From an optimization exercise on the open Yosys and OpenROAD flow, aimed at small area; shortcuts taken in it are not production practice.
RTL that was checked went through simulation tests only; none was proved equivalent to the original.
The series may have gaps, and a smaller design here may also do less where the tests do not look.
No functional check of the RTL was part of run 1.

Figure 1. Metal 1 (run 1).
Scale bar: 100 microns. Supply wires on this layer in grey.
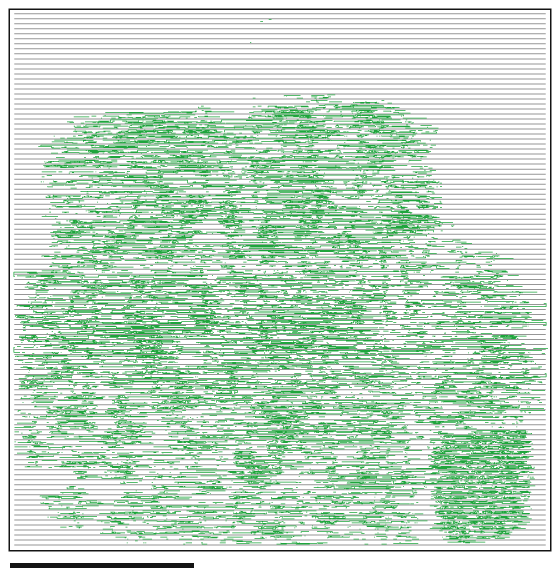
Figure 2. Met2 routing (run 1).
Scale bar: 100 microns. Cells faint in the background.
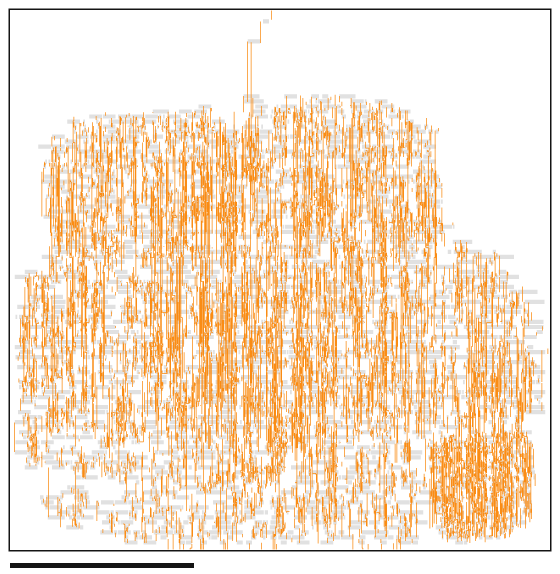
Figure 3. M3 wires (run 1).
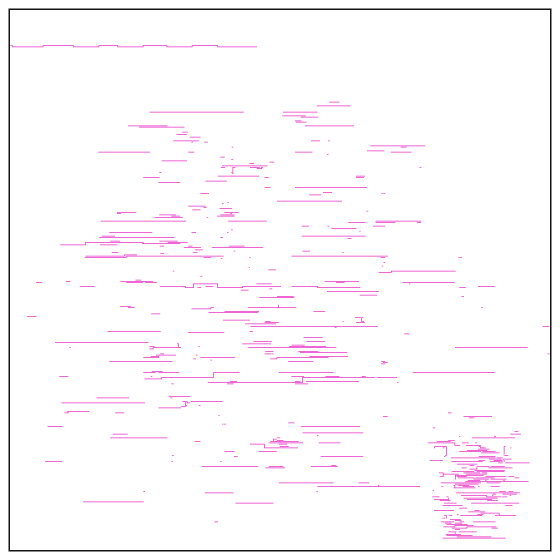
Figure 4. M4 wires (run 1).
Supply wires on this layer in grey.
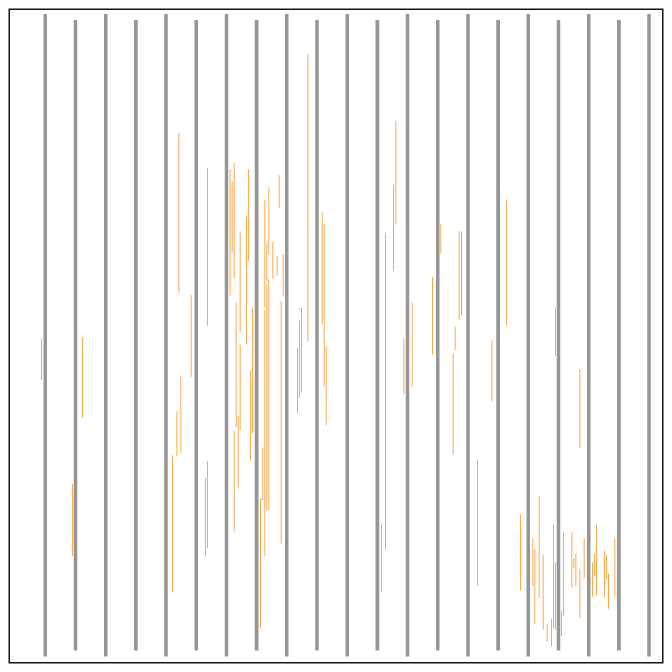
--- flow/design.v: outline only ---
// module Ducks_Rom: 1861 lines
// module Ducks_Drawer: 64 lines
// module Gun: 49 lines
// module Shot_Builder: 87 lines
// module RGe: 13 lines
// module Collision_Control: 18 lines
// module RAdd: 14 lines
// module Comparator: 21 lines
// module RDec: 13 lines
// module LfsrTimer: 11 lines
// module CLK_Divider: 15 lines
// module SineWave: 44 lines
// module Control_Drawer: 25 lines
// module VGA_LOGIC: 42 lines
// module Main: 128 lines
module Main(
	input clk,
	input reset,
	input izq,
	input der,
	input fire,
	input reload,
	output [1:0]red_out,
	output [1:0]green_out,
	output [1:0]blue_out,
	output hsync,
	output vsync,
	output reg [7:0]led,
	output shouldFinish,
	output [3:0]data_sound
	);
  // ...
==> flow/run.sh <==
#!/bin/bash
# synth_recipe.tcl (not shown) runs the flow's synth.tcl, then flattens the netlist and writes it again
# the make line also repeats each setting of config.mk as NAME=value (left out here)
make -C /OpenROAD-flow-scripts/flow DESIGN_CONFIG=/design/flow/config.mk WORK_HOME=/design/flow/orfs CLKGATE_MAP_FILE= SYNTH_SCRIPT=/design/flow/synth_recipe.tcl finish
==> flow/config.mk <==
export PLATFORM = sky130hd
export DESIGN_NAME = Main
export DESIGN_NICKNAME = Main
export VERILOG_FILES = /design/flow/design.v
export SDC_FILE = /design/flow/constraint.sdc
export NUM_CORES = 4
export LEC_CHECK = 0
export CAP_MARGIN = 20
export CORE_MARGIN = 2
export CORE_UTILIZATION = 40
export CTS_BUF_LIST = sky130_fd_sc_hd__clkbuf_16
export CTS_CLUSTER_DIAMETER = 80
export CTS_CLUSTER_SIZE = 30
export SLEW_MARGIN = 20
export SYNTH_MEMORY_MAX_BITS = 16384
==> flow/constraint.sdc <==
create_clock -name core_clock -period 20.0 [get_ports {clk}]
set_input_delay 4.0000 -clock core_clock [delete_from_list [all_inputs] [get_ports {clk}]]
set_output_delay 4.0000 -clock core_clock [all_outputs]
set_load 0.01 [all_outputs]
==> impl_metrics.ini, run 1 <==
[detailed_routing]
wl_met2_mm = 41.2
dr_wl_met3_mm = 4.36
drt-initial-drc-count = 1923
drc_errors = 0
wl_met1_mm = 41.1
ant_nets = 0

[worst_setup_path]
required_ns = 20.50
critical_path.max_stage_delay_ns = 0.74
crit_type = reg2reg
r2r_slack_ns = 10.17
cp-start-kind = register
crit_fanout = 12

[final_layout]
final_cells = 4694
drive_gt1_share_pct = 4.76

[min_path]
holdPathStages = 0
min_path_type = reg2reg

[synth]
yosys.area_share.simple_pct = 19.0
synthDistinctLibCells = 107
synth-xor-area-share_pct = 2.46
synthesis.instances = 3638
synth_largest_area_cell = dfxtp_1
synth_compound_area_share_pct = 13.0
ys_ff_latch = 525
synth.top_cell.area_share_pct = 26.5
ys_warn_count = 23
synth_top_family_by_area = adder cells
syn_avg_cell_area_sq_um = 9.19
synthMuxAreaShare_pct = 1.50

[job]
maxCapViolCount = 0

[sta]
fin_crit_sh_pct = 49.2
post-route-min-period_ns = 9.83
clock_skew_ns = 0.0684
fin_setup_tns_ns = 0
tightest_slew_ns = 1.09

[floorplanning]
num_rows = 106
io_pins = 27
die_w_microns = 293
core_area_sq_um = 83200

[placement]
portBuffers = 26
dp_hpwl_mm = 64.8

[clocking]
cts_resized = 0
htree_levels = 2
clk_pin_slew_ns = 0.10
cts_setup_buffers = 0

[global_route]
grt_pass1_vias = 25200
gr-total-overflow = 0
busiest_layer = met2
grtUsageTotal_pct = 20.9

[outcome]
status = finished clean
-- Figure 1 (at the start) --
- share of all routed wire: 46%
- main direction: horizontal
- wire length on this layer: 41.1 mm
- longest straight run: 103 microns
DR vias: 25.7k
Routed Wire Length: 89.9 mm
met1 Track Usage GR: 28.7%

-- Figure 2 (at the start) --
- wire length on this layer: 41.2 mm
- main direction: vertical
- longest straight run: 122 microns
GR Util met2: 34.0%

-- Figure 3 (at the start) --
- main direction: horizontal
- share of all routed wire: 4.9%
- nets with wire on the layer: 237
M3 GR Usage: 2.37%

-- Figure 4 (at the start) --
- share of all routed wire: 3.6%
- nets with wire on the layer: 65
- longest straight run: 142 microns
- main direction: vertical

## run 1: per-stage QoR
stage	hold WS (ns)	setup WS (ns)	cell area (sq um)
after floorplan	0.324	10.58	33400
after global placement	0.354	9.98	34700
after detailed placement	0.354	9.78	34700
after CTS	0.374	10.14	36000
after global routing	0.396	9.28	36000
final	0.379	10.17	36000
## run 1: cell usage in the layout, fill, tap and decap left out, drive strengths merged, types with 47 or more instances in the layout
master / n
nand2: 395
dfxtp: 443
inv: 400
buf: 47
nor2: 286
o21ai: 136
nand4: 63
a21oi: 191
nor3: 59
ha: 233
xnor2: 53
fa: 243
edfxtp: 82
nor2b: 79
and2: 79
nand3: 110
## run 1: Yosys cell counts (all sizes together) (12+ instances only)
library cell and instances:
dfxtp 443, o211ai 42, a311oi 15, nor3 59, nor2 286, nand2 395
o31ai 46, ha 233, o21ai 136, a21o 12, a22oi 16, nand3b 12
inv 382, xor2 41, nand2b 30, nand4 63, maj3 12, a31oi 43
a211oi 41, nand4b 22, and2 79, xnor2 53, buf 47, nor4b 13
nor3b 18, mux2i 35, or3 25, clkbuf 113, nand3 110, edfxtp 82
and3 25, nor4 32, nor2b 79, fa 243, a21oi 191
## run 1: area by class of cell
| type | count | area (sq um) | area share, % |
|---|---|---|---|
| multi-input combinational | 2567 | 20000 | 55.4 |
| sequential | 525 | 11300 | 31.5 |
| inverter | 386 | 1450 | 4.03 |
| tap | 1080 | 1350 | 3.75 |
| clock buffer | 36 | 901 | 2.50 |
| timing repair buffer | 72 | 603 | 1.68 |
| clock inverter | 28 | 404 | 1.12 |
## run 1: worst max-delay path, delay by kind of cell, from the launching register on
kind                       cells  cell delay (ns)
AOI/OAI and AO/OA              6             1.50
adders and majority gates     20             4.87
buffers and inverters          4             0.24
DFF                            1             0.33
and+or+nand+nor                8             2.79
## run 1: kinds of logic (layout without fill, tap and decap cells)
kind of cell | count (synthesis) | after routing
and+or+nand+nor | 1280 | 1280
AOI/OAI and AO/OA | 660 | 660
buffers and inverters | 546 | 522
DFF | 525 | 525
adders and majority gates | 488 | 488
xor gates and xnor gates | 94 | 94
muxes | 45 | 45
Figure 5. The whole layout, all layers (run 1).
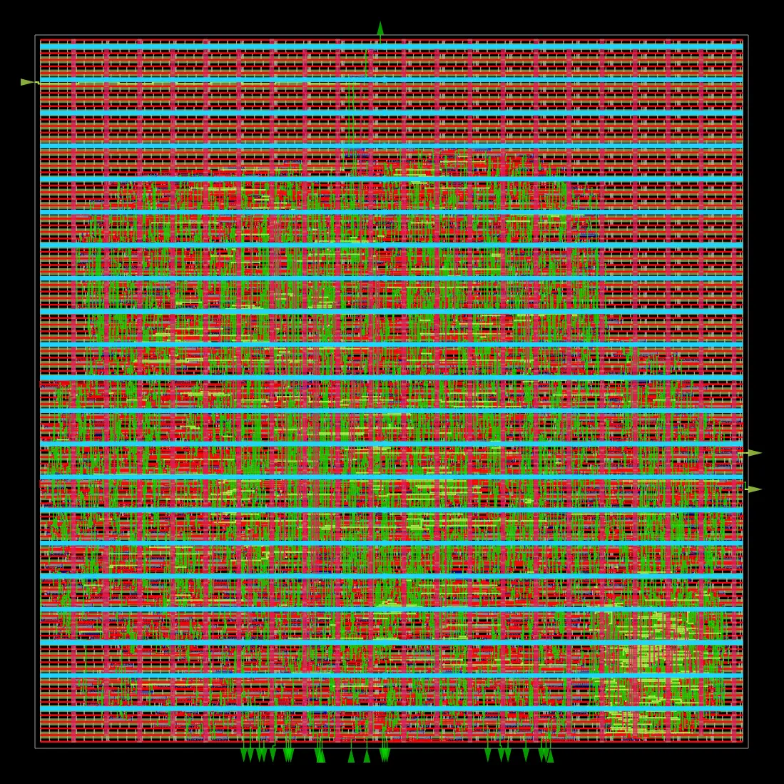

==> run 2, diff against run 1 <==
--- a/flow/design.v
+++ b/flow/design.v
@@ -2,9 +2,8 @@
 module Ducks_Rom(
 	input [5:0] row,
 	input [5:0] col,
-	output reg [5:0] data
+	output reg [2:0] k        
 	);
-	reg [2:0] k;
 	always @(*) begin
 		case ({row, col})
 			12'd0: k = 3'd2;
@@ -1849,15 +1848,6 @@
 			12'd2541: k = 3'd2;
 			default: k = 3'd0;
 		endcase
-		case (k)
-			3'd0: data = 6'h00;
-			3'd1: data = 6'h02;
-			3'd2: data = 6'h0f;
-			3'd3: data = 6'h22;
-			3'd4: data = 6'h35;
-			3'd5: data = 6'h3f;
-			default: data = 6'h00;
-		endcase
 	end
 endmodule
 `timescale 1ns / 1ps
@@ -1867,8 +1857,7 @@
 	input reset,
 	input collision,
 	input tickX,
-	input tickY,
-	input flipY,
+	input [9:0] y_next,    
 	input [10:0] sv,       
 	input [11:0] h,        
 	output reg [11:0] address,    
@@ -1877,17 +1866,9 @@
 	output signed [9:0] nxt_y
 	);
 	parameter
-		initial_posY = 10'sd150,
-		initial_posX = 11'sd594,
-		start_down = 1;
+		initial_posX = 11'sd594;
 	reg signed [10:0] pos_x;
-	reg signed [9:0] pos_y;
-	reg down;           
-	reg shouldStop;
-	wire down_n = down ^ (tickY & (flipY ^ shouldStop));
-	wire [9:0] py_n;
-	RAdd #(10) ay(pos_y, tickY ? {{9{~down_n}}, 1'b1} : 10'd0, 1'b0, py_n);
-	wire stop_n = (tickY ? 1'b0 : shouldStop) | ($signed(py_n) >= 10'sd200) | ($signed(py_n) <= -10'sd40);
+	wire [9:0] py_n = y_next;
 	wire [10:0] px_d;
 	RDec #(11) ax(pos_x, tickX, px_d);
 	wire [10:0] px_n = ($signed(px_d) < -11'sd46 || collision) ? 11'sd640 : px_d;
@@ -1906,19 +1887,14 @@
 	RAdd #(6) ac(col, 6'd0, 1'b1, col_i);
 	wire [11:0] addr_i = !inX ? address : wrap ? 12'd0 : {row_i, eol ? 6'd0 : col_i};
 	assign nxt_x = !en ? pos_x : reset ? initial_posX : px_n;
-	assign nxt_y = !en ? pos_y : reset ? initial_posY : py_n;
+	assign nxt_y = y_next;
 	always @(posedge clk) begin
 		pos_x <= nxt_x;
-		pos_y <= nxt_y;
 		if (en) begin
 			if (reset) begin
 				address <= 12'd0;
 				draw <= 1'b0;
-				down <= start_down;
-				shouldStop <= 1'b0;
 			end else begin
-				down <= down_n;
-				shouldStop <= stop_n;
 				draw <= inY & inX;
 				address <= inY ? addr_i : 12'd0;
 			end
@@ -1986,7 +1962,7 @@
 	input [9:0] hcount,
 	input [9:0] vcount,
 	input [9:0] vnext,      
-	output [9:0] sel_y,
+	output [8:0] sel_y,     
 	output [9:0] sel_x,
 	output reg draw
 	);
@@ -1994,7 +1970,7 @@
 	reg instantiate;
 	reg shouldInstantiate;
 	reg [7:0] valid;
-	reg [9:0] Y [0:7];
+	reg [8:0] Y [0:7];      
 	reg [9:0] X [0:7];
 	reg [7:0] f0, f1;
 	wire adv = instantiate && valid[new_place];
@@ -2004,24 +1980,25 @@
 	assign sel_x = X[0];
 	wire n0 = vnext >= 10'd424 && vnext <= 10'd434;
 	wire n1 = vnext >= 10'd423 && vnext <= 10'd433;
-	wire [9:0] y0n;
+	wire [8:0] y0n;
 	wire [10:0] d0;
-	RAdd #(11) ad0({vnext[9], vnext}, ~{y0n[9], y0n}, 1'b1, d0);    
-	wire r0 = !d0[10] && d0 <= 11'd10;                           
-	wire r1 = (d0 == 11'h7ff) || (!d0[10] && d0 <= 11'd9);       
+	RAdd #(11) ad0({vnext[9], vnext}, ~{2'b00, y0n}, 1'b1, d0);    
+	wire signed [10:0] d0s = d0;
+	wire r0 = d0s >= -11'sd11 && d0s <= -11'sd1;     
+	wire r1 = d0s >= -11'sd12 && d0s <= -11'sd2;     
 	wire [7:0] in_shot;
 	genvar g;
 	generate for (g = 0; g < 8; g = g + 1) begin : slot
 		localparam integer N = (g + 1) % 8;    
-		wire [9:0] y = Y[N];
+		wire [8:0] y = Y[N];
 		wire [9:0] x = X[N];
 		wire v = valid[N];
 		wire a0 = f0[N], a1 = f1[N];
 		wire sel = launch && place_n == g;
-		wire alive = y != 10'h3f5;    
-		wire [9:0] y_d;
-		RDec #(10) ad(y, 1'b1, y_d);
-		wire [9:0] yn = (en && reset) ? 10'h3f5 : (en && tick && alive) ? y_d : (en && sel) ? 10'd424 : y;
+		wire alive = y != 9'd0;    
+		wire [8:0] y_d;
+		RDec #(9) ad(y, 1'b1, y_d);
+		wire [8:0] yn = (en && reset) ? 9'd0 : (en && tick && alive) ? y_d : (en && sel) ? 9'd435 : y;
 		wire b0 = (en && reset) ? 1'b0 : (en && tick && alive) ? a1 : (en && sel) ? n0 : a0;
 		wire b1 = (en && reset) ? 1'b0 : (en && tick && alive) ? a1 : (en && sel) ? n1 : a1;
 		if (g == 0) begin : refresh
@@ -2084,7 +2061,7 @@
 	input [10:0] nx2, input [9:0] ny2,
 	input [10:0] nx3, input [9:0] ny3,
 	input [10:0] nx4, input [9:0] ny4,
-	input [9:0] bullet_y,
+	input [8:0] bullet_y,     
 	input [9:0] bullet_x,
 	output collision1,
 	output collision2,
@@ -2115,22 +2092,20 @@
 	input clk,
 	input signed [10:0] duckPos_x,
 	input signed [9:0] duckPos_y,
-	input signed [9:0] bulletPosition_y,
+	input [8:0] bulletPosition_y,     
 	input [9:0] bulletPosition_x,
 	output reg collision
 	);
 	wire [11:0] dx;
 	wire [10:0] dy;
 	RAdd #(12) sx({duckPos_x[10], duckPos_x}, ~{2'b00, bulletPosition_x}, 1'b1, dx);
-	RAdd #(11) sy({duckPos_y[9], duckPos_y}, ~{bulletPosition_y[9], bulletPosition_y}, 1'b1, dy);
-	wire dxz = ~|dx;
-	wire dyz = ~|dy;
-	wire dx_p = !dx[11] && dx[10:4] == 7'd0 && (dx[3:0] <= 4'd8);
-	wire dy_p = !dy[10] && dy[9:4] == 6'd0 && (dy[3:0] <= 4'd10);
-	wire dx_n = dx[11] && (&dx[10:6]) && (dx[5:0] >= 6'd18);
-	wire dy_n = dy[10] && (&dy[9:6]) && (dy[5:0] >= 6'd24);
+	RAdd #(11) sy({duckPos_y[9], duckPos_y}, ~{2'b00, bulletPosition_y}, 1'b1, dy);    
+	wire signed [11:0] dxs = dx;
+	wire signed [10:0] dys = dy;
+	wire a = dxs >= 12'sd0 && dxs <= 12'sd8 && dys >= -11'sd11 && dys <= -11'sd1;
+	wire b = dxs >= -12'sd46 && dxs <= 12'sd0 && dys >= -11'sd51 && dys <= -11'sd11;
 	always @(posedge clk)
-		collision <= (dx_p && dy_p) || ((dx_n || dxz) && (dy_n || dyz));
+		collision <= a || b;
 endmodule
 module RDec #(parameter W = 8) (
 	input [W-1:0] a,
@@ -2231,23 +2206,23 @@
 	input [11:0] address3,
 	input [11:0] address4,
 	input gun_data,
-	output reg [5:0] data,
+	output reg [2:0] data,
 	output reg draw
 	);
 	wire [11:0] address = duck_draw1 ? address1 : duck_draw2 ? address2 : duck_draw3 ? address3 : address4;
-	wire [5:0] duck_data;
+	wire [2:0] duck_data;
 	Ducks_Rom rom(address[11:6], address[5:0], duck_data);
 	wire duck = duck_draw1 | duck_draw2 | duck_draw3 | duck_draw4;
 	always @(posedge clk) begin
 		draw <= duck | gun_drawer | shot_drawer;
-		data <= duck ? duck_data : gun_drawer ? {1'b0, gun_data, 1'b0, gun_data, 2'b00} : 6'b101010;
+		data <= duck ? duck_data : gun_drawer ? {gun_data, gun_data, 1'b0} : 3'd7;
 	end
 endmodule
 `timescale 1ns / 1ps
 module VGA_LOGIC(
 	input clk,
 	input reset,
-	input [5:0]rgb_in,
+	input [2:0]rgb_in,      
 	input draw,
 	output reg [1:0]red_out,
 	output reg [1:0]green_out,
@@ -2269,6 +2244,18 @@
 	wire [9:0] hn = hwrap ? 10'd0 : hcount + 10'd1;
 	wire [9:0] vn;
 	assign vn = hwrap ? (vwrap ? 10'd0 : vcount + 10'd1) : vcount;
+	reg [5:0] rgb;
+	always @(*)
+		case (rgb_in)
+			3'd0: rgb = 6'h00;
+			3'd1: rgb = 6'h02;
+			3'd2: rgb = 6'h0f;
+			3'd3: rgb = 6'h22;
+			3'd4: rgb = 6'h35;
+			3'd5: rgb = 6'h3f;
+			3'd6: rgb = 6'h14;
+			default: rgb = 6'h2a;
+		endcase
 	wire vis = (hn < 10'd640) && (vn < 10'd480);
 	always @(posedge clk) begin
 		vsync <= !(vn >= 10'd490 && vn < 10'd492);
@@ -2282,7 +2269,7 @@
 			hcount <= hn;
 			vcount <= vn;
 			if (vis)
-				color <= draw ? rgb_in : (vn < 10'd240) ? 6'b001111 : (vn < 10'd264) ? 6'b001100 : 6'b001000;
+				color <= draw ? rgb :  (vn < 10'd240) ? 6'b001111 : (vn < 10'd264) ? 6'b001100 : 6'b001000;
 		end
 	end
 endmodule
@@ -2312,11 +2299,9 @@
 	LfsrTimer #(.W(12), .TAPS(12'h829), .SEED(12'h1), .LAST(12'hfa9)) tX3(clk, reset, tickX3);    
 	LfsrTimer #(.W(11), .TAPS(11'h500), .SEED(11'h1), .LAST(11'h213)) tG(clk, reset, tickG);      
 	LfsrTimer #(.W(11), .TAPS(11'h500), .SEED(11'h1), .LAST(11'h674)) tS(clk, reset, tickS);      
-	reg [4:0] contI;      
 	reg [1:0] m3, m4;     
 	reg [5:0] c40;        
 	reg [4:0] segs;
-	wire flipY = tickY && (contI == 5'd29);
 	wire tickX1 = tick667 && (m3 == 2'd2);
 	wire tickX4 = tick667 && (m4 == 2'd3);
 	wire sec = tickS && (c40 == 6'd39);
@@ -2324,14 +2309,11 @@
 	wire en = !shouldFinish;
 	always @(posedge clk) begin
 		if (reset) begin
-			contI <= 5'd0;
 			m3 <= 2'd0;
 			m4 <= 2'd0;
 			c40 <= 6'd0;
 			segs <= 5'd0;
 		end else begin
-			if (tickY)
-				contI <= flipY ? 5'd0 : contI + 5'd1;
 			if (tick667) begin
 				m3 <= (m3 == 2'd2) ? 2'd0 : m3 + 2'd1;
 				m4 <= m4 + 2'd1;
@@ -2342,6 +2324,20 @@
 				segs <= segs + 5'd1;
 		end
 	end
+	reg [8:0] k;
+	reg [5:0] j;
+	wire [8:0] k_n = (en && reset) ? 9'd0 : (en && tickY) ? k + 9'd1 : k;
+	wire [5:0] j_n = (en && reset) ? 6'd1 : (en && tickY) ? ((j == 6'd59) ? 6'd0 : j + 6'd1) : j;
+	always @(posedge clk) begin
+		k <= k_n;
+		j <= j_n;
+	end
+	wire [9:0] kx = {1'b0, k_n};
+	wire [9:0] y1n = (k_n <= 9'd200) ? kx : 10'd400 - kx;
+	wire [9:0] y2n = (k_n <= 9'd220) ? 10'd180 - kx : kx - 10'd260;
+	wire [5:0] tri_ = (j_n <= 6'd30) ? j_n : 6'd60 - j_n;
+	wire [9:0] y3n = 10'd111 - {4'd0, tri_};
+	wire [9:0] y4n = 10'd71 - {4'd0, tri_};
 	wire [10:0] sv = {vcount[9], vcount};
 	wire [11:0] h12 = {2'b00, hcount};
 	wire collision1, collision2, collision3, collision4;
@@ -2349,14 +2345,14 @@
 	wire [11:0] addr1, addr2, addr3, addr4;    
 	wire [10:0] nx1, nx2, nx3, nx4;
 	wire [9:0] ny1, ny2, ny3, ny4;
-	Ducks_Drawer #(.initial_posY(10'sd0),   .initial_posX(-11'sd100), .start_down(1))
-		DD (clk, en, reset, collision1, tickX1, tickY, 1'b0, sv, h12, addr1, draw1, nx1, ny1);
-	Ducks_Drawer #(.initial_posY(10'sd180), .initial_posX(-11'sd200), .start_down(0))
-		DD2(clk, en, reset, collision2, tickX1, tickY, 1'b0, sv, h12, addr2, draw2, nx2, ny2);
-	Ducks_Drawer #(.initial_posY(10'sd110), .initial_posX(-11'sd50),  .start_down(0))
-		DD3(clk, en, reset, collision3, tickX3, tickY, flipY, sv, h12, addr3, draw3, nx3, ny3);
-	Ducks_Drawer #(.initial_posY(10'sd70),  .initial_posX(-11'sd400), .start_down(0))
-		DD4(clk, en, reset, collision4, tickX4, tickY, flipY, sv, h12, addr4, draw4, nx4, ny4);
+	Ducks_Drawer #(.initial_posX(-11'sd100))
+		DD (clk, en, reset, collision1, tickX1, y1n, sv, h12, addr1, draw1, nx1, ny1);
+	Ducks_Drawer #(.initial_posX(-11'sd200))
+		DD2(clk, en, reset, collision2, tickX1, y2n, sv, h12, addr2, draw2, nx2, ny2);
+	Ducks_Drawer #(.initial_posX(-11'sd50))
+		DD3(clk, en, reset, collision3, tickX3, y3n, sv, h12, addr3, draw3, nx3, ny3);
+	Ducks_Drawer #(.initial_posX(-11'sd400))
+		DD4(clk, en, reset, collision4, tickX4, y4n, sv, h12, addr4, draw4, nx4, ny4);
 	reg [2:0] bullet_counter;
 	reg fired;
 	wire fire_up = (bullet_counter != 3'd0) && fire;
@@ -2375,7 +2371,8 @@
 	wire gun_data, gun_draw;
 	wire [9:0] gun_x;
 	Gun g(clk, en, reset, tickG, hcount, vcount, izq, der, bullet_counter, gun_data, gun_draw, gun_x);
-	wire [9:0] bullet_y, bullet_x;
+	wire [8:0] bullet_y;     
+	wire [9:0] bullet_x;
 	wire shot_draw;
 	Shot_Builder SB(clk, en, fire_up, reset, tickS, gun_x, hcount, vcount, vnext, bullet_y, bullet_x, shot_draw);
 	Collision_Control CC(clk, nx1, ny1, nx2, ny2, nx3, ny3, nx4, ny4, bullet_y, bullet_x,
@@ -2410,7 +2407,7 @@
 	end
 	SineWave rom(address_sineWave, data_sound);
 	wire draw;
-	wire [5:0] data;
+	wire [2:0] data;
 	Control_Drawer CD(clk, draw1, draw2, draw3, draw4, gun_draw, shot_draw,
 		addr1, addr2, addr3, addr4, gun_data, data, draw);
 	VGA_LOGIC vga(clk, reset, data, draw, red_out, green_out, blue_out, hsync, vsync, hcount, vcount, vnext);
--- a/flow/config.mk
+++ b/flow/config.mk
@@ -9,7 +9,7 @@
 export CORE_MARGIN = 2
 export CORE_UTILIZATION = 40
 export CTS_BUF_LIST = sky130_fd_sc_hd__clkbuf_16
-export CTS_CLUSTER_DIAMETER = 80
-export CTS_CLUSTER_SIZE = 30
+export CTS_CLUSTER_DIAMETER = 60
+export CTS_CLUSTER_SIZE = 25
 export SLEW_MARGIN = 20
 export SYNTH_MEMORY_MAX_BITS = 16384
Figure 6. The whole layout, all layers (run 2).
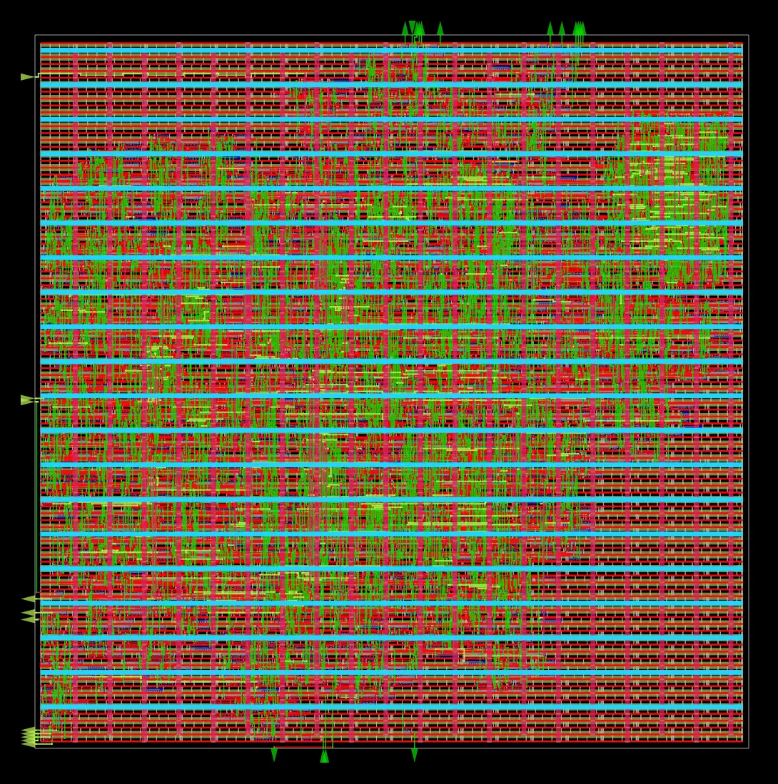
width of the die: 281 microns
Final Non-Filler Cells: 4350
Layout Utilization: 44.2%
Routed Wire Length: 78.2 mm

==> run 2 against run 1 <==
Cell count shrank 7.3%. First-iteration DRC count down 6.4%. Global-route usage is 0.80 points lower. Worst hold slack improved by 0.053 ns. Still clean.
==> impl_metrics.ini, run 2 <==
[final_layout]
final_cell_mix = 402 x dfxtp_1, 330 x nand2_1, 315 x inv_1
finalInstanceArea_sq_um = 33500
drive_gt1_share_pct = 5.52
layout_commonest_cell = dfxtp_1

[synth]
synth.top_cell.area_share_pct = 26.3
synth_largest_area_cell = dfxtp_1
ys_warn_count = 23
synthDistinctLibCells = 107
syn_avg_cell_area_sq_um = 9.09
synth_top_cells_by_count = 402 x dfxtp_1, 331 x nand2_1, 314 x nor2_1, 313 x inv_1, 232 x ha_1

[clocking]
cts_setup_buffers = 0
clk_pin_slew_ns = 0.07

[placement]
dp_hpwl_mm = 57.8
portBuffers = 26

[global_route]
grt_pass1_vias = 23600
grtUsageTotal_pct = 20.1

[worst_setup_path]
required_ns = 20.46
r2r_slack_ns = 10.73
critical_path.max_stage_delay_ns = 0.84
crit_family = adder cells
crit_type = in2reg
crit_cells = 27

[sta]
tightest_slew_ns = 1.03
fin_setup_tns_ns = 0
fin_crit_sh_pct = 51.7
clock_skew_ns = 0.0538
post-route-min-period_ns = 10.33
fin_hold_ws_ns = 0.432

[job]
maxCapViolCount = 0

[detailed_routing]
drc_errors = 0
ant_nets = 0

[floorplanning]
io_pins = 27
core_area_sq_um = 75800

[outcome]
status = finished clean
Figure 7. M3 wires (run 2).
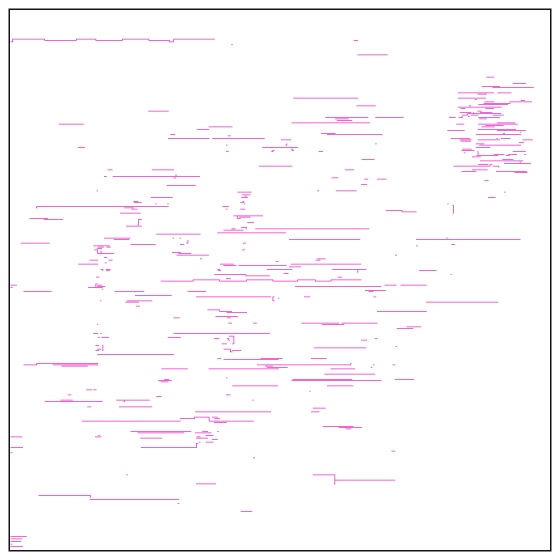
- nets with wire on the layer: 209
- share of all routed wire: 4.5%
- wire length on this layer: 3540 microns
- main direction: horizontal
- longest straight run: 68.5 microns
DR vias: 23.8k
M3 GR Usage: 2.33%

==> run 2: cell types whose count changed in the layout (fill, tap and decap cells not counted), moves of 32 or more <==
cell | previous run | this run
dfxtp_1 | 443 | 402
o21ai_0 | 132 | 87
nand2_1 | 391 | 330
o211ai_1 | 40 | 8
fa_1 | 243 | 196
inv_1 | 379 | 315
nor2_1 | 280 | 312
nor3_1 | 58 | 102
nand3_1 | 110 | 62
==> run 2: per-layer routing <==
metal  routed length [microns]  track usage (%)  vias up
met1                     36200             27.4    11500
met2                     36200             33.3      606
met5                         0                0        -
li1                          -                -    11600
met4                      2220             6.27        0
met3                      3540             2.33      155
==> run 2: area by class of cell <==
class	count	area (sq um)
inverters	322	1220
clock inverters	40	479
multi-input cells	2429	18600
flip-flops and latches	476	10300
clock buffers	48	1200
repair buffers	57	494
fillers	7392	42300
well taps	978	1220
==> run 2: through the flow <==
stage               util (%)  setup slack [ns]
finish                  44.2              9.67
floorplan                  -             10.45
detailed placement      41.9              8.93
global placement        41.9              9.01
global route            44.2              9.17
CTS                     44.2              9.57
==> run 2: cell families after synthesis <==
logic type	share of synthesized area, %
AO/OA/AOI/OAI	13.6
flip-flops	33.5
XOR/XNOR	2.91
AND/OR/NAND/NOR	20.1
adder cells (fa/ha/maj)	22.7
multiplexers	1.38
buffers and inverters	5.81
Figure 8. M4 wires (run 2).
Supply wires on this layer in grey.
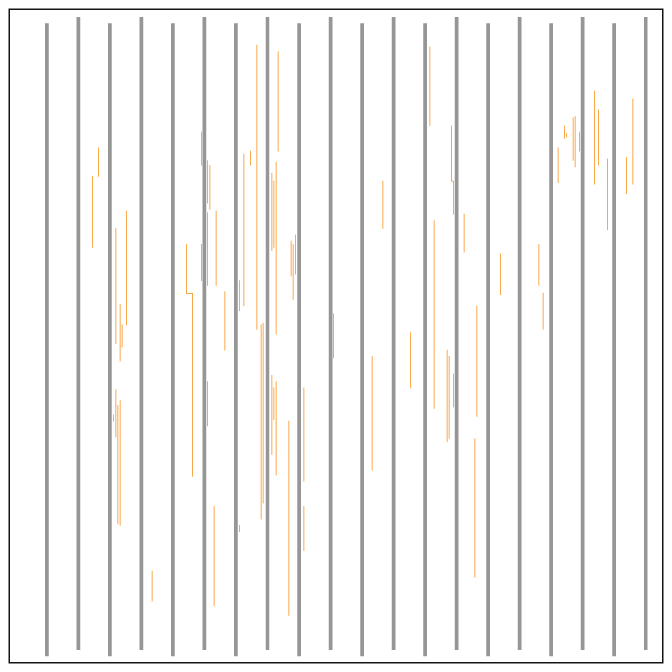

==> run 3, diff against run 2 <==
--- a/flow/design.v
+++ b/flow/design.v
@@ -1859,25 +1859,23 @@
 	input tickX,
 	input [9:0] y_next,    
 	input [10:0] sv,       
-	input [11:0] h,        
+	input [10:0] h,        
 	output reg [11:0] address,    
 	output reg draw,
-	output signed [10:0] nxt_x,    
+	output [9:0] nxt_x,    
 	output signed [9:0] nxt_y
 	);
-	parameter
-		initial_posX = 11'sd594;
-	reg signed [10:0] pos_x;
+	reg [9:0] pos_x;       
 	wire [9:0] py_n = y_next;
-	wire [10:0] px_d;
-	RDec #(11) ax(pos_x, tickX, px_d);
-	wire [10:0] px_n = ($signed(px_d) < -11'sd46 || collision) ? 11'sd640 : px_d;
+	wire [9:0] px_d;
+	RDec #(10) ax(pos_x, tickX, px_d);
+	wire [9:0] px_n = (px_d == 10'd0 || collision) ? 10'd687 : px_d;    
 	wire [10:0] dy;
-	wire [11:0] dx;
+	wire [10:0] dx;
 	RAdd #(11) sy(sv, ~{py_n[9], py_n}, 1'b1, dy);     
-	RAdd #(12) sx(h, ~{px_n[10], px_n}, 1'b1, dx);      
+	RAdd #(11) sx(h, ~{1'b0, px_n}, 1'b1, dx);          
 	wire inY = !dy[10] && dy < 11'd40;
-	wire inX = !dx[11] && dx < 12'd46;
+	wire inX = $signed(dx) >= -11'sd47 && $signed(dx) <= -11'sd2;    
 	wire [5:0] row = address[11:6];
 	wire [5:0] col = address[5:0];
 	wire wrap = (row == 6'd44) && (col == 6'd23);
@@ -1886,7 +1884,7 @@
 	RAdd #(6) ar(row, 6'd0, eol, row_i);
 	RAdd #(6) ac(col, 6'd0, 1'b1, col_i);
 	wire [11:0] addr_i = !inX ? address : wrap ? 12'd0 : {row_i, eol ? 6'd0 : col_i};
-	assign nxt_x = !en ? pos_x : reset ? initial_posX : px_n;
+	assign nxt_x = !en ? pos_x : reset ? 10'd0 : px_n;
 	assign nxt_y = y_next;
 	always @(posedge clk) begin
 		pos_x <= nxt_x;
@@ -1976,6 +1974,7 @@
 	wire adv = instantiate && valid[new_place];
 	wire [2:0] place_n = adv ? new_place : new_place - 3'd1;    
 	wire launch = !fire && shouldInstantiate;
+	wire run = en && !reset;
 	assign sel_y = Y[0];
 	assign sel_x = X[0];
 	wire n0 = vnext >= 10'd424 && vnext <= 10'd434;
@@ -1998,9 +1997,10 @@
 		wire alive = y != 9'd0;    
 		wire [8:0] y_d;
 		RDec #(9) ad(y, 1'b1, y_d);
-		wire [8:0] yn = (en && reset) ? 9'd0 : (en && tick && alive) ? y_d : (en && sel) ? 9'd435 : y;
-		wire b0 = (en && reset) ? 1'b0 : (en && tick && alive) ? a1 : (en && sel) ? n0 : a0;
-		wire b1 = (en && reset) ? 1'b0 : (en && tick && alive) ? a1 : (en && sel) ? n1 : a1;
+		wire rst = (g % 3 == 0) && en && reset;
+		wire [8:0] yn = rst ? 9'd0 : (run && tick && alive) ? y_d : (run && sel) ? 9'd435 : y;
+		wire b0 = rst ? 1'b0 : (run && tick && alive) ? a1 : (run && sel) ? n0 : a0;
+		wire b1 = rst ? 1'b0 : (run && tick && alive) ? a1 : (run && sel) ? n1 : a1;
 		if (g == 0) begin : refresh
 			assign y0n = yn;
 		end
@@ -2008,10 +2008,10 @@
 			Y[g] <= yn;
 			f0[g] <= (g == 0) ? r0 : b0;
 			f1[g] <= (g == 0) ? r1 : b1;
-			if (en && reset) begin
+			if (rst) begin
 				valid[g] <= 1'b0;
 				X[g] <= 10'd0;
-			end else if (en) begin
+			end else if (run) begin
 				valid[g] <= (tick && !alive) ? 1'b0 : sel | v;
 				X[g] <= sel ? pos_x : x;
 			end else begin
@@ -2057,10 +2057,10 @@
 `timescale 1ns / 1ps
 module Collision_Control(
 	input clk,
-	input [10:0] nx1, input [9:0] ny1,
-	input [10:0] nx2, input [9:0] ny2,
-	input [10:0] nx3, input [9:0] ny3,
-	input [10:0] nx4, input [9:0] ny4,
+	input [9:0] nx1, input [9:0] ny1,
+	input [9:0] nx2, input [9:0] ny2,
+	input [9:0] nx3, input [9:0] ny3,
+	input [9:0] nx4, input [9:0] ny4,
 	input [8:0] bullet_y,     
 	input [9:0] bullet_x,
 	output collision1,
@@ -2090,20 +2090,20 @@
 endmodule
 module Comparator(
 	input clk,
-	input signed [10:0] duckPos_x,
+	input [9:0] duckPos_x,         
 	input signed [9:0] duckPos_y,
 	input [8:0] bulletPosition_y,     
 	input [9:0] bulletPosition_x,
 	output reg collision
 	);
-	wire [11:0] dx;
+	wire [10:0] dx;
 	wire [10:0] dy;
-	RAdd #(12) sx({duckPos_x[10], duckPos_x}, ~{2'b00, bulletPosition_x}, 1'b1, dx);
+	RAdd #(11) sx({1'b0, duckPos_x}, ~{1'b0, bulletPosition_x}, 1'b1, dx);    
 	RAdd #(11) sy({duckPos_y[9], duckPos_y}, ~{2'b00, bulletPosition_y}, 1'b1, dy);    
-	wire signed [11:0] dxs = dx;
+	wire signed [10:0] dxs = dx;
 	wire signed [10:0] dys = dy;
-	wire a = dxs >= 12'sd0 && dxs <= 12'sd8 && dys >= -11'sd11 && dys <= -11'sd1;
-	wire b = dxs >= -12'sd46 && dxs <= 12'sd0 && dys >= -11'sd51 && dys <= -11'sd11;
+	wire a = dxs >= 11'sd47 && dxs <= 11'sd55 && dys >= -11'sd11 && dys <= -11'sd1;
+	wire b = dxs >= 11'sd1 && dxs <= 11'sd47 && dys >= -11'sd51 && dys <= -11'sd11;
 	always @(posedge clk)
 		collision <= a || b;
 endmodule
@@ -2339,20 +2339,20 @@
 	wire [9:0] y3n = 10'd111 - {4'd0, tri_};
 	wire [9:0] y4n = 10'd71 - {4'd0, tri_};
 	wire [10:0] sv = {vcount[9], vcount};
-	wire [11:0] h12 = {2'b00, hcount};
+	wire [10:0] h11 = {1'b0, hcount};
 	wire collision1, collision2, collision3, collision4;
 	wire draw1, draw2, draw3, draw4;
 	wire [11:0] addr1, addr2, addr3, addr4;    
-	wire [10:0] nx1, nx2, nx3, nx4;
+	wire [9:0] nx1, nx2, nx3, nx4;      
 	wire [9:0] ny1, ny2, ny3, ny4;
-	Ducks_Drawer #(.initial_posX(-11'sd100))
-		DD (clk, en, reset, collision1, tickX1, y1n, sv, h12, addr1, draw1, nx1, ny1);
-	Ducks_Drawer #(.initial_posX(-11'sd200))
-		DD2(clk, en, reset, collision2, tickX1, y2n, sv, h12, addr2, draw2, nx2, ny2);
-	Ducks_Drawer #(.initial_posX(-11'sd50))
-		DD3(clk, en, reset, collision3, tickX3, y3n, sv, h12, addr3, draw3, nx3, ny3);
-	Ducks_Drawer #(.initial_posX(-11'sd400))
-		DD4(clk, en, reset, collision4, tickX4, y4n, sv, h12, addr4, draw4, nx4, ny4);
+	Ducks_Drawer
+		DD (clk, en, reset, collision1, tickX1, y1n, sv, h11, addr1, draw1, nx1, ny1);
+	Ducks_Drawer
+		DD2(clk, en, reset, collision2, tickX1, y2n, sv, h11, addr2, draw2, nx2, ny2);
+	Ducks_Drawer
+		DD3(clk, en, reset, collision3, tickX3, y3n, sv, h11, addr3, draw3, nx3, ny3);
+	Ducks_Drawer
+		DD4(clk, en, reset, collision4, tickX4, y4n, sv, h11, addr4, draw4, nx4, ny4);
 	reg [2:0] bullet_counter;
 	reg fired;
 	wire fire_up = (bullet_counter != 3'd0) && fire;
Figure 9. M4 wires (run 3).
Supply wires on this layer in grey.
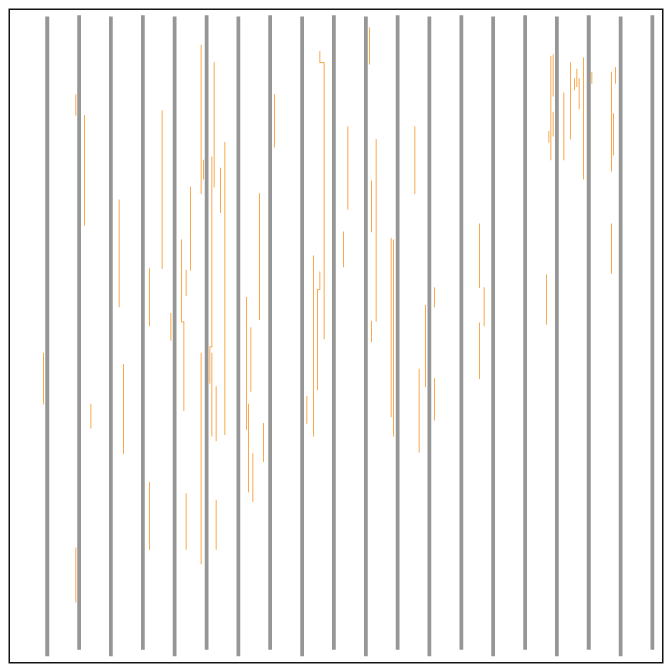
- wire length on this layer: 2360 microns
- longest straight run: 124 microns
- main direction: vertical
- nets with wire on the layer: 45
DR vias: 23.3k
Routed Wire Length: 80.0 mm

Figure 10. The whole layout, all layers (run 3).
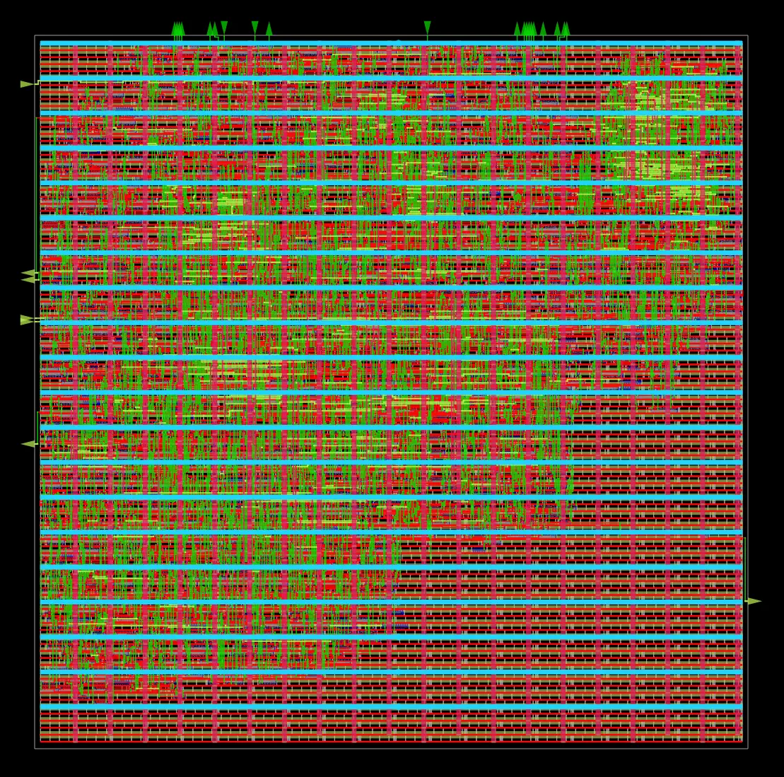
Final Cell Area: 33000 sq um
Layout Utilization: 44.4%
Final Non-Filler Cells: 4229
die area: 77200 sq um

==> run 3 against run 2 <==
Count of clock-buffer cells in the layout is 4 lower. Non-clock buffer count is 1 higher. Die area is 2.1% lower.
==> impl_metrics.ini, run 3 <==
[outcome]
status = finished clean

[min_path]
min_path_type = reg2reg
holdPathStages = 1

[worst_setup_path]
crit_fanout = 21
crit_family = adder cells
cp-start-kind = input pin
crit_type = in2reg
cp_num_buf_inv = 5
critical_path.max_stage_delay_ns = 0.77
required_ns = 20.51
crit_cells = 23
r2r_slack_ns = 10.67

[synth]
synth_largest_area_cell = dfxtp_1
synth_top_cells_by_count = 398 x dfxtp_1, 335 x nand2_1, 291 x inv_1, 246 x nor2_1, 219 x ha_1
yosysMostFrequentCell = dfxtp_1
ys_ff_latch = 472
synthesis.instances = 3244

[clocking]
htree_levels = 2

[global_route]
gr-total-overflow = 0
grt_pass1_vias = 22900

[final_layout]
drive_gt1_share_pct = 6.20
final_cell_mix = 398 x dfxtp_1, 335 x nand2_1, 292 x inv_1
fillers = 7248

[floorplanning]
io_pins = 27
num_rows = 100

[detailed_routing]
ant_nets = 0
drc_errors = 0

[sta]
fin_setup_tns_ns = 0
post-route-min-period_ns = 10.69
clock_skew_ns = 0.0725

[placement]
pre_cts_ws_ns = 8.78
placed_cell_area_sq_um = 31200
-- run 3: changes by cell type in the layout (fill, tap and decap cells not counted), moves of 12 or more --
cell / delta
a211oi_1: -25
ha_1: -13
nor3_1: -14
a21oi_1: -59
mux2_2: +30
inv_1: -23
nor2_1: -69
o21ai_0: +34
o211ai_1: +12
clkinv_8: +14
o32ai_1: +12
nand4_1: +13
-- run 3: area by class of cell --
class | count | area (sq um) | area share [%]
Tap cell | 969 | 1210 | 3.68
Sequential cell | 472 | 10200 | 30.9
Multi-Input combinational cell | 2348 | 18200 | 55.3
Clock inverter | 38 | 616 | 1.87
Inverter | 299 | 1120 | 3.40
Clock buffer | 44 | 1100 | 3.34
Antenna cell | 1 | 2.50 | 0.00759
Timing Repair Buffer | 58 | 498 | 1.51
-- run 3: kinds of logic (layout without fill, tap and decap cells) --
group	after synthesis	in the layout	share of synthesized area (%)
compound gates	567	567	12.4
xor+xnor	95	95	2.78
fa+ha+maj	428	428	22.7
buf+inv	424	439	5.35
flops	472	472	34.0
mux	75	75	2.75
other cells	0	1	0
simple gates	1183	1183	20.0
-- run 3: metal layers --
metal  wire length [microns]  global-route usage, %  vias up
li1                        -                      -    11300
met1                   36000                   27.9    11200
met2                   37000                   33.9      684
met3                    4590                   3.27      152
met4                    2360                   6.82        0
met5                       0                  0.313        -
-- run 3: metrics by stage --
step | hold slack, ns
after floorplan | 0.324
after global placement | 0.404
after detailed placement | 0.399
after CTS | 0.435
after global routing | 0.456
final | 0.436
Figure 11. M3 wires (run 3).
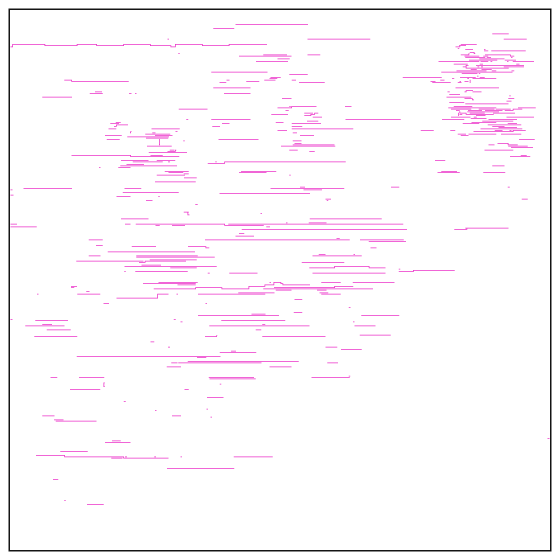

==> run 4, diff against run 3 <==
==> flow/flow/run.sh (new file) <==
#!/bin/bash
# Own layout flow: the standard flow (standard.sh, unchanged synthesis),
# with clock tree synthesis run without dummy loads and with sinks clustered
# 28 to a clkbuf_16 leaf buffer within 70 um.
set -euo pipefail
CTS="-sink_clustering_enable -repair_clock_nets -dont_use_dummy_load -sink_clustering_size 28 -sink_clustering_max_diameter 70 -buf_list sky130_fd_sc_hd__clkbuf_16"
bash standard.sh "CTS_ARGS=$CTS" finish > layout.log 2>&1
==> flow/standard.sh (new file) <==
#!/bin/bash
# synth_recipe.tcl (not shown) runs the flow's synth.tcl, then flattens the netlist and writes it again
# the make line also repeats each setting of config.mk as NAME=value (left out here)
make -C /OpenROAD-flow-scripts/flow DESIGN_CONFIG=/design/flow/config.mk WORK_HOME=/design/flow/orfs CLKGATE_MAP_FILE= SYNTH_SCRIPT=/design/flow/synth_recipe.tcl "${@:-finish}"
removed: flow/run.sh
Figure 12. M3 wires (run 4).
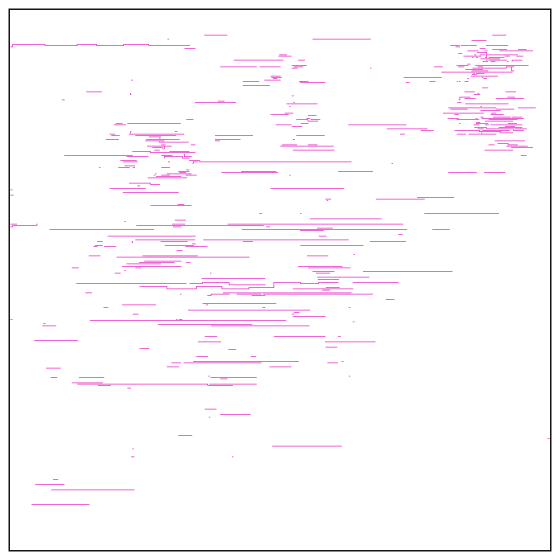
- longest straight run: 101 microns
- share of all routed wire: 5.7%
- main direction: horizontal
- nets with wire on the layer: 228
DR vias: 23.1k
M3 GR Usage: 3.33%

Figure 13. Metal 1 (run 4).
Scale bar: 100 microns. Supply wires on this layer in grey.
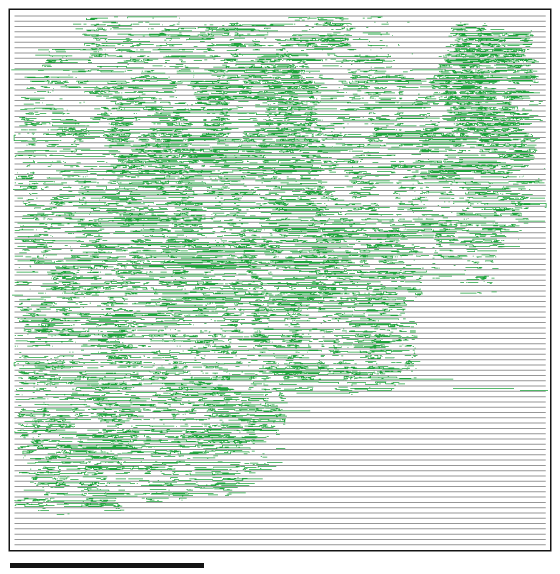
- nets with wire on the layer: 3459
- share of all routed wire: 45%
- wire length on this layer: 35.7 mm

==> run 4 against run 3 <==
Critical path type unchanged. Area after synthesis unchanged. Critical path depth unchanged. Still clean on timing, DRC and antenna. Largest cell class unchanged. Synthesized cell count unchanged. Die area unchanged.
==> impl_metrics.ini, run 4 <==
[outcome]
status = finished clean

[clocking]
cts_hold_buf = 0
clk_pin_slew_ns = 0.10
cts_setup_buffers = 0
clock_path_buffers = 3
htree_levels = 2
cts_resized = 0

[placement]
portBuffers = 26
pre_cts_ws_ns = 8.78
dp_hpwl_mm = 59.4

[final_layout]
final_cells = 4183
drive_gt1_share_pct = 4.92
layout_commonest_cell = dfxtp_1
final_cell_mix = 398 x dfxtp_1, 335 x nand2_1, 291 x inv_1

[synth]
synthDistinctLibCells = 88
ys_ff_latch = 472
synth_top_family_by_area = adder cells
synthMuxAreaShare_pct = 2.75
ys_warn_count = 20
synth-adder-area-share_pct = 22.7
synth_largest_area_cell = dfxtp_1
synth_top_cells_by_count = 398 x dfxtp_1, 335 x nand2_1, 291 x inv_1, 246 x nor2_1, 219 x ha_1
syn_avg_cell_area_sq_um = 9.24
synthesis.instances = 3244
yosysMostFrequentCell = dfxtp_1
synth-xor-area-share_pct = 2.78
synth_compound_area_share_pct = 12.4
synth.top_cell.area_share_pct = 26.6

[worst_setup_path]
cpMostUsedCell = fa_1
worst_ep_arrival_time_ns = 11.21
required_ns = 20.45
cp-start-kind = input pin
critical_path.max_stage_delay_ns = 0.77
crit_fanout = 21
r2r_slack_ns = 10.64
crit_type = in2reg

[floorplanning]
die-area_sq_um = 77200
die_w_microns = 278
die_height_microns = 278
num_rows = 100
core_area_sq_um = 74300

[detailed_routing]
drt-initial-drc-count = 1746
wl_per_cell_microns = 19.0
ant_nets = 0
routed_wl_mm = 79.4
drc_errors = 0

[sta]
fin_crit_sh_pct = 53.8
fin_hold_ws_ns = 0.371
tightest_slew_ns = 1.08
fin_setup_tns_ns = 0
clock_skew_ns = 0.131
rsz0062_at_grt = no
worst_slack_ns = 9.24
post-route-min-period_ns = 10.76

[min_path]
min_path_type = reg2reg
holdPathStages = 1

[global_route]
grt_pass1_vias = 22600
grtUsageTotal_pct = 20.6
[run 4: cells by family after synthesis]
logic type                 Yosys count
and+or+nand+nor                   1183
AOI/OAI and AO/OA                  567
DFF                                472
adders and majority gates          428
buffers and inverters              424
xor gates and xnor gates            95
muxes                               75
[run 4: area by class of cell]
type	count	area [sq um]
multi-input combinational	2348	18200
tap	969	1210
inverter	299	1120
clock buffer	37	926
timing repair buffer	58	498
fill	7330	42200
sequential	472	10200
[run 4: through the flow]
step | area (sq um)
after global placement | 31200
final | 32200
after CTS | 32200
after global routing | 32200
after detailed placement | 31200
after floorplan | 30000
[run 4: worst max-delay path, delay by kind of cell]
family | cells | cell delay (ns)
buffers and inverters | 5 | 0.63
adder cells (fa/ha/maj) | 9 | 3.07
AO/OA/AOI/OAI | 4 | 1.72
multiplexers | 1 | 0.23
AND/OR/NAND/NOR | 4 | 1.55
[run 4: layer usage]
metal  part of all wire, %  GRT usage [%]  up-vias  wire length [microns]
met3                   5.7           3.33      125                   4550
met1                    45           27.7    11100                  35700
met4                   2.7           6.31        0                   2130
met5                     0          0.313        -                      0
li1                      -              -    11200                      -
met2                    47           33.8      667                  36900
Figure 14. The whole layout, all layers (run 4).
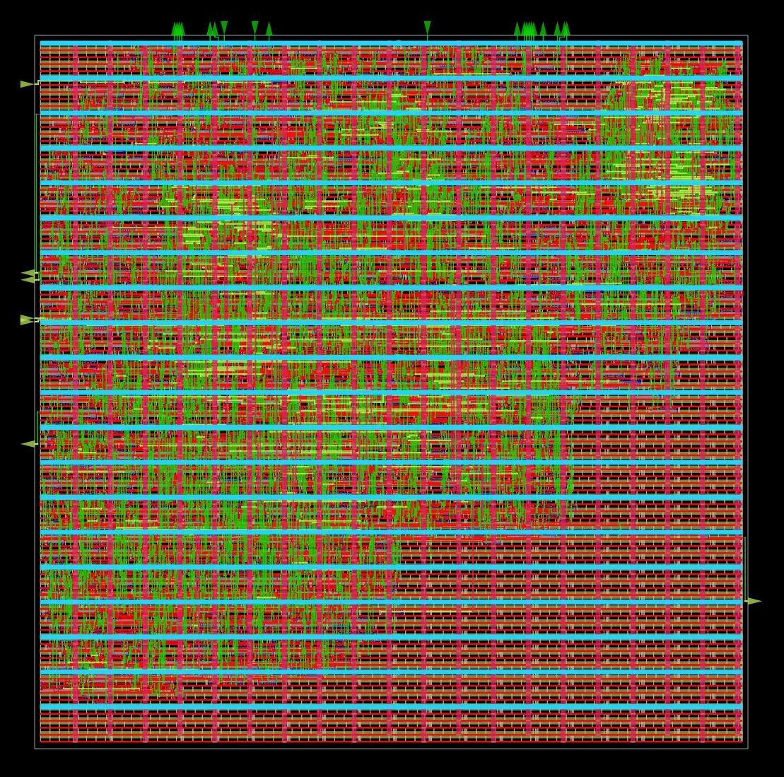

--- run 5: outline of the changes from run 4 ---
flow/design.v: 2414 -> 2422 lines; modules unchanged: 7
  Ducks_Rom: edited, 1851 -> 1851 lines
  Ducks_Drawer: edited, 48 -> 41 lines
  Shot_Builder: edited, 90 -> 97 lines
  Collision_Control: edited, 18 -> 22 lines
  Comparator: edited, 19 -> 17 lines
  Control_Drawer: edited, 25 -> 25 lines
  VGA_LOGIC: edited, 54 -> 54 lines
  Main: edited, 138 -> 144 lines
==> module VGA_LOGIC as of run 5 <==
module VGA_LOGIC(
	input clk,
	input reset,
	input [2:0]rgb_in,      
	input draw,
	output reg [1:0]red_out,
	output reg [1:0]green_out,
	output reg [1:0]blue_out,
	output reg hsync,
	output reg vsync,
	output [9:0]hor_count,
	output [9:0]ver_count,
	output [9:0]ver_next     
	);
	reg [9:0] hcount;
	reg [9:0] vcount;
	reg [5:0] color;
	assign hor_count = hcount;
	assign ver_count = vcount;
	assign ver_next = reset ? 10'd0 : vn;
	wire hwrap = (hcount == 10'd799);
	wire vwrap = (vcount == 10'd524);
	wire [9:0] hn = hwrap ? 10'd0 : hcount + 10'd1;
	wire [9:0] vn;
	assign vn = hwrap ? (vwrap ? 10'd0 : vcount + 10'd1) : vcount;
	reg [5:0] rgb;
	always @(*)
		case (rgb_in)
			3'd0: rgb = 6'h00;
			3'd1: rgb = 6'h14;
			3'd2: rgb = 6'h2a;
			3'd3: rgb = 6'h02;
			3'd4: rgb = 6'h35;
			3'd5: rgb = 6'h22;
			3'd6: rgb = 6'h0f;
			default: rgb = 6'h3f;
		endcase
	wire vis = (hn < 10'd640) && (vn < 10'd480);
	always @(posedge clk) begin
		vsync <= !(vn >= 10'd490 && vn < 10'd492);
		hsync <= !(hn >= 10'd656 && hn < 10'd752);
		{red_out, green_out, blue_out} <= vis ? color : 6'b0;
		if (reset) begin
			hcount <= 10'd0;
			vcount <= 10'd0;
			color <= 6'b0;
		end else begin
			hcount <= hn;
			vcount <= vn;
			if (vis)
				color <= draw ? rgb :  (vn < 10'd240) ? 6'b001111 : (vn < 10'd264) ? 6'b001100 : 6'b001000;
		end
	end
endmodule
==> module Comparator as of run 5 <==
module Comparator(
	input clk,
	input [9:0] duckPos_x,         
	input [10:0] dy,               
	input [9:0] bulletPosition_x,
	output reg collision
	);
	parameter YOFF = 0;
	wire [10:0] dx;
	RAdd #(11) sx({1'b0, duckPos_x}, ~{1'b0, bulletPosition_x}, 1'b1, dx);    
	wire signed [10:0] dxs = dx;
	wire signed [10:0] dys = dy;
	wire a = dxs >= 11'sd47 && dxs <= 11'sd55 && dys >= -11'sd11 + YOFF && dys <= -11'sd1 + YOFF;
	wire b = dxs >= 11'sd1 && dxs <= 11'sd47 && dys >= -11'sd51 + YOFF && dys <= -11'sd11 + YOFF;
	always @(posedge clk)
		collision <= a || b;
endmodule
==> module Collision_Control as of run 5 <==
module Collision_Control(
	input clk,
	input [9:0] nx1, input [9:0] ny1,
	input [9:0] nx2, input [9:0] ny2,
	input [9:0] nx3, input [9:0] ny3,
	input [9:0] nx4,                    
	input [8:0] bullet_y,     
	input [9:0] bullet_x,
	output collision1,
	output collision2,
	output collision3,
	output collision4
	);
	wire [10:0] dy1, dy2, dy3;
	RAdd #(11) s1({ny1[9], ny1}, ~{2'b00, bullet_y}, 1'b1, dy1);
	RAdd #(11) s2({ny2[9], ny2}, ~{2'b00, bullet_y}, 1'b1, dy2);
	RAdd #(11) s3({ny3[9], ny3}, ~{2'b00, bullet_y}, 1'b1, dy3);
	Comparator C (clk, nx1, dy1, bullet_x, collision1);
	Comparator C2(clk, nx2, dy2, bullet_x, collision2);
	Comparator C3(clk, nx3, dy3, bullet_x, collision3);
	Comparator #(.YOFF(40)) C4(clk, nx4, dy3, bullet_x, collision4);
endmodule
==> module Ducks_Drawer as of run 5 <==
module Ducks_Drawer(
	input clk,
	input en,
	input reset,
	input collision,
	input tickX,
	input inY,             
	input [10:0] h,        
	output reg [11:0] address,    
	output reg draw,
	output [9:0] nxt_x     
	);
	reg [9:0] pos_x;       
	wire [9:0] px_d;
	RDec #(10) ax(pos_x, tickX, px_d);
	wire [9:0] px_n = (px_d == 10'd0 || collision) ? 10'd687 : px_d;    
	wire [10:0] dx;
	RAdd #(11) sx(h, ~{1'b0, px_n}, 1'b1, dx);          
	wire inX = $signed(dx) >= -11'sd47 && $signed(dx) <= -11'sd2;    
	wire [5:0] row = address[11:6];
	wire [5:0] col = address[5:0];
	wire wrap = (row == 6'd44) && (col == 6'd23);
	wire eol = (col == 6'd45);
	wire [5:0] row_i, col_i;
	RAdd #(6) ar(row, 6'd0, eol, row_i);
	RAdd #(6) ac(col, 6'd0, 1'b1, col_i);
	wire [11:0] addr_i = !inX ? address : wrap ? 12'd0 : {row_i, eol ? 6'd0 : col_i};
	assign nxt_x = !en ? pos_x : reset ? 10'd0 : px_n;
	always @(posedge clk) begin
		pos_x <= nxt_x;
		if (en) begin
			if (reset) begin
				address <= 12'd0;
				draw <= 1'b0;
			end else begin
				draw <= inY & inX;
				address <= inY ? addr_i : 12'd0;
			end
		end
	end
endmodule
==> module Shot_Builder as of run 5 <==
module Shot_Builder(
	input clk,
	input en,
	input fire,
	input reset,
	input tick,
	input [9:0] pos_x,
	input [9:0] hcount,
	input [9:0] vcount,
	input [9:0] vnext,      
	output [8:0] sel_y,     
	output [9:0] sel_x,
	output reg draw
	);
	reg [2:0] new_place;    
	reg instantiate;
	reg shouldInstantiate;
	reg [7:0] valid;
	reg [8:0] Y [0:7];      
	reg [9:0] X [0:7];
	reg [7:0] f0, f1;
	reg [7:0] owe;          
	wire adv = instantiate && valid[new_place];
	wire [2:0] place_n = adv ? new_place : new_place - 3'd1;    
	wire launch = !fire && shouldInstantiate;
	wire run = en && !reset;
	assign sel_y = Y[0];
	assign sel_x = X[0];
	wire n0 = vnext >= 10'd424 && vnext <= 10'd434;
	wire n1 = vnext >= 10'd423 && vnext <= 10'd433;
	wire [8:0] y0n;
	wire [10:0] d0;
	RAdd #(11) ad0({vnext[9], vnext}, ~{2'b00, y0n}, 1'b1, d0);    
	wire signed [10:0] d0s = d0;
	wire r0 = d0s >= -11'sd11 && d0s <= -11'sd1;     
	wire r1 = d0s >= -11'sd12 && d0s <= -11'sd2;     
	wire [7:0] in_shot;
	wire tk = run && tick;      
	genvar g;
	generate for (g = 0; g < 8; g = g + 1) begin : slot
		localparam integer N = (g + 1) % 8;    
		wire [8:0] y = Y[N];
		wire [9:0] x = X[N];
		wire v = valid[N];
		wire o = owe[N];
		wire a0 = f0[N], a1 = f1[N];
		wire sel = launch && place_n == g;
		wire alive = y != 9'd0;    
		wire rst = (g % 3 == 0) && en && reset;
		wire fresh = run && sel && !(tk && alive);    
		wire [8:0] yn;
		if (g == 0) begin : place0
			wire mv = (o | tk) & alive;
			wire [8:0] y_d;
			RDec #(9) ad(y, mv, y_d);
			assign yn = rst ? 9'd0 : fresh ? 9'd435 : y_d;
			assign y0n = yn;
			always @(posedge clk) begin
				valid[g] <= rst ? 1'b0 : (run && sel) ? !(tk && !alive) : ((o | tk) && !alive) ? 1'b0 : v;
				owe[g] <= 1'b0;
				f0[g] <= r0;
				f1[g] <= r1;
			end
		end else begin : placek
			assign yn = rst ? 9'd0 : fresh ? 9'd435 : y;
			always @(posedge clk) begin
				valid[g] <= rst ? 1'b0 : (run && sel) ? !(tk && !alive) : v;
				owe[g] <= rst ? 1'b0 : (run && sel) ? (tk && alive) : tk ? 1'b1 : o;
				f0[g] <= rst ? 1'b0 : fresh ? n0 : tk ? a1 : a0;
				f1[g] <= rst ? 1'b0 : fresh ? n1 : a1;
			end
		end
		always @(posedge clk) begin
			Y[g] <= yn;
			X[g] <= rst ? 10'd0 : (run && sel) ? pos_x : x;
		end
		wire [9:0] Xc = X[g];
		wire [10:0] dx;
		RAdd #(11) sx({1'b0, hcount}, ~{1'b0, Xc}, 1'b1, dx);    
		wire inX = !dx[10] && dx[9:3] == 7'd0;
		assign in_shot[g] = inX & f0[g];
	end endgenerate
	always @(posedge clk) begin
		if (en && reset) begin
			new_place <= 3'd7;
			instantiate <= 1'b0;
			shouldInstantiate <= 1'b0;
			draw <= 1'b0;
		end else if (en) begin
			new_place <= place_n;
			instantiate <= launch | (instantiate & !adv);
			shouldInstantiate <= fire;
			draw <= |in_shot;
		end else
			new_place <= new_place - 3'd1;
	end
endmodule
==> module Main as of run 5 <==
module Main(
	input clk,
	input reset,
	input izq,
	input der,
	input fire,
	input reload,
	output [1:0]red_out,
	output [1:0]green_out,
	output [1:0]blue_out,
	output hsync,
	output vsync,
	output reg [7:0]led,
	output shouldFinish,
	output [3:0]data_sound
	);
	wire [9:0] hcount;
	wire [9:0] vcount;
	wire [9:0] vnext;
	wire tickY, tick667, tickX3, tickG, tickS;
	LfsrTimer #(.W(14), .TAPS(14'h2015), .SEED(14'h1), .LAST(14'h28d2)) tY(clk, reset, tickY);     
	LfsrTimer #(.W(10), .TAPS(10'h240), .SEED(10'h1), .LAST(10'h252)) tX(clk, reset, tick667);     
	LfsrTimer #(.W(12), .TAPS(12'h829), .SEED(12'h1), .LAST(12'hfa9)) tX3(clk, reset, tickX3);    
	LfsrTimer #(.W(11), .TAPS(11'h500), .SEED(11'h1), .LAST(11'h213)) tG(clk, reset, tickG);      
	LfsrTimer #(.W(11), .TAPS(11'h500), .SEED(11'h1), .LAST(11'h674)) tS(clk, reset, tickS);      
	reg [1:0] m3, m4;     
	reg [5:0] c40;        
	reg [4:0] segs;
	wire tickX1 = tick667 && (m3 == 2'd2);
	wire tickX4 = tick667 && (m4 == 2'd3);
	wire sec = tickS && (c40 == 6'd39);
	assign shouldFinish = (segs == 5'd30);
	wire en = !shouldFinish;
	always @(posedge clk) begin
		if (reset) begin
			m3 <= 2'd0;
			m4 <= 2'd0;
			c40 <= 6'd0;
			segs <= 5'd0;
		end else begin
			if (tick667) begin
				m3 <= (m3 == 2'd2) ? 2'd0 : m3 + 2'd1;
				m4 <= m4 + 2'd1;
			end
			if (tickS)
				c40 <= sec ? 6'd0 : c40 + 6'd1;
			if (sec && segs < 5'd30)
				segs <= segs + 5'd1;
		end
	end
	reg [8:0] k;
	reg [5:0] j;
	wire [8:0] k_n = (en && reset) ? 9'd0 : (en && tickY) ? k + 9'd1 : k;
	wire [5:0] j_n = (en && reset) ? 6'd1 : (en && tickY) ? ((j == 6'd59) ? 6'd0 : j + 6'd1) : j;
	always @(posedge clk) begin
		k <= k_n;
		j <= j_n;
	end
	wire [9:0] kx = {1'b0, k_n};
	wire [9:0] y1n = (k_n <= 9'd200) ? kx : 10'd400 - kx;
	wire [9:0] y2n = (k_n <= 9'd220) ? 10'd180 - kx : kx - 10'd260;
	wire [5:0] tri_ = (j_n <= 6'd30) ? j_n : 6'd60 - j_n;
	wire [9:0] y3n = 10'd111 - {4'd0, tri_};
	wire [10:0] sv = {vcount[9], vcount};
	wire [10:0] h11 = {1'b0, hcount};
	wire [10:0] dv1, dv2, dv3;
	RAdd #(11) v1(sv, ~{y1n[9], y1n}, 1'b1, dv1);
	RAdd #(11) v2(sv, ~{y2n[9], y2n}, 1'b1, dv2);
	RAdd #(11) v3(sv, ~{y3n[9], y3n}, 1'b1, dv3);
	wire inY1 = !dv1[10] && dv1 < 11'd40;
	wire inY2 = !dv2[10] && dv2 < 11'd40;
	wire inY3 = !dv3[10] && dv3 < 11'd40;
	wire inY4 = $signed(dv3) >= -11'sd40 && $signed(dv3) <= -11'sd1;
	wire collision1, collision2, collision3, collision4;
	wire draw1, draw2, draw3, draw4;
	wire [11:0] addr1, addr2, addr3, addr4;    
	wire [9:0] nx1, nx2, nx3, nx4;      
	Ducks_Drawer
		DD (clk, en, reset, collision1, tickX1, inY1, h11, addr1, draw1, nx1);
	Ducks_Drawer
		DD2(clk, en, reset, collision2, tickX1, inY2, h11, addr2, draw2, nx2);
	Ducks_Drawer
		DD3(clk, en, reset, collision3, tickX3, inY3, h11, addr3, draw3, nx3);
	Ducks_Drawer
		DD4(clk, en, reset, collision4, tickX4, inY4, h11, addr4, draw4, nx4);
	reg [2:0] bullet_counter;
	reg fired;
	wire fire_up = (bullet_counter != 3'd0) && fire;
	always @(posedge clk) begin
		if (reset) begin
			fired <= 1'b0;
			bullet_counter <= 3'd4;
		end else begin
			fired <= fire;
			if (!fire && fired && (reload || bullet_counter != 3'd0))
				bullet_counter <= reload ? 3'd3 : bullet_counter - 3'd1;
			else if (reload)
				bullet_counter <= 3'd4;
		end
	end
	wire gun_data, gun_draw;
	wire [9:0] gun_x;
	Gun g(clk, en, reset, tickG, hcount, vcount, izq, der, bullet_counter, gun_data, gun_draw, gun_x);
	wire [8:0] bullet_y;     
	wire [9:0] bullet_x;
	wire shot_draw;
	Shot_Builder SB(clk, en, fire_up, reset, tickS, gun_x, hcount, vcount, vnext, bullet_y, bullet_x, shot_draw);
	Collision_Control CC(clk, nx1, y1n, nx2, y2n, nx3, y3n, nx4, bullet_y, bullet_x,
		collision1, collision2, collision3, collision4);
	wire collisions = collision1 | collision2 | collision3 | collision4;
	reg hasCollisioned;
	always @(posedge clk) begin
		if (reset) begin
			hasCollisioned <= 1'b0;
			led <= 8'd0;
		end else begin
			hasCollisioned <= collisions;
			if (!collisions && hasCollisioned)
				led <= led + 8'd1;
		end
	end
	wire clk_c, clk_g;
	CLK_Divider #(.W(11), .TAPS(11'h500), .SEED(11'h1), .LAST(11'h580)) clk_div_c(.clk(clk), .reset(reset), .clk1hz(clk_c));
	CLK_Divider #(.W(10), .TAPS(10'h240), .SEED(10'h1), .LAST(10'h27d)) clk_div_g(.clk(clk), .reset(reset), .clk1hz(clk_g));
	reg [4:0] address_sineWave;
	reg temp, temp_q;
	always @(posedge clk) begin
		temp_q <= temp;
		if (reset)
			address_sineWave <= 5'd0;
		else if (temp && !temp_q)
			address_sineWave <= address_sineWave + 5'd1;
		if (reset)
			temp <= 1'b0;
		else
			temp <= collisions ? clk_g : fire_up ? clk_c : 1'b0;
	end
	SineWave rom(address_sineWave, data_sound);
	wire draw;
	wire [2:0] data;
	Control_Drawer CD(clk, draw1, draw2, draw3, draw4, gun_draw, shot_draw,
		addr1, addr2, addr3, addr4, gun_data, data, draw);
	VGA_LOGIC vga(clk, reset, data, draw, red_out, green_out, blue_out, hsync, vsync, hcount, vcount, vnext);
endmodule
==> module Control_Drawer as of run 5 <==
module Control_Drawer(
	input clk,
	input duck_draw1,
	input duck_draw2,
	input duck_draw3,
	input duck_draw4,
	input gun_drawer,
	input shot_drawer,
	input [11:0] address1,
	input [11:0] address2,
	input [11:0] address3,
	input [11:0] address4,
	input gun_data,
	output reg [2:0] data,
	output reg draw
	);
	wire [11:0] address = duck_draw1 ? address1 : duck_draw2 ? address2 : duck_draw3 ? address3 : address4;
	wire [2:0] duck_data;
	Ducks_Rom rom(address[11:6], address[5:0], duck_data);
	wire duck = duck_draw1 | duck_draw2 | duck_draw3 | duck_draw4;
	always @(posedge clk) begin
		draw <= duck | gun_drawer | shot_drawer;
		data <= duck ? duck_data : gun_drawer ? {2'b00, gun_data} : 3'd2;
	end
endmodule
==> flow/run.sh (new file) <==
#!/bin/bash
# synth_recipe.tcl (not shown) runs the flow's synth.tcl, then flattens the netlist and writes it again
# the make line also repeats each setting of config.mk as NAME=value (left out here)
make -C /OpenROAD-flow-scripts/flow DESIGN_CONFIG=/design/flow/config.mk WORK_HOME=/design/flow/orfs CLKGATE_MAP_FILE= SYNTH_SCRIPT=/design/flow/synth_recipe.tcl finish
removed: flow/flow/run.sh
removed: flow/standard.sh
Figure 15. The whole layout, all layers (run 5).
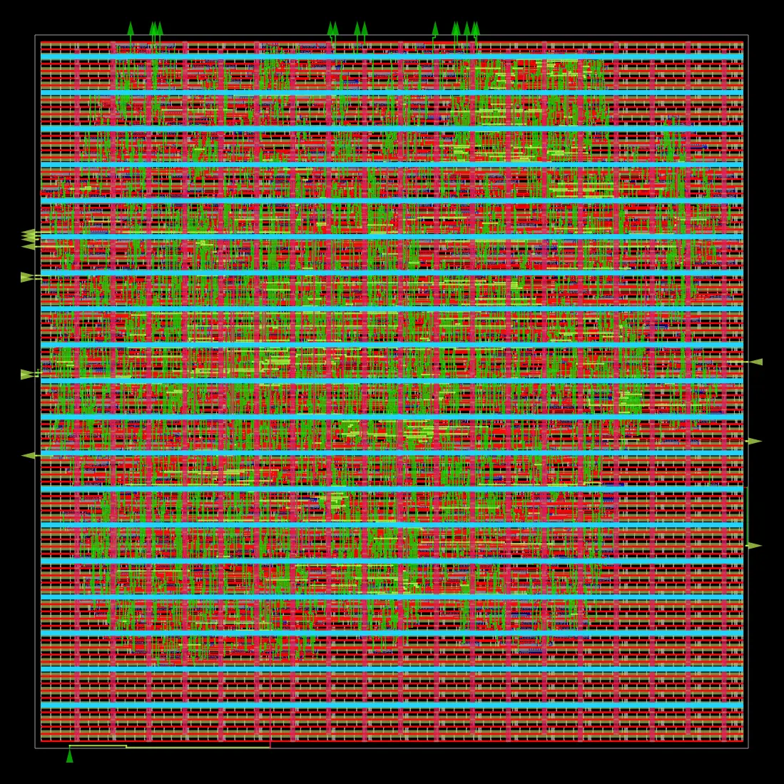
Final Cell Area: 30700 sq um
Final Non-Filler Cells: 3804
Routed Wire Length: 70.2 mm
num ports: 27
Layout Utilization: 43.9%

==> run 5 against run 4 <==
First-iteration DRC count is 16% lower. Highest routed layer unchanged. Core utilization is 0.65 points higher. Critical endpoint is now SB.f1[0]. Critical path type unchanged. Sequential share of layout area is 2.0 points higher.
==> impl_metrics.ini, run 5 <==
[outcome]
status = finished clean

[sta]
fin_hold_ws_ns = 0.365
fin_setup_tns_ns = 0
tightest_slew_ns = 1.02
post-route-min-period_ns = 11.01
fin_crit_sh_pct = 55.0

[worst_setup_path]
crit_type = in2reg
crit_fanout = 69
worst_ep_arrival_time_ns = 11.53
crit_cells = 22
crit_family = adder cells
cp_num_buf_inv = 4

[final_layout]
layout_commonest_cell = dfxtp_1
final_cell_mix = 405 x dfxtp_1, 236 x inv_1, 213 x nor2_1
num_antenna_cells = 0
drive_gt1_share_pct = 7.61
fillers = 6678

[floorplanning]
num_rows = 97
die_w_microns = 269
core_area_sq_um = 69900
die-area_sq_um = 72500

[clocking]
clock_path_buffers = 3
htree_levels = 2
clk_pin_slew_ns = 0.09
cts_setup_buffers = 0
cts_resized = 0
cts_hold_buf = 0

[min_path]
holdPathStages = 0

[synth]
synth.top_cell.area_share_pct = 28.8
yosysMostFrequentCell = dfxtp_1
syn_avg_cell_area_sq_um = 9.90
ys_warn_count = 21
synthDistinctLibCells = 89

[detailed_routing]
wl_per_cell_microns = 18.5
ant_nets = 0

[job]
maxCapViolCount = 0

[global_route]
grt_pass1_vias = 20600
gr-total-overflow = 0

[placement]
dp_hpwl_mm = 52.9
Figure 16. Metal 1 (run 5).
Scale bar: 100 microns. Supply wires on this layer in grey.
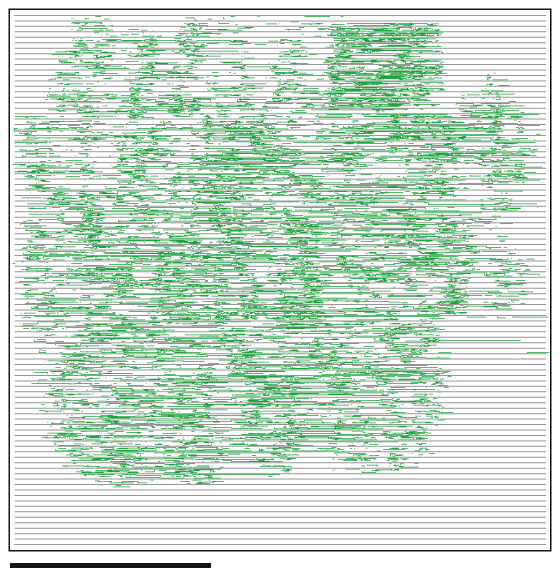
- main direction: horizontal
- nets with wire on the layer: 3066
- share of all routed wire: 47%
- wire length on this layer: 32.8 mm
DR vias: 20.6k
met1 Track Usage GR: 26.6%

-- run 5: worst reg2reg max path: cells and delay by family, from the launching register on --
kind | cells | cell delay (ns)
adder cells (fa/ha/maj) | 19 | 4.42
AND/OR/NAND/NOR | 9 | 2.61
AO/OA/AOI/OAI | 1 | 0.63
buffers and inverters | 6 | 0.38
flip-flops | 1 | 0.34
XOR/XNOR | 1 | 0.09
-- run 5: metrics by stage --
step,worst slack (ns),cell area [sq um]
4_1_cts,8.96,30700
6_report,8.99,30700
5_1_grt,8.51,30700
2_1_floorplan,10.10,28100
3_3_place_gp,8.45,29400
3_5_place_dp,8.29,29400
-- run 5: kinds of logic after synthesis --
group                      count (synthesis)  share of synthesized area (%)
AOI/OAI and AO/OA                        407                           9.52
xor gates and xnor gates                 105                           3.27
adders and majority gates                381                           21.9
buffers and inverters                    340                           4.57
DFF                                      479                           36.7
muxes                                    131                           5.00
and+or+nand+nor                         1001                           19.1
-- run 5: routing by layer --
metal,GRT usage (%),vias to the layer above,routed length (microns)
met1,26.6,10100,32800
met3,2.45,99,3340
met5,0,-,0
li1,-,9858,-
met4,5.94,0,1800
met2,31.5,523,32200
-- run 5: cell type report --
class | count | area, sq um | area share (%)
multi-input combinational | 2025 | 16600 | 54.0
sequential | 479 | 10300 | 33.6
tap | 940 | 1180 | 3.83
clock buffer | 39 | 976 | 3.18
inverter | 240 | 901 | 2.93
timing repair buffer | 52 | 453 | 1.47
clock inverter | 29 | 295 | 0.961
Figure 17. M3 wires (run 5).
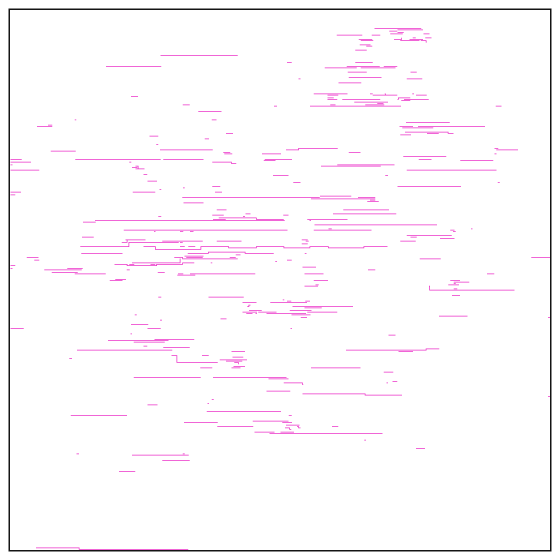

==> run 6, diff against run 5 <==
==> flow/flow/run.sh (new file) <==
#!/bin/bash
# Own layout flow: the standard flow (standard.sh, unchanged synthesis),
# with clock tree synthesis run without dummy loads and with sinks clustered
# 28 to a clkbuf_16 leaf buffer within 70 um.
set -euo pipefail
CTS="-sink_clustering_enable -repair_clock_nets -dont_use_dummy_load -sink_clustering_size 28 -sink_clustering_max_diameter 70 -buf_list sky130_fd_sc_hd__clkbuf_16"
bash standard.sh "CTS_ARGS=$CTS" finish > layout.log 2>&1
==> flow/standard.sh (new file) <==
#!/bin/bash
# synth_recipe.tcl (not shown) runs the flow's synth.tcl, then flattens the netlist and writes it again
# the make line also repeats each setting of config.mk as NAME=value (left out here)
make -C /OpenROAD-flow-scripts/flow DESIGN_CONFIG=/design/flow/config.mk WORK_HOME=/design/flow/orfs CLKGATE_MAP_FILE= SYNTH_SCRIPT=/design/flow/synth_recipe.tcl "${@:-finish}"
removed: flow/run.sh
Figure 18. M3 wires (run 6).
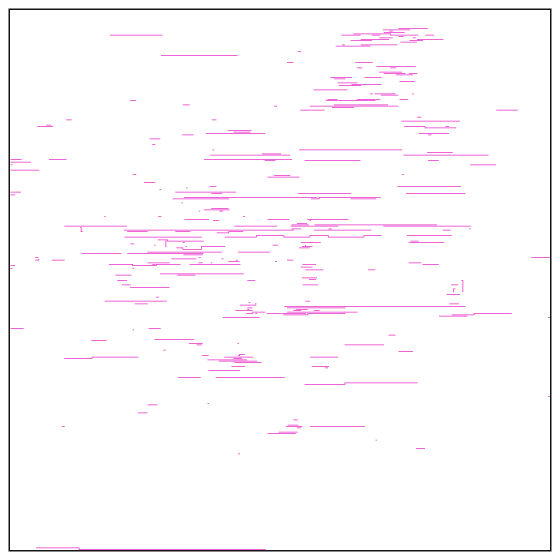
- wire length on this layer: 3280 microns
- share of all routed wire: 4.7%
M3 GR Usage: 2.31%
Routed Wire Length: 70.0 mm
DR vias: 20.5k

==> run 6 against run 5 <==
Area after synthesis did not move. Sequential share of layout area rose by 0.55 points. Synthesized cell count did not move. Via count fell by 0.64%. Clock skew rose by 0.052 ns. Worst hold slack got worse by 0.0038 ns. First-iteration DRC count rose by 3.5%.
==> impl_metrics.ini, run 6 <==
[synth]
yosysMostFrequentCell = dfxtp_1
ys_warn_count = 21
synth.top_cell.area_share_pct = 28.8
ys_seq_area_share_pct = 36.7
syn_avg_cell_area_sq_um = 9.90
synthesis.instances = 2844
synth_top_family_by_area = adder cells
synth-adder-area-share_pct = 21.9
synth-xor-area-share_pct = 3.27
synthMuxAreaShare_pct = 5.00
synth_top_cells_by_count = 405 x dfxtp_1, 234 x inv_1, 216 x nor2_1, 191 x fa_1, 186 x nand2_1
synth_compound_area_share_pct = 9.52
synth_largest_area_cell = dfxtp_1
ys_ff_latch = 479
synthDistinctLibCells = 89

[clocking]
cts_setup_buffers = 0
cts_resized = 0
clock_path_buffers = 3
htree_levels = 1
cts_hold_buf = 0
clk_pin_slew_ns = 0.09

[sta]
tightest_slew_ns = 1.05
rsz0062_at_grt = no
fin_setup_tns_ns = 0
post-route-min-period_ns = 11.02

[detailed_routing]
drt-initial-drc-count = 1517
ant_nets = 0
wl_per_cell_microns = 18.6

[job]
maxCapViolCount = 0

[worst_setup_path]
cp-start-kind = input pin
r2r_slack_ns = 11.08
required_ns = 20.53
crit_type = in2reg
worst_ep_arrival_time_ns = 11.55
crit_fanout = 69

[global_route]
grt_pass1_vias = 20400
gr-total-overflow = 0
grtUsageTotal_pct = 19.1
antenna_found_initial = 2

[placement]
portBuffers = 26
dp_hpwl_mm = 52.9

[floorplanning]
core_area_sq_um = 69900
io_pins = 27
num_rows = 97
die_height_microns = 269
die_w_microns = 269

[final_layout]
final_cells = 3767
final_cell_mix = 405 x dfxtp_1, 232 x inv_1, 213 x nor2_1
drive_gt1_share_pct = 6.65
num_antenna_cells = 0

[min_path]
holdPathStages = 0
min_path_type = reg2reg

[outcome]
status = finished clean

[power_and_ir_drop]
Figure 19. Metal 1 (run 6).
Scale bar: 100 microns. Supply wires on this layer in grey.
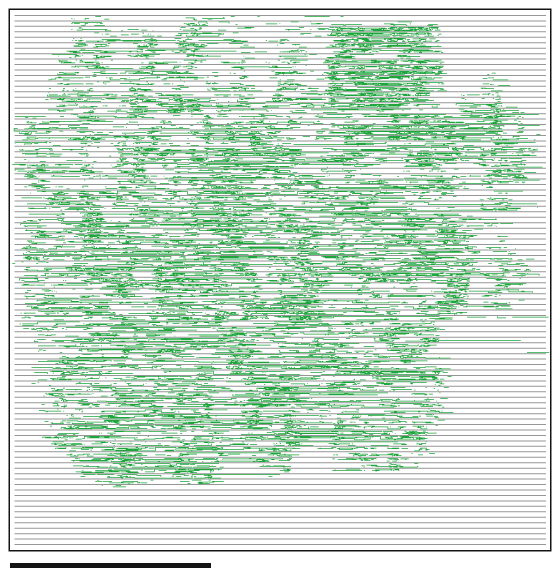
- longest straight run: 59.3 microns
- wire length on this layer: 32.7 mm
- nets with wire on the layer: 3061
- main direction: horizontal

## run 6: changes by cell type in the layout (fill, tap and decap cells not counted), moves of 3 or more
cell,change
clkinvlp_4,-4
inv_1,-4
clkbuf_16,-8
inv_12,-4
clkinv_2,-4
clkinv_1,-3
## run 6: logic make-up (layout without fill, tap and decap cells)
| logic type | Yosys count | count (layout) |
|---|---|---|
| fa+ha+maj | 381 | 381 |
| xor+xnor | 105 | 105 |
| simple gates | 1001 | 1001 |
| flops | 479 | 479 |
| compound gates | 407 | 407 |
| buf+inv | 340 | 323 |
| mux | 131 | 131 |
## run 6: area by class of cell
class	count	area [sq um]
Inverter	240	901
Sequential cell	479	10300
Clock buffer	31	776
Timing Repair Buffer	52	453
Tap cell	940	1180
Fill cell	6728	39700
Multi-Input combinational cell	2025	16600
## run 6: per-stage QoR
stage               hold WS [ns]  setup slack, ns  area [sq um]
floorplan                  0.324            10.10         28100
global placement           0.349             8.45         29400
detailed placement         0.348             8.29         29400
CTS                        0.363             8.97         30200
global route               0.382             8.52         30200
finish                     0.361             8.98         30200
## run 6: critical path, stage by stage
cell,delay (ns)
buf_4,0.18
buf_4,0.53
buf_4,0.74
nor2_2,0.09
nand2_1,0.52
nor2_1,0.11
or3_1,0.43
a21oi_1,0.23
ha_1,0.17
inv_1,0.05
fa_1,0.44
fa_1,0.46
fa_1,0.46
fa_1,0.46
fa_1,0.46
fa_1,0.46
fa_1,0.46
fa_1,0.43
ha_1,0.28
and4b_1,0.19
nand4_1,0.13
nor2_1,0.12
## run 6: routing by layer
layer  vias up  wire, microns  GRT usage, %
li1       9815              -             -
met1     10100          32700          26.5
met2       474          32300          31.5
met3        96           3280          2.31
met4         0           1700          4.82
met5         -              0             0
Figure 20. Met2 routing (run 6).
Scale bar: 100 microns. Cells faint in the background.
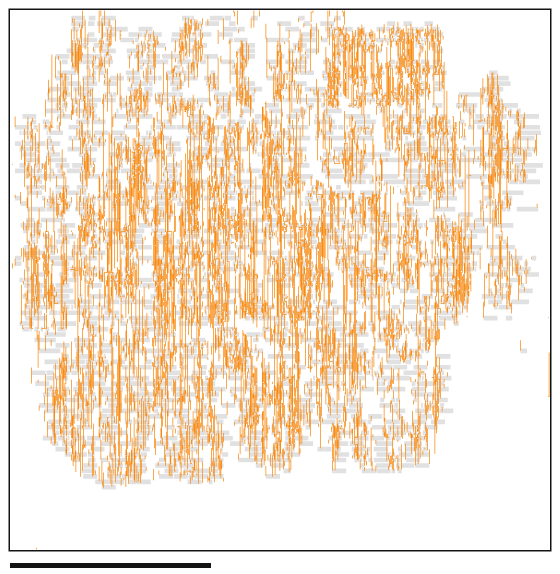

==> run 7, diff against run 6 <==
==> flow/flow/run.sh (replaced) <==
#!/bin/bash
# Own layout flow: the standard flow (standard.sh) with two changes.
# - Synthesis is the standard flow's (synth_recipe.tcl and ORFS's synth.tcl, otherwise
#   unchanged), but ABC maps the logic with flow/abc.script: ORFS's speed
#   script with the delay target relaxed and without buffering or upsizing,
#   for area (the clock period leaves ample slack). Registers are mapped
#   before ABC runs, so they are the standard synthesis's.
# - Clock tree synthesis runs without dummy loads, with sinks clustered 28 to
#   a clkbuf_16 leaf buffer within 70 um.
# Each tool's output goes to layout.log here and to ORFS's logs in orfs/logs.
set -euo pipefail
HERE=$(pwd)
sed "s#^  log_cmd abc {\*}\$abc_args\$#  lset abc_args 1 $HERE/flow/abc.script\n  log_cmd abc {*}\$abc_args#" "$FLOW_HOME/scripts/synth.tcl" > flow_synth.tcl
grep -q "lset abc_args 1 $HERE/flow/abc.script" flow_synth.tcl
sed "s#\$::env(SCRIPTS_DIR)/synth.tcl#$HERE/flow_synth.tcl#" synth_recipe.tcl > flow_synth_recipe.tcl
grep -q "$HERE/flow_synth.tcl" flow_synth_recipe.tcl
CTS="-sink_clustering_enable -repair_clock_nets -dont_use_dummy_load -sink_clustering_size 28 -sink_clustering_max_diameter 70 -buf_list sky130_fd_sc_hd__clkbuf_16"
bash standard.sh "SYNTH_SCRIPT=$HERE/flow_synth_recipe.tcl" "CTS_ARGS=$CTS" finish > layout.log 2>&1
==> flow/flow/abc.script (new file) <==
&get -n
&st
&dch
&nf -R 1000 -F 8 -A 4
&st
&syn2
&if -g -K 6
&synch2
&nf -R 1000 -F 8 -A 4
&st
&syn2
&if -g -K 6
&synch2
&nf -R 1000 -F 8 -A 4
&st
&syn2
&if -g -K 6
&synch2
&nf -R 1000 -F 8 -A 4
&st
&syn2
&if -g -K 6
&synch2
&nf -R 1000 -F 8 -A 4
&st
&syn2
&if -g -K 6
&synch2
&nf -R 1000 -F 8 -A 4
&put
topo
stime -c
dnsize -c
Figure 21. Met2 routing (run 7).
Scale bar: 100 microns. Cells faint in the background.
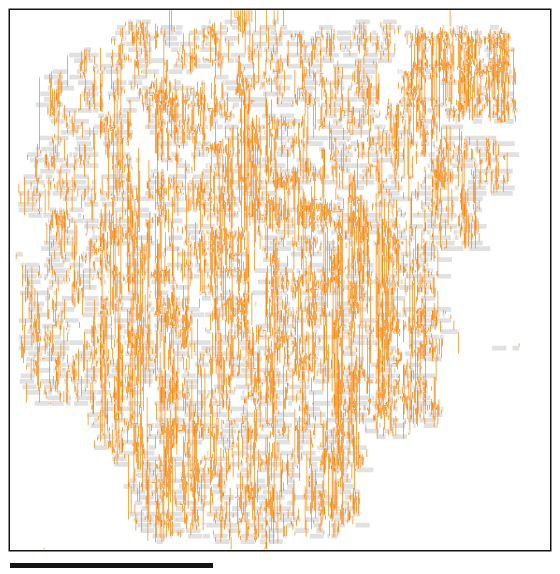
- main direction: vertical
- wire length on this layer: 32.7 mm
- longest straight run: 95.9 microns
- share of all routed wire: 47%
- nets with wire on the layer: 2765
Routed Wire Length: 70.3 mm
DR vias: 20.5k
GR Util met2: 33.3%

Figure 22. M4 wires (run 7).
Supply wires on this layer in grey.
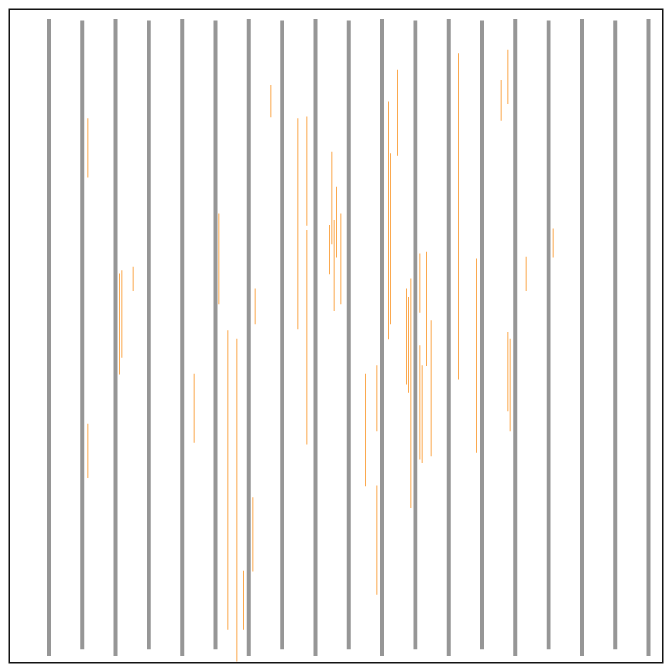
- main direction: vertical
- nets with wire on the layer: 31

==> run 7 against run 6 <==
Critical endpoint is now DD.address[4]. Still clean on timing, DRC and antenna. Worst hold slack got worse by 0.0085 ns. Via count barely moved. Routed wire length rose by 0.45%. Global-route usage rose by 0.92 points.
==> impl_metrics.ini, run 7 <==
[clocking]
clk_pin_slew_ns = 0.10
htree_levels = 1
cts_resized = 0

[floorplanning]
die-area_sq_um = 70500
die_w_microns = 266
core_area_sq_um = 67500
num_rows = 95
die_height_microns = 266
io_pins = 27

[worst_setup_path]
crit_type = in2reg
worst_ep_arrival_time_ns = 11.01
crit_fanout = 59
r2r_slack_ns = 10.88
cp-start-kind = input pin

[final_layout]
final_cell_mix = 405 x dfxtp_1, 256 x nand2_1, 255 x clkinv_1
drive_gt1_share_pct = 2.88
final_cells = 3756

[job]
maxCapViolCount = 0

[sta]
fin_setup_tns_ns = 0
fin_crit_sh_pct = 52.6
clock_skew_ns = 0.0913

[detailed_routing]
drc_errors = 0
wl_per_cell_microns = 18.7
ant_nets = 0

[synth]
yosysMostFrequentCell = dfxtp_1
syn_avg_cell_area_sq_um = 9.80
synth.top_cell.area_share_pct = 29.6
synth_top_cells_by_count = 405 x dfxtp_1, 257 x nand2_1, 255 x clkinv_1, 244 x nor2_1, 191 x fa_1
synthDistinctLibCells = 64

[min_path]
holdPathStages = 0
min_path_type = reg2reg

[placement]
dp_hpwl_mm = 54.2

[outcome]
status = finished clean

[global_route]
grtUsageTotal_pct = 20.0
gr-total-overflow = 0
run 7: cell count changes after synthesis, sizes merged, moves of 8 or more:
| cell | change |
|---|---|
| a21oi | +29 |
| and3 | -9 |
| buf | -17 |
| clkbuf | -83 |
| clkinv | +253 |
| inv | -238 |
| maj3 | -8 |
| mux2i | -24 |
| nand2 | +71 |
| nor2 | +26 |
| nor3b | -8 |
| o21ai | +12 |
| or3 | -8 |
run 7: cell type report:
class                           instances  share of cell area, %
Timing Repair Buffer                   60                   1.72
Inverter                              255                   3.21
Sequential cell                       479                   34.6
Tap cell                              873                   3.66
Clock buffer                           31                   2.60
Multi-Input combinational cell       2058                   54.2
run 7: routing by layer:
layer | part of all wire, % | vias up | track usage [%]
met1 | 46 | 10100 | 27.7
met5 | 0 | - | 0
met3 | 4.3 | 98 | 1.84
met2 | 47 | 444 | 33.3
li1 | - | 9848 | -
met4 | 2.8 | 0 | 5.80
run 7: metrics by stage:
| step | utilization [%] | area, sq um |
|---|---|---|
| finish | 44.2 | 29800 |
| global route | 44.2 | 29800 |
| CTS | 44.1 | 29800 |
| detailed placement | 43.0 | 29000 |
| global placement | 43.0 | 29000 |
| floorplan | - | 27400 |
run 7: logic make-up after synthesis:
kind of cell	Yosys count	share of synthesized area, %
AO/OA/AOI/OAI	422	9.47
AND/OR/NAND/NOR	1062	19.9
XOR/XNOR	100	3.20
multiplexers	101	4.01
flip-flops	479	37.7
buffers and inverters	255	3.50
adder cells (fa/ha/maj)	373	22.2
run 7: critical path: stages:
cell      delay (ns)
buf_4           0.32
and2_2          0.23
buf_4           0.54
or2_0           0.35
clkinv_1        0.14
nor2_1          0.20
nand4b_1        0.15
nand2_1         0.19
mux2i_1         0.36
maj3_1          0.22
a21oi_1         0.07
nor3_1          0.27
fa_1            0.23
clkinv_1        0.09
fa_1            0.39
fa_1            0.41
fa_1            0.38
clkinv_1        0.07
fa_1            0.16
clkinv_1        0.08
fa_1            0.37
clkinv_1        0.07
fa_1            0.39
nor3_1          0.20
o21ai_0         0.23
a21oi_1         0.44
nor2b_1         0.25
and2_0          0.17
Figure 23. Metal 1 (run 7).
Scale bar: 100 microns. Supply wires on this layer in grey.
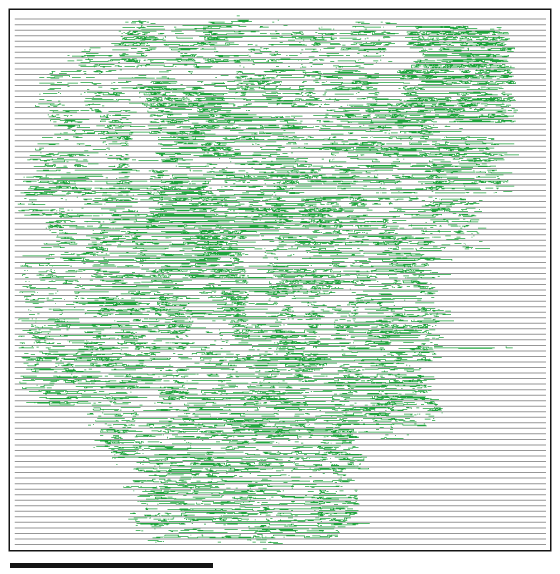

==> run 8, diff against run 7 <==
--- a/flow/flow/run.sh
+++ b/flow/flow/run.sh
@@ -1,10 +1,11 @@
 #!/bin/bash
 # Own layout flow: the standard flow (standard.sh) with two changes.
 # - Synthesis is the standard flow's (synth_recipe.tcl and ORFS's synth.tcl, otherwise
-#   unchanged), but ABC maps the logic with flow/abc.script: ORFS's speed
-#   script with the delay target relaxed and without buffering or upsizing,
-#   for area (the clock period leaves ample slack). Registers are mapped
-#   before ABC runs, so they are the standard synthesis's.
+#   unchanged), but ABC maps the logic with flow/abc.script, an area-oriented
+#   script (relaxed delay target, area-flow and exact-area rounds, mfs3 area
+#   resubstitution, no buffering or upsizing); the clock period leaves ample
+#   slack. Registers are mapped before ABC runs, so they are the standard
+#   synthesis's.
 # - Clock tree synthesis runs without dummy loads, with sinks clustered 28 to
 #   a clkbuf_16 leaf buffer within 70 um.
 # Each tool's output goes to layout.log here and to ORFS's logs in orfs/logs.
==> flow/flow/abc.script (replaced) <==
&get -n
&st
&syn2
&dch -f
&nf -R 1000 -F 8 -A 4
&st
&synch2
&dch -f
&nf -R 1000 -F 8 -A 4
&st
&synch2
&dch -f
&nf -R 1000 -F 8 -A 4
&put
mfs3 -a
topo
stime -c
dnsize -c
Figure 24. Metal 1 (run 8).
Scale bar: 100 microns. Supply wires on this layer in grey.
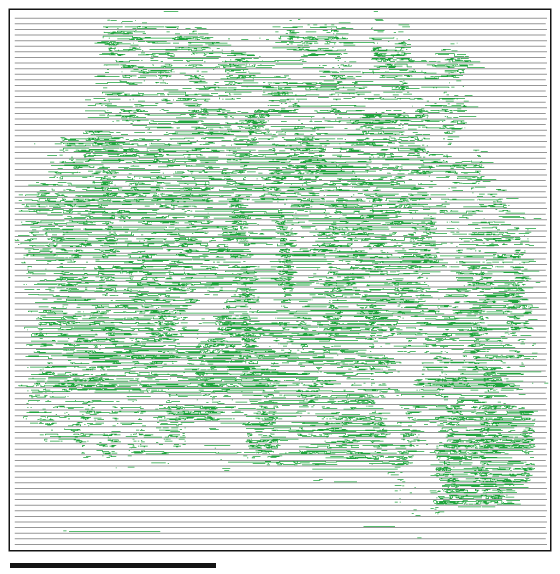
- wire length on this layer: 31.3 mm
- main direction: horizontal

Figure 25. The whole layout, all layers (run 8).
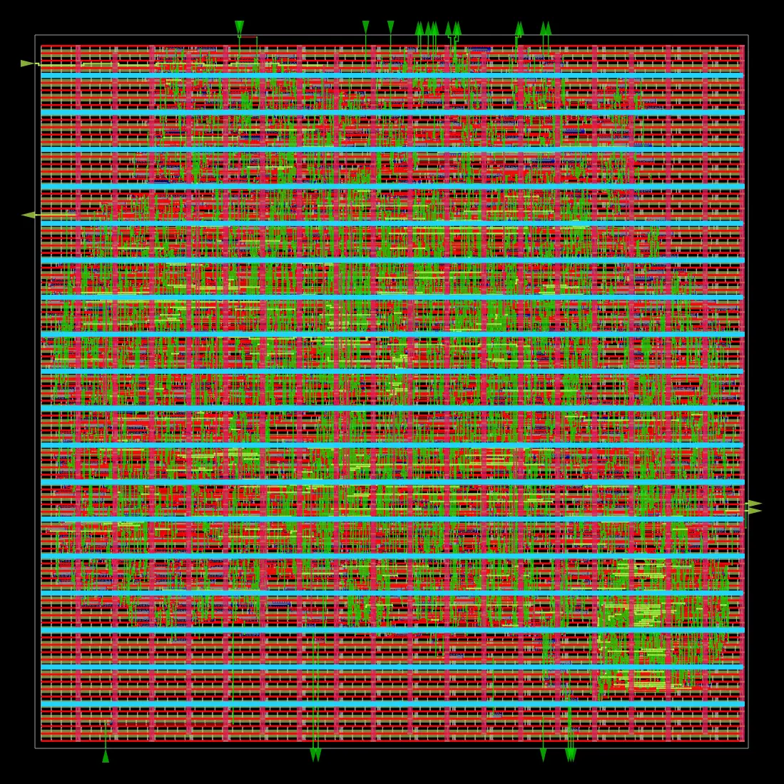
width of the die: 262 microns
Final Non-Filler Cells: 3766
die height: 262 microns
Routed Wire Length: 69.1 mm

==> run 8 against run 7 <==
Die area fell by 2.4%. Via count fell by 0.30%. Critical path depth did not move. First-iteration DRC count rose by 5.4%. Cell count rose by 0.27%. Area after synthesis fell by 2.4%. Critical path type unchanged.
==> impl_metrics.ini, run 8 <==
[final_layout]
fillers = 6261
layout_commonest_cell = dfxtp_1
num_antenna_cells = 0
finalInstanceArea_sq_um = 29200
drive_gt1_share_pct = 2.69
final_cell_mix = 405 x dfxtp_1, 299 x nand2_1, 257 x clkinv_1

[synth]
synth_top_cells_by_count = 405 x dfxtp_1, 300 x nand2_1, 257 x clkinv_1, 254 x nor2_1, 191 x fa_1
synth.top_cell.area_share_pct = 30.4
synth_largest_area_cell = dfxtp_1
yosysMostFrequentCell = dfxtp_1
ys_ff_latch = 479
syn_avg_cell_area_sq_um = 9.51
synthesis.instances = 2809
ys_seq_area_share_pct = 38.7
synthDistinctLibCells = 65
ys_warn_count = 21

[sta]
rsz0062_at_grt = no
clock_skew_ns = 0.0564
tightest_slew_ns = 1.04
post-route-min-period_ns = 11.02
worst_slack_ns = 8.98
fin_crit_sh_pct = 55.1
fin_setup_tns_ns = 0

[global_route]
grtUsageTotal_pct = 20.0
gr-total-overflow = 0

[clocking]
cts_hold_buf = 0
clock_path_buffers = 3
cts_setup_buffers = 0
clk_pin_slew_ns = 0.07
htree_levels = 2
cts_resized = 0

[placement]
portBuffers = 26
pre_cts_ws_ns = 8.46
dp_hpwl_mm = 51.8
placed_cell_area_sq_um = 28300
gp_congestion = 0.877

[worst_setup_path]
crit_type = in2reg
worst_ep_arrival_time_ns = 11.41
crit_fanout = 51
cp-start-kind = input pin
r2r_slack_ns = 10.56
required_ns = 20.39

[floorplanning]
num_rows = 94
die-area_sq_um = 68900

[detailed_routing]
wl_per_cell_microns = 18.4
ant_nets = 0
drc_errors = 0
vias = 20400
drt-initial-drc-count = 1464

[job]
maxCapViolCount = 0

[outcome]
status = finished clean

[min_path]
min_path_type = reg2reg
==> run 8: cell types whose count changed in the layout (fill, tap and decap cells not counted), moves of 13 or more <==
cell,before,now
mux2_1,50,8
nand2_1,256,299
nor3b_1,20,6
nand4_1,65,40
nor2b_1,81,68
nor3_1,55,85
o21ai_0,122,159
nand3_1,52,66
or2_0,25,10
mux2i_1,49,15
a21oi_1,110,172
==> run 8: metal layers <==
layer / vias up / wire length (microns) / global-route usage, %
met5: - / 0 / 0
met4: 0 / 1790 / 5.84
met3: 92 / 3130 / 2.31
met2: 510 / 32800 / 34.3
met1: 9968 / 31300 / 26.7
li1: 9852 / - / -
==> run 8: critical path, cell delays in order <==
cell and delay (ns):
buf_4 0.55, clkinv_1 0.20, nor2_1 0.14, buf_4 0.28, or2_0 0.34, clkinv_1 0.27, ha_1 0.25, nand2_1 0.06
a31o_1 0.14, a21oi_1 0.28, nor2b_1 0.27, xnor2_1 0.24, maj3_1 0.23, fa_1 0.18, clkinv_1 0.08, fa_1 0.38
fa_1 0.42, fa_1 0.39, clkinv_1 0.07, fa_1 0.16, clkinv_1 0.08, fa_1 0.38, fa_1 0.49, nand4_1 0.08
or4_1 0.54, nor2_1 0.41, nor2b_1 0.27, and2_0 0.18
==> run 8: kinds of logic after synthesis <==
| kind of cell | after synthesis | share of synthesized area [%] |
|---|---|---|
| simple gates | 1068 | 19.4 |
| compound gates | 529 | 11.9 |
| flops | 479 | 38.7 |
| fa+ha+maj | 374 | 22.8 |
| buf+inv | 257 | 3.61 |
| xor+xnor | 76 | 2.49 |
| mux | 25 | 1.07 |
| other cells | 1 | 0.0140 |
==> run 8: cell type report <==
type	count	area, sq um	area share (%)
Clock buffer	34	851	2.92
Tap cell	864	1080	3.70
Timing Repair Buffer	58	495	1.70
Sequential cell	479	10300	35.4
Inverter	257	965	3.31
Multi-Input combinational cell	2074	15500	53.0
==> run 8: through the flow <==
stage / hold WS [ns] / utilization (%)
global route: 0.371 / 44.2
CTS: 0.355 / 44.2
finish: 0.352 / 44.2
floorplan: 0.324 / -
global placement: 0.331 / 42.9
detailed placement: 0.339 / 42.9
Figure 26. M4 wires (run 8).
Supply wires on this layer in grey.
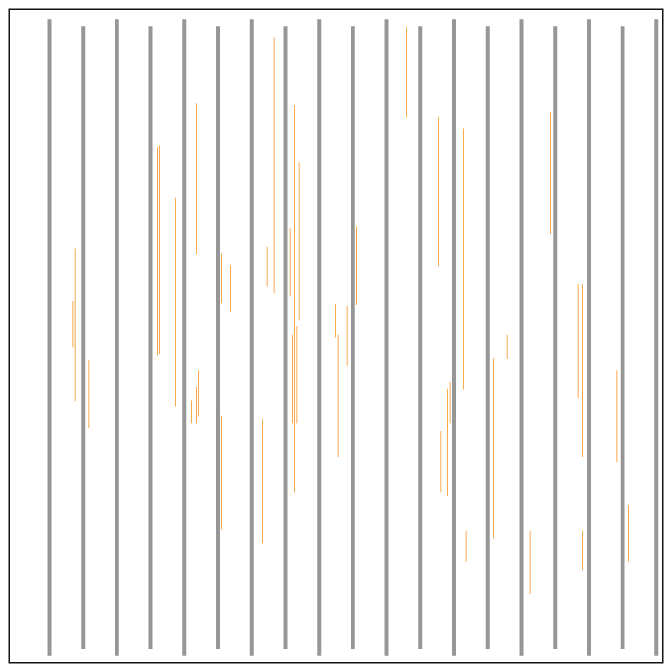

--- run 9: outline of the changes from run 8 ---
flow/design.v: 2422 -> 2552 lines; modules unchanged: 12
  Ducks_Rom: edited, 1851 -> 1981 lines
  Control_Drawer: edited, 25 -> 25 lines
  VGA_LOGIC: edited, 54 -> 54 lines
==> module VGA_LOGIC as of run 9 <==
module VGA_LOGIC(
	input clk,
	input reset,
	input [2:0]rgb_in,      
	input draw,
	output reg [1:0]red_out,
	output reg [1:0]green_out,
	output reg [1:0]blue_out,
	output reg hsync,
	output reg vsync,
	output [9:0]hor_count,
	output [9:0]ver_count,
	output [9:0]ver_next     
	);
	reg [9:0] hcount;
	reg [9:0] vcount;
	reg [5:0] color;
	assign hor_count = hcount;
	assign ver_count = vcount;
	assign ver_next = reset ? 10'd0 : vn;
	wire hwrap = (hcount == 10'd799);
	wire vwrap = (vcount == 10'd524);
	wire [9:0] hn = hwrap ? 10'd0 : hcount + 10'd1;
	wire [9:0] vn;
	assign vn = hwrap ? (vwrap ? 10'd0 : vcount + 10'd1) : vcount;
	reg [5:0] rgb;
	always @(*)
		case (rgb_in)
			3'd0: rgb = 6'h22;
			3'd1: rgb = 6'h0f;
			3'd2: rgb = 6'h35;
			3'd3: rgb = 6'h02;
			3'd4: rgb = 6'h14;
			3'd5: rgb = 6'h2a;
			3'd6: rgb = 6'h00;
			default: rgb = 6'h3f;
		endcase
	wire vis = (hn < 10'd640) && (vn < 10'd480);
	always @(posedge clk) begin
		vsync <= !(vn >= 10'd490 && vn < 10'd492);
		hsync <= !(hn >= 10'd656 && hn < 10'd752);
		{red_out, green_out, blue_out} <= vis ? color : 6'b0;
		if (reset) begin
			hcount <= 10'd0;
			vcount <= 10'd0;
			color <= 6'b0;
		end else begin
			hcount <= hn;
			vcount <= vn;
			if (vis)
				color <= draw ? rgb :  (vn < 10'd240) ? 6'b001111 : (vn < 10'd264) ? 6'b001100 : 6'b001000;
		end
	end
endmodule
==> module Control_Drawer as of run 9 <==
module Control_Drawer(
	input clk,
	input duck_draw1,
	input duck_draw2,
	input duck_draw3,
	input duck_draw4,
	input gun_drawer,
	input shot_drawer,
	input [11:0] address1,
	input [11:0] address2,
	input [11:0] address3,
	input [11:0] address4,
	input gun_data,
	output reg [2:0] data,
	output reg draw
	);
	wire [11:0] address = duck_draw1 ? address1 : duck_draw2 ? address2 : duck_draw3 ? address3 : address4;
	wire [2:0] duck_data;
	Ducks_Rom rom(address[11:6], address[5:0], duck_data);
	wire duck = duck_draw1 | duck_draw2 | duck_draw3 | duck_draw4;
	always @(posedge clk) begin
		draw <= duck | gun_drawer | shot_drawer;
		data <= duck ? duck_data : gun_drawer ? (gun_data ? 3'd4 : 3'd6) : 3'd5;
	end
endmodule
--- a/flow/flow/run.sh
+++ b/flow/flow/run.sh
@@ -9,4 +9,6 @@
 # - Clock tree synthesis runs without dummy loads, with sinks clustered 28 to
 #   a clkbuf_16 leaf buffer within 70 um.
+# - Every input and output port still gets its buffer, but a buf_1 (the
+#   outputs drive 0.01 pF and timing has ample slack).
 # Each tool's output goes to layout.log here and to ORFS's logs in orfs/logs.
 set -euo pipefail
@@ -17,3 +19,4 @@
 grep -q "$HERE/flow_synth.tcl" flow_synth_recipe.tcl
 CTS="-sink_clustering_enable -repair_clock_nets -dont_use_dummy_load -sink_clustering_size 28 -sink_clustering_max_diameter 70 -buf_list sky130_fd_sc_hd__clkbuf_16"
-bash standard.sh "SYNTH_SCRIPT=$HERE/flow_synth_recipe.tcl" "CTS_ARGS=$CTS" finish > layout.log 2>&1
+bash standard.sh "SYNTH_SCRIPT=$HERE/flow_synth_recipe.tcl" "CTS_ARGS=$CTS" \
+	"BUFFER_PORTS_ARGS=-buffer_cell sky130_fd_sc_hd__buf_1" finish > layout.log 2>&1
Figure 27. M4 wires (run 9).
Supply wires on this layer in grey.
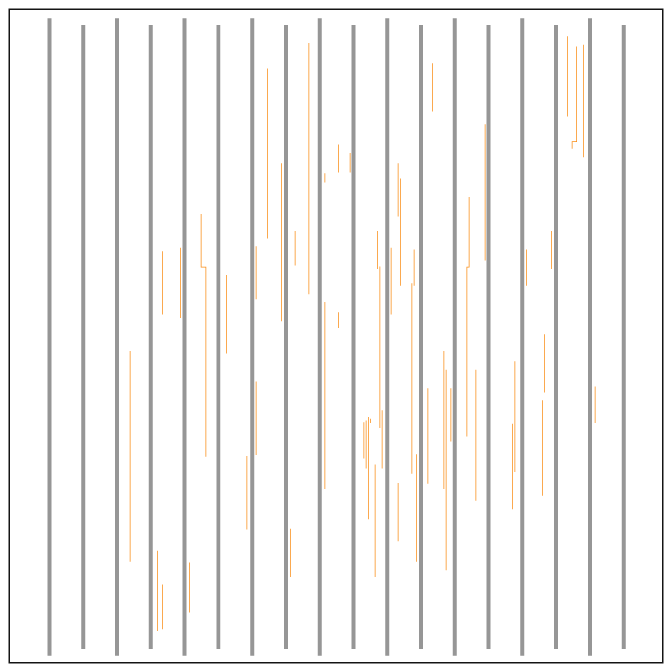
- longest straight run: 101 microns
- share of all routed wire: 2.8%
- wire length on this layer: 1970 microns
- main direction: vertical
- nets with wire on the layer: 38
DR vias: 20.5k
Routed Wire Length: 69.4 mm

Figure 28. M3 wires (run 9).
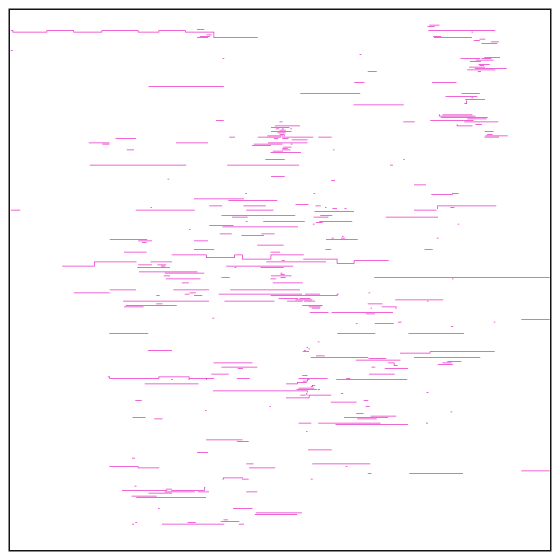
- nets with wire on the layer: 187
- longest straight run: 84.9 microns
- main direction: horizontal
- share of all routed wire: 4.9%
- wire length on this layer: 3360 microns
M3 GR Usage: 2.11%

==> run 9 against run 8 <==
Still clean. Maximum frequency decreased by 1.4%. Die area fell by 0.34%. Cell count decreased by 0.29%. Final area fell by 0.83%. First-iteration DRC count fell by 3.8%. Non-clock buffer count down 1. Count of clock-buffer cells in the layout rose by 1. Critical endpoint is now CC.C2.collision.
==> impl_metrics.ini, run 9 <==
[outcome]
status = finished clean

[sta]
clock_skew_ns = 0.0890
post-route-min-period_ns = 11.18
fin_setup_tns_ns = 0
rsz0062_at_grt = no

[worst_setup_path]
crit_family = adder cells
r2r_slack_ns = 10.10
worst_ep_arrival_time_ns = 11.62
crit_type = in2reg
critical_path.max_stage_delay_ns = 0.72
crit_cells = 29
required_ns = 20.44
cpMostUsedCell = fa_1
crit_fanout = 66

[placement]
placed_cell_area_sq_um = 28100
pre_cts_ws_ns = 8.43

[global_route]
grtUsageTotal_pct = 20.3
antenna_found_initial = 2

[job]
maxCapViolCount = 0

[clocking]
clock_path_buffers = 3
htree_levels = 2

[synth]
synth_largest_area_cell = dfxtp_1
ys_seq_area_share_pct = 38.8
synthesis.instances = 2798
yosysMostFrequentCell = dfxtp_1

[final_layout]
final_cells = 3755
fillers = 6295
regArea_sq_um = 10300
drive_gt1_share_pct = 2.70

[detailed_routing]
drc_errors = 0
ant_nets = 0
==> run 9: metrics by stage <==
stage | utilization, %
finish | 43.9
global placement | 42.6
CTS | 43.9
global route | 43.9
floorplan | -
detailed placement | 42.6
==> run 9: cell type report <==
type / count / share of cell area (%)
diodes: 1 / 0.00865
clock buffers: 35 / 3.03
inverters: 261 / 3.39
multi-input cells: 2058 / 53.0
flip-flops and latches: 479 / 35.7
well taps: 864 / 3.74
repair buffers: 57 / 1.15
==> run 9: routing by layer <==
metal | part of all wire [%] | GRT usage, % | up-vias
met3 | 4.8 | 2.11 | 129
met4 | 2.8 | 6.50 | 0
met5 | 0 | 0 | -
met1 | 46 | 28.1 | 9961
met2 | 47 | 33.6 | 562
li1 | - | - | 9843
==> run 9: logic make-up after synthesis <==
logic type / synth area share (%)
simple gates: 19.7
compound gates: 11.8
flops: 38.8
fa+ha+maj: 22.9
buf+inv: 3.68
xor+xnor: 2.50
mux: 0.630

afterwards: timing with drivers on the ports:
The results above use ideal ports. As a check the final layouts listed here were re-extracted and re-timed, cells and wires unchanged. Step 1 assumes that a clkbuf_16 drives the clock port and a buf_2 every other input. Step 2 times the ports against the registers' clock, not the clock port: input delays grow and output delays shrink by t, the midpoint of the rising clock arrivals with the driver on. a / b / c = no drivers / after step 1 / after step 2; a / b = the first two.
run | t, ns | slack for setup (ns) | cell pins on the clock port's net
run 1 | 0.645 | 10.168 / 10.168 / 9.722 | 1
run 2 | 0.675 | 9.666 / 9.678 / 9.003 | 1
run 3 | 0.679 | 9.311 / 9.350 / 8.671 | 1
run 4 | 0.627 | 9.241 / 9.281 / 8.654 | 1
run 5 | 0.629 | 8.993 / 9.031 / 8.401 | 1
run 6 | 0.667 | 8.981 / 9.015 / 8.348 | 1
run 7 | 0.650 | 9.470 / 9.482 / 8.831 | 1
run 8 | 0.609 | 8.980 / 9.013 / 8.405 | 1
run 9 | 0.618 | 8.821 / 8.852 / 8.234 | 1
After both steps setup and hold are still met in every run listed. For run 2, which loses most, drivers alone change the setup slack by +0.012 ns; drivers and shift together by -0.663 ns.
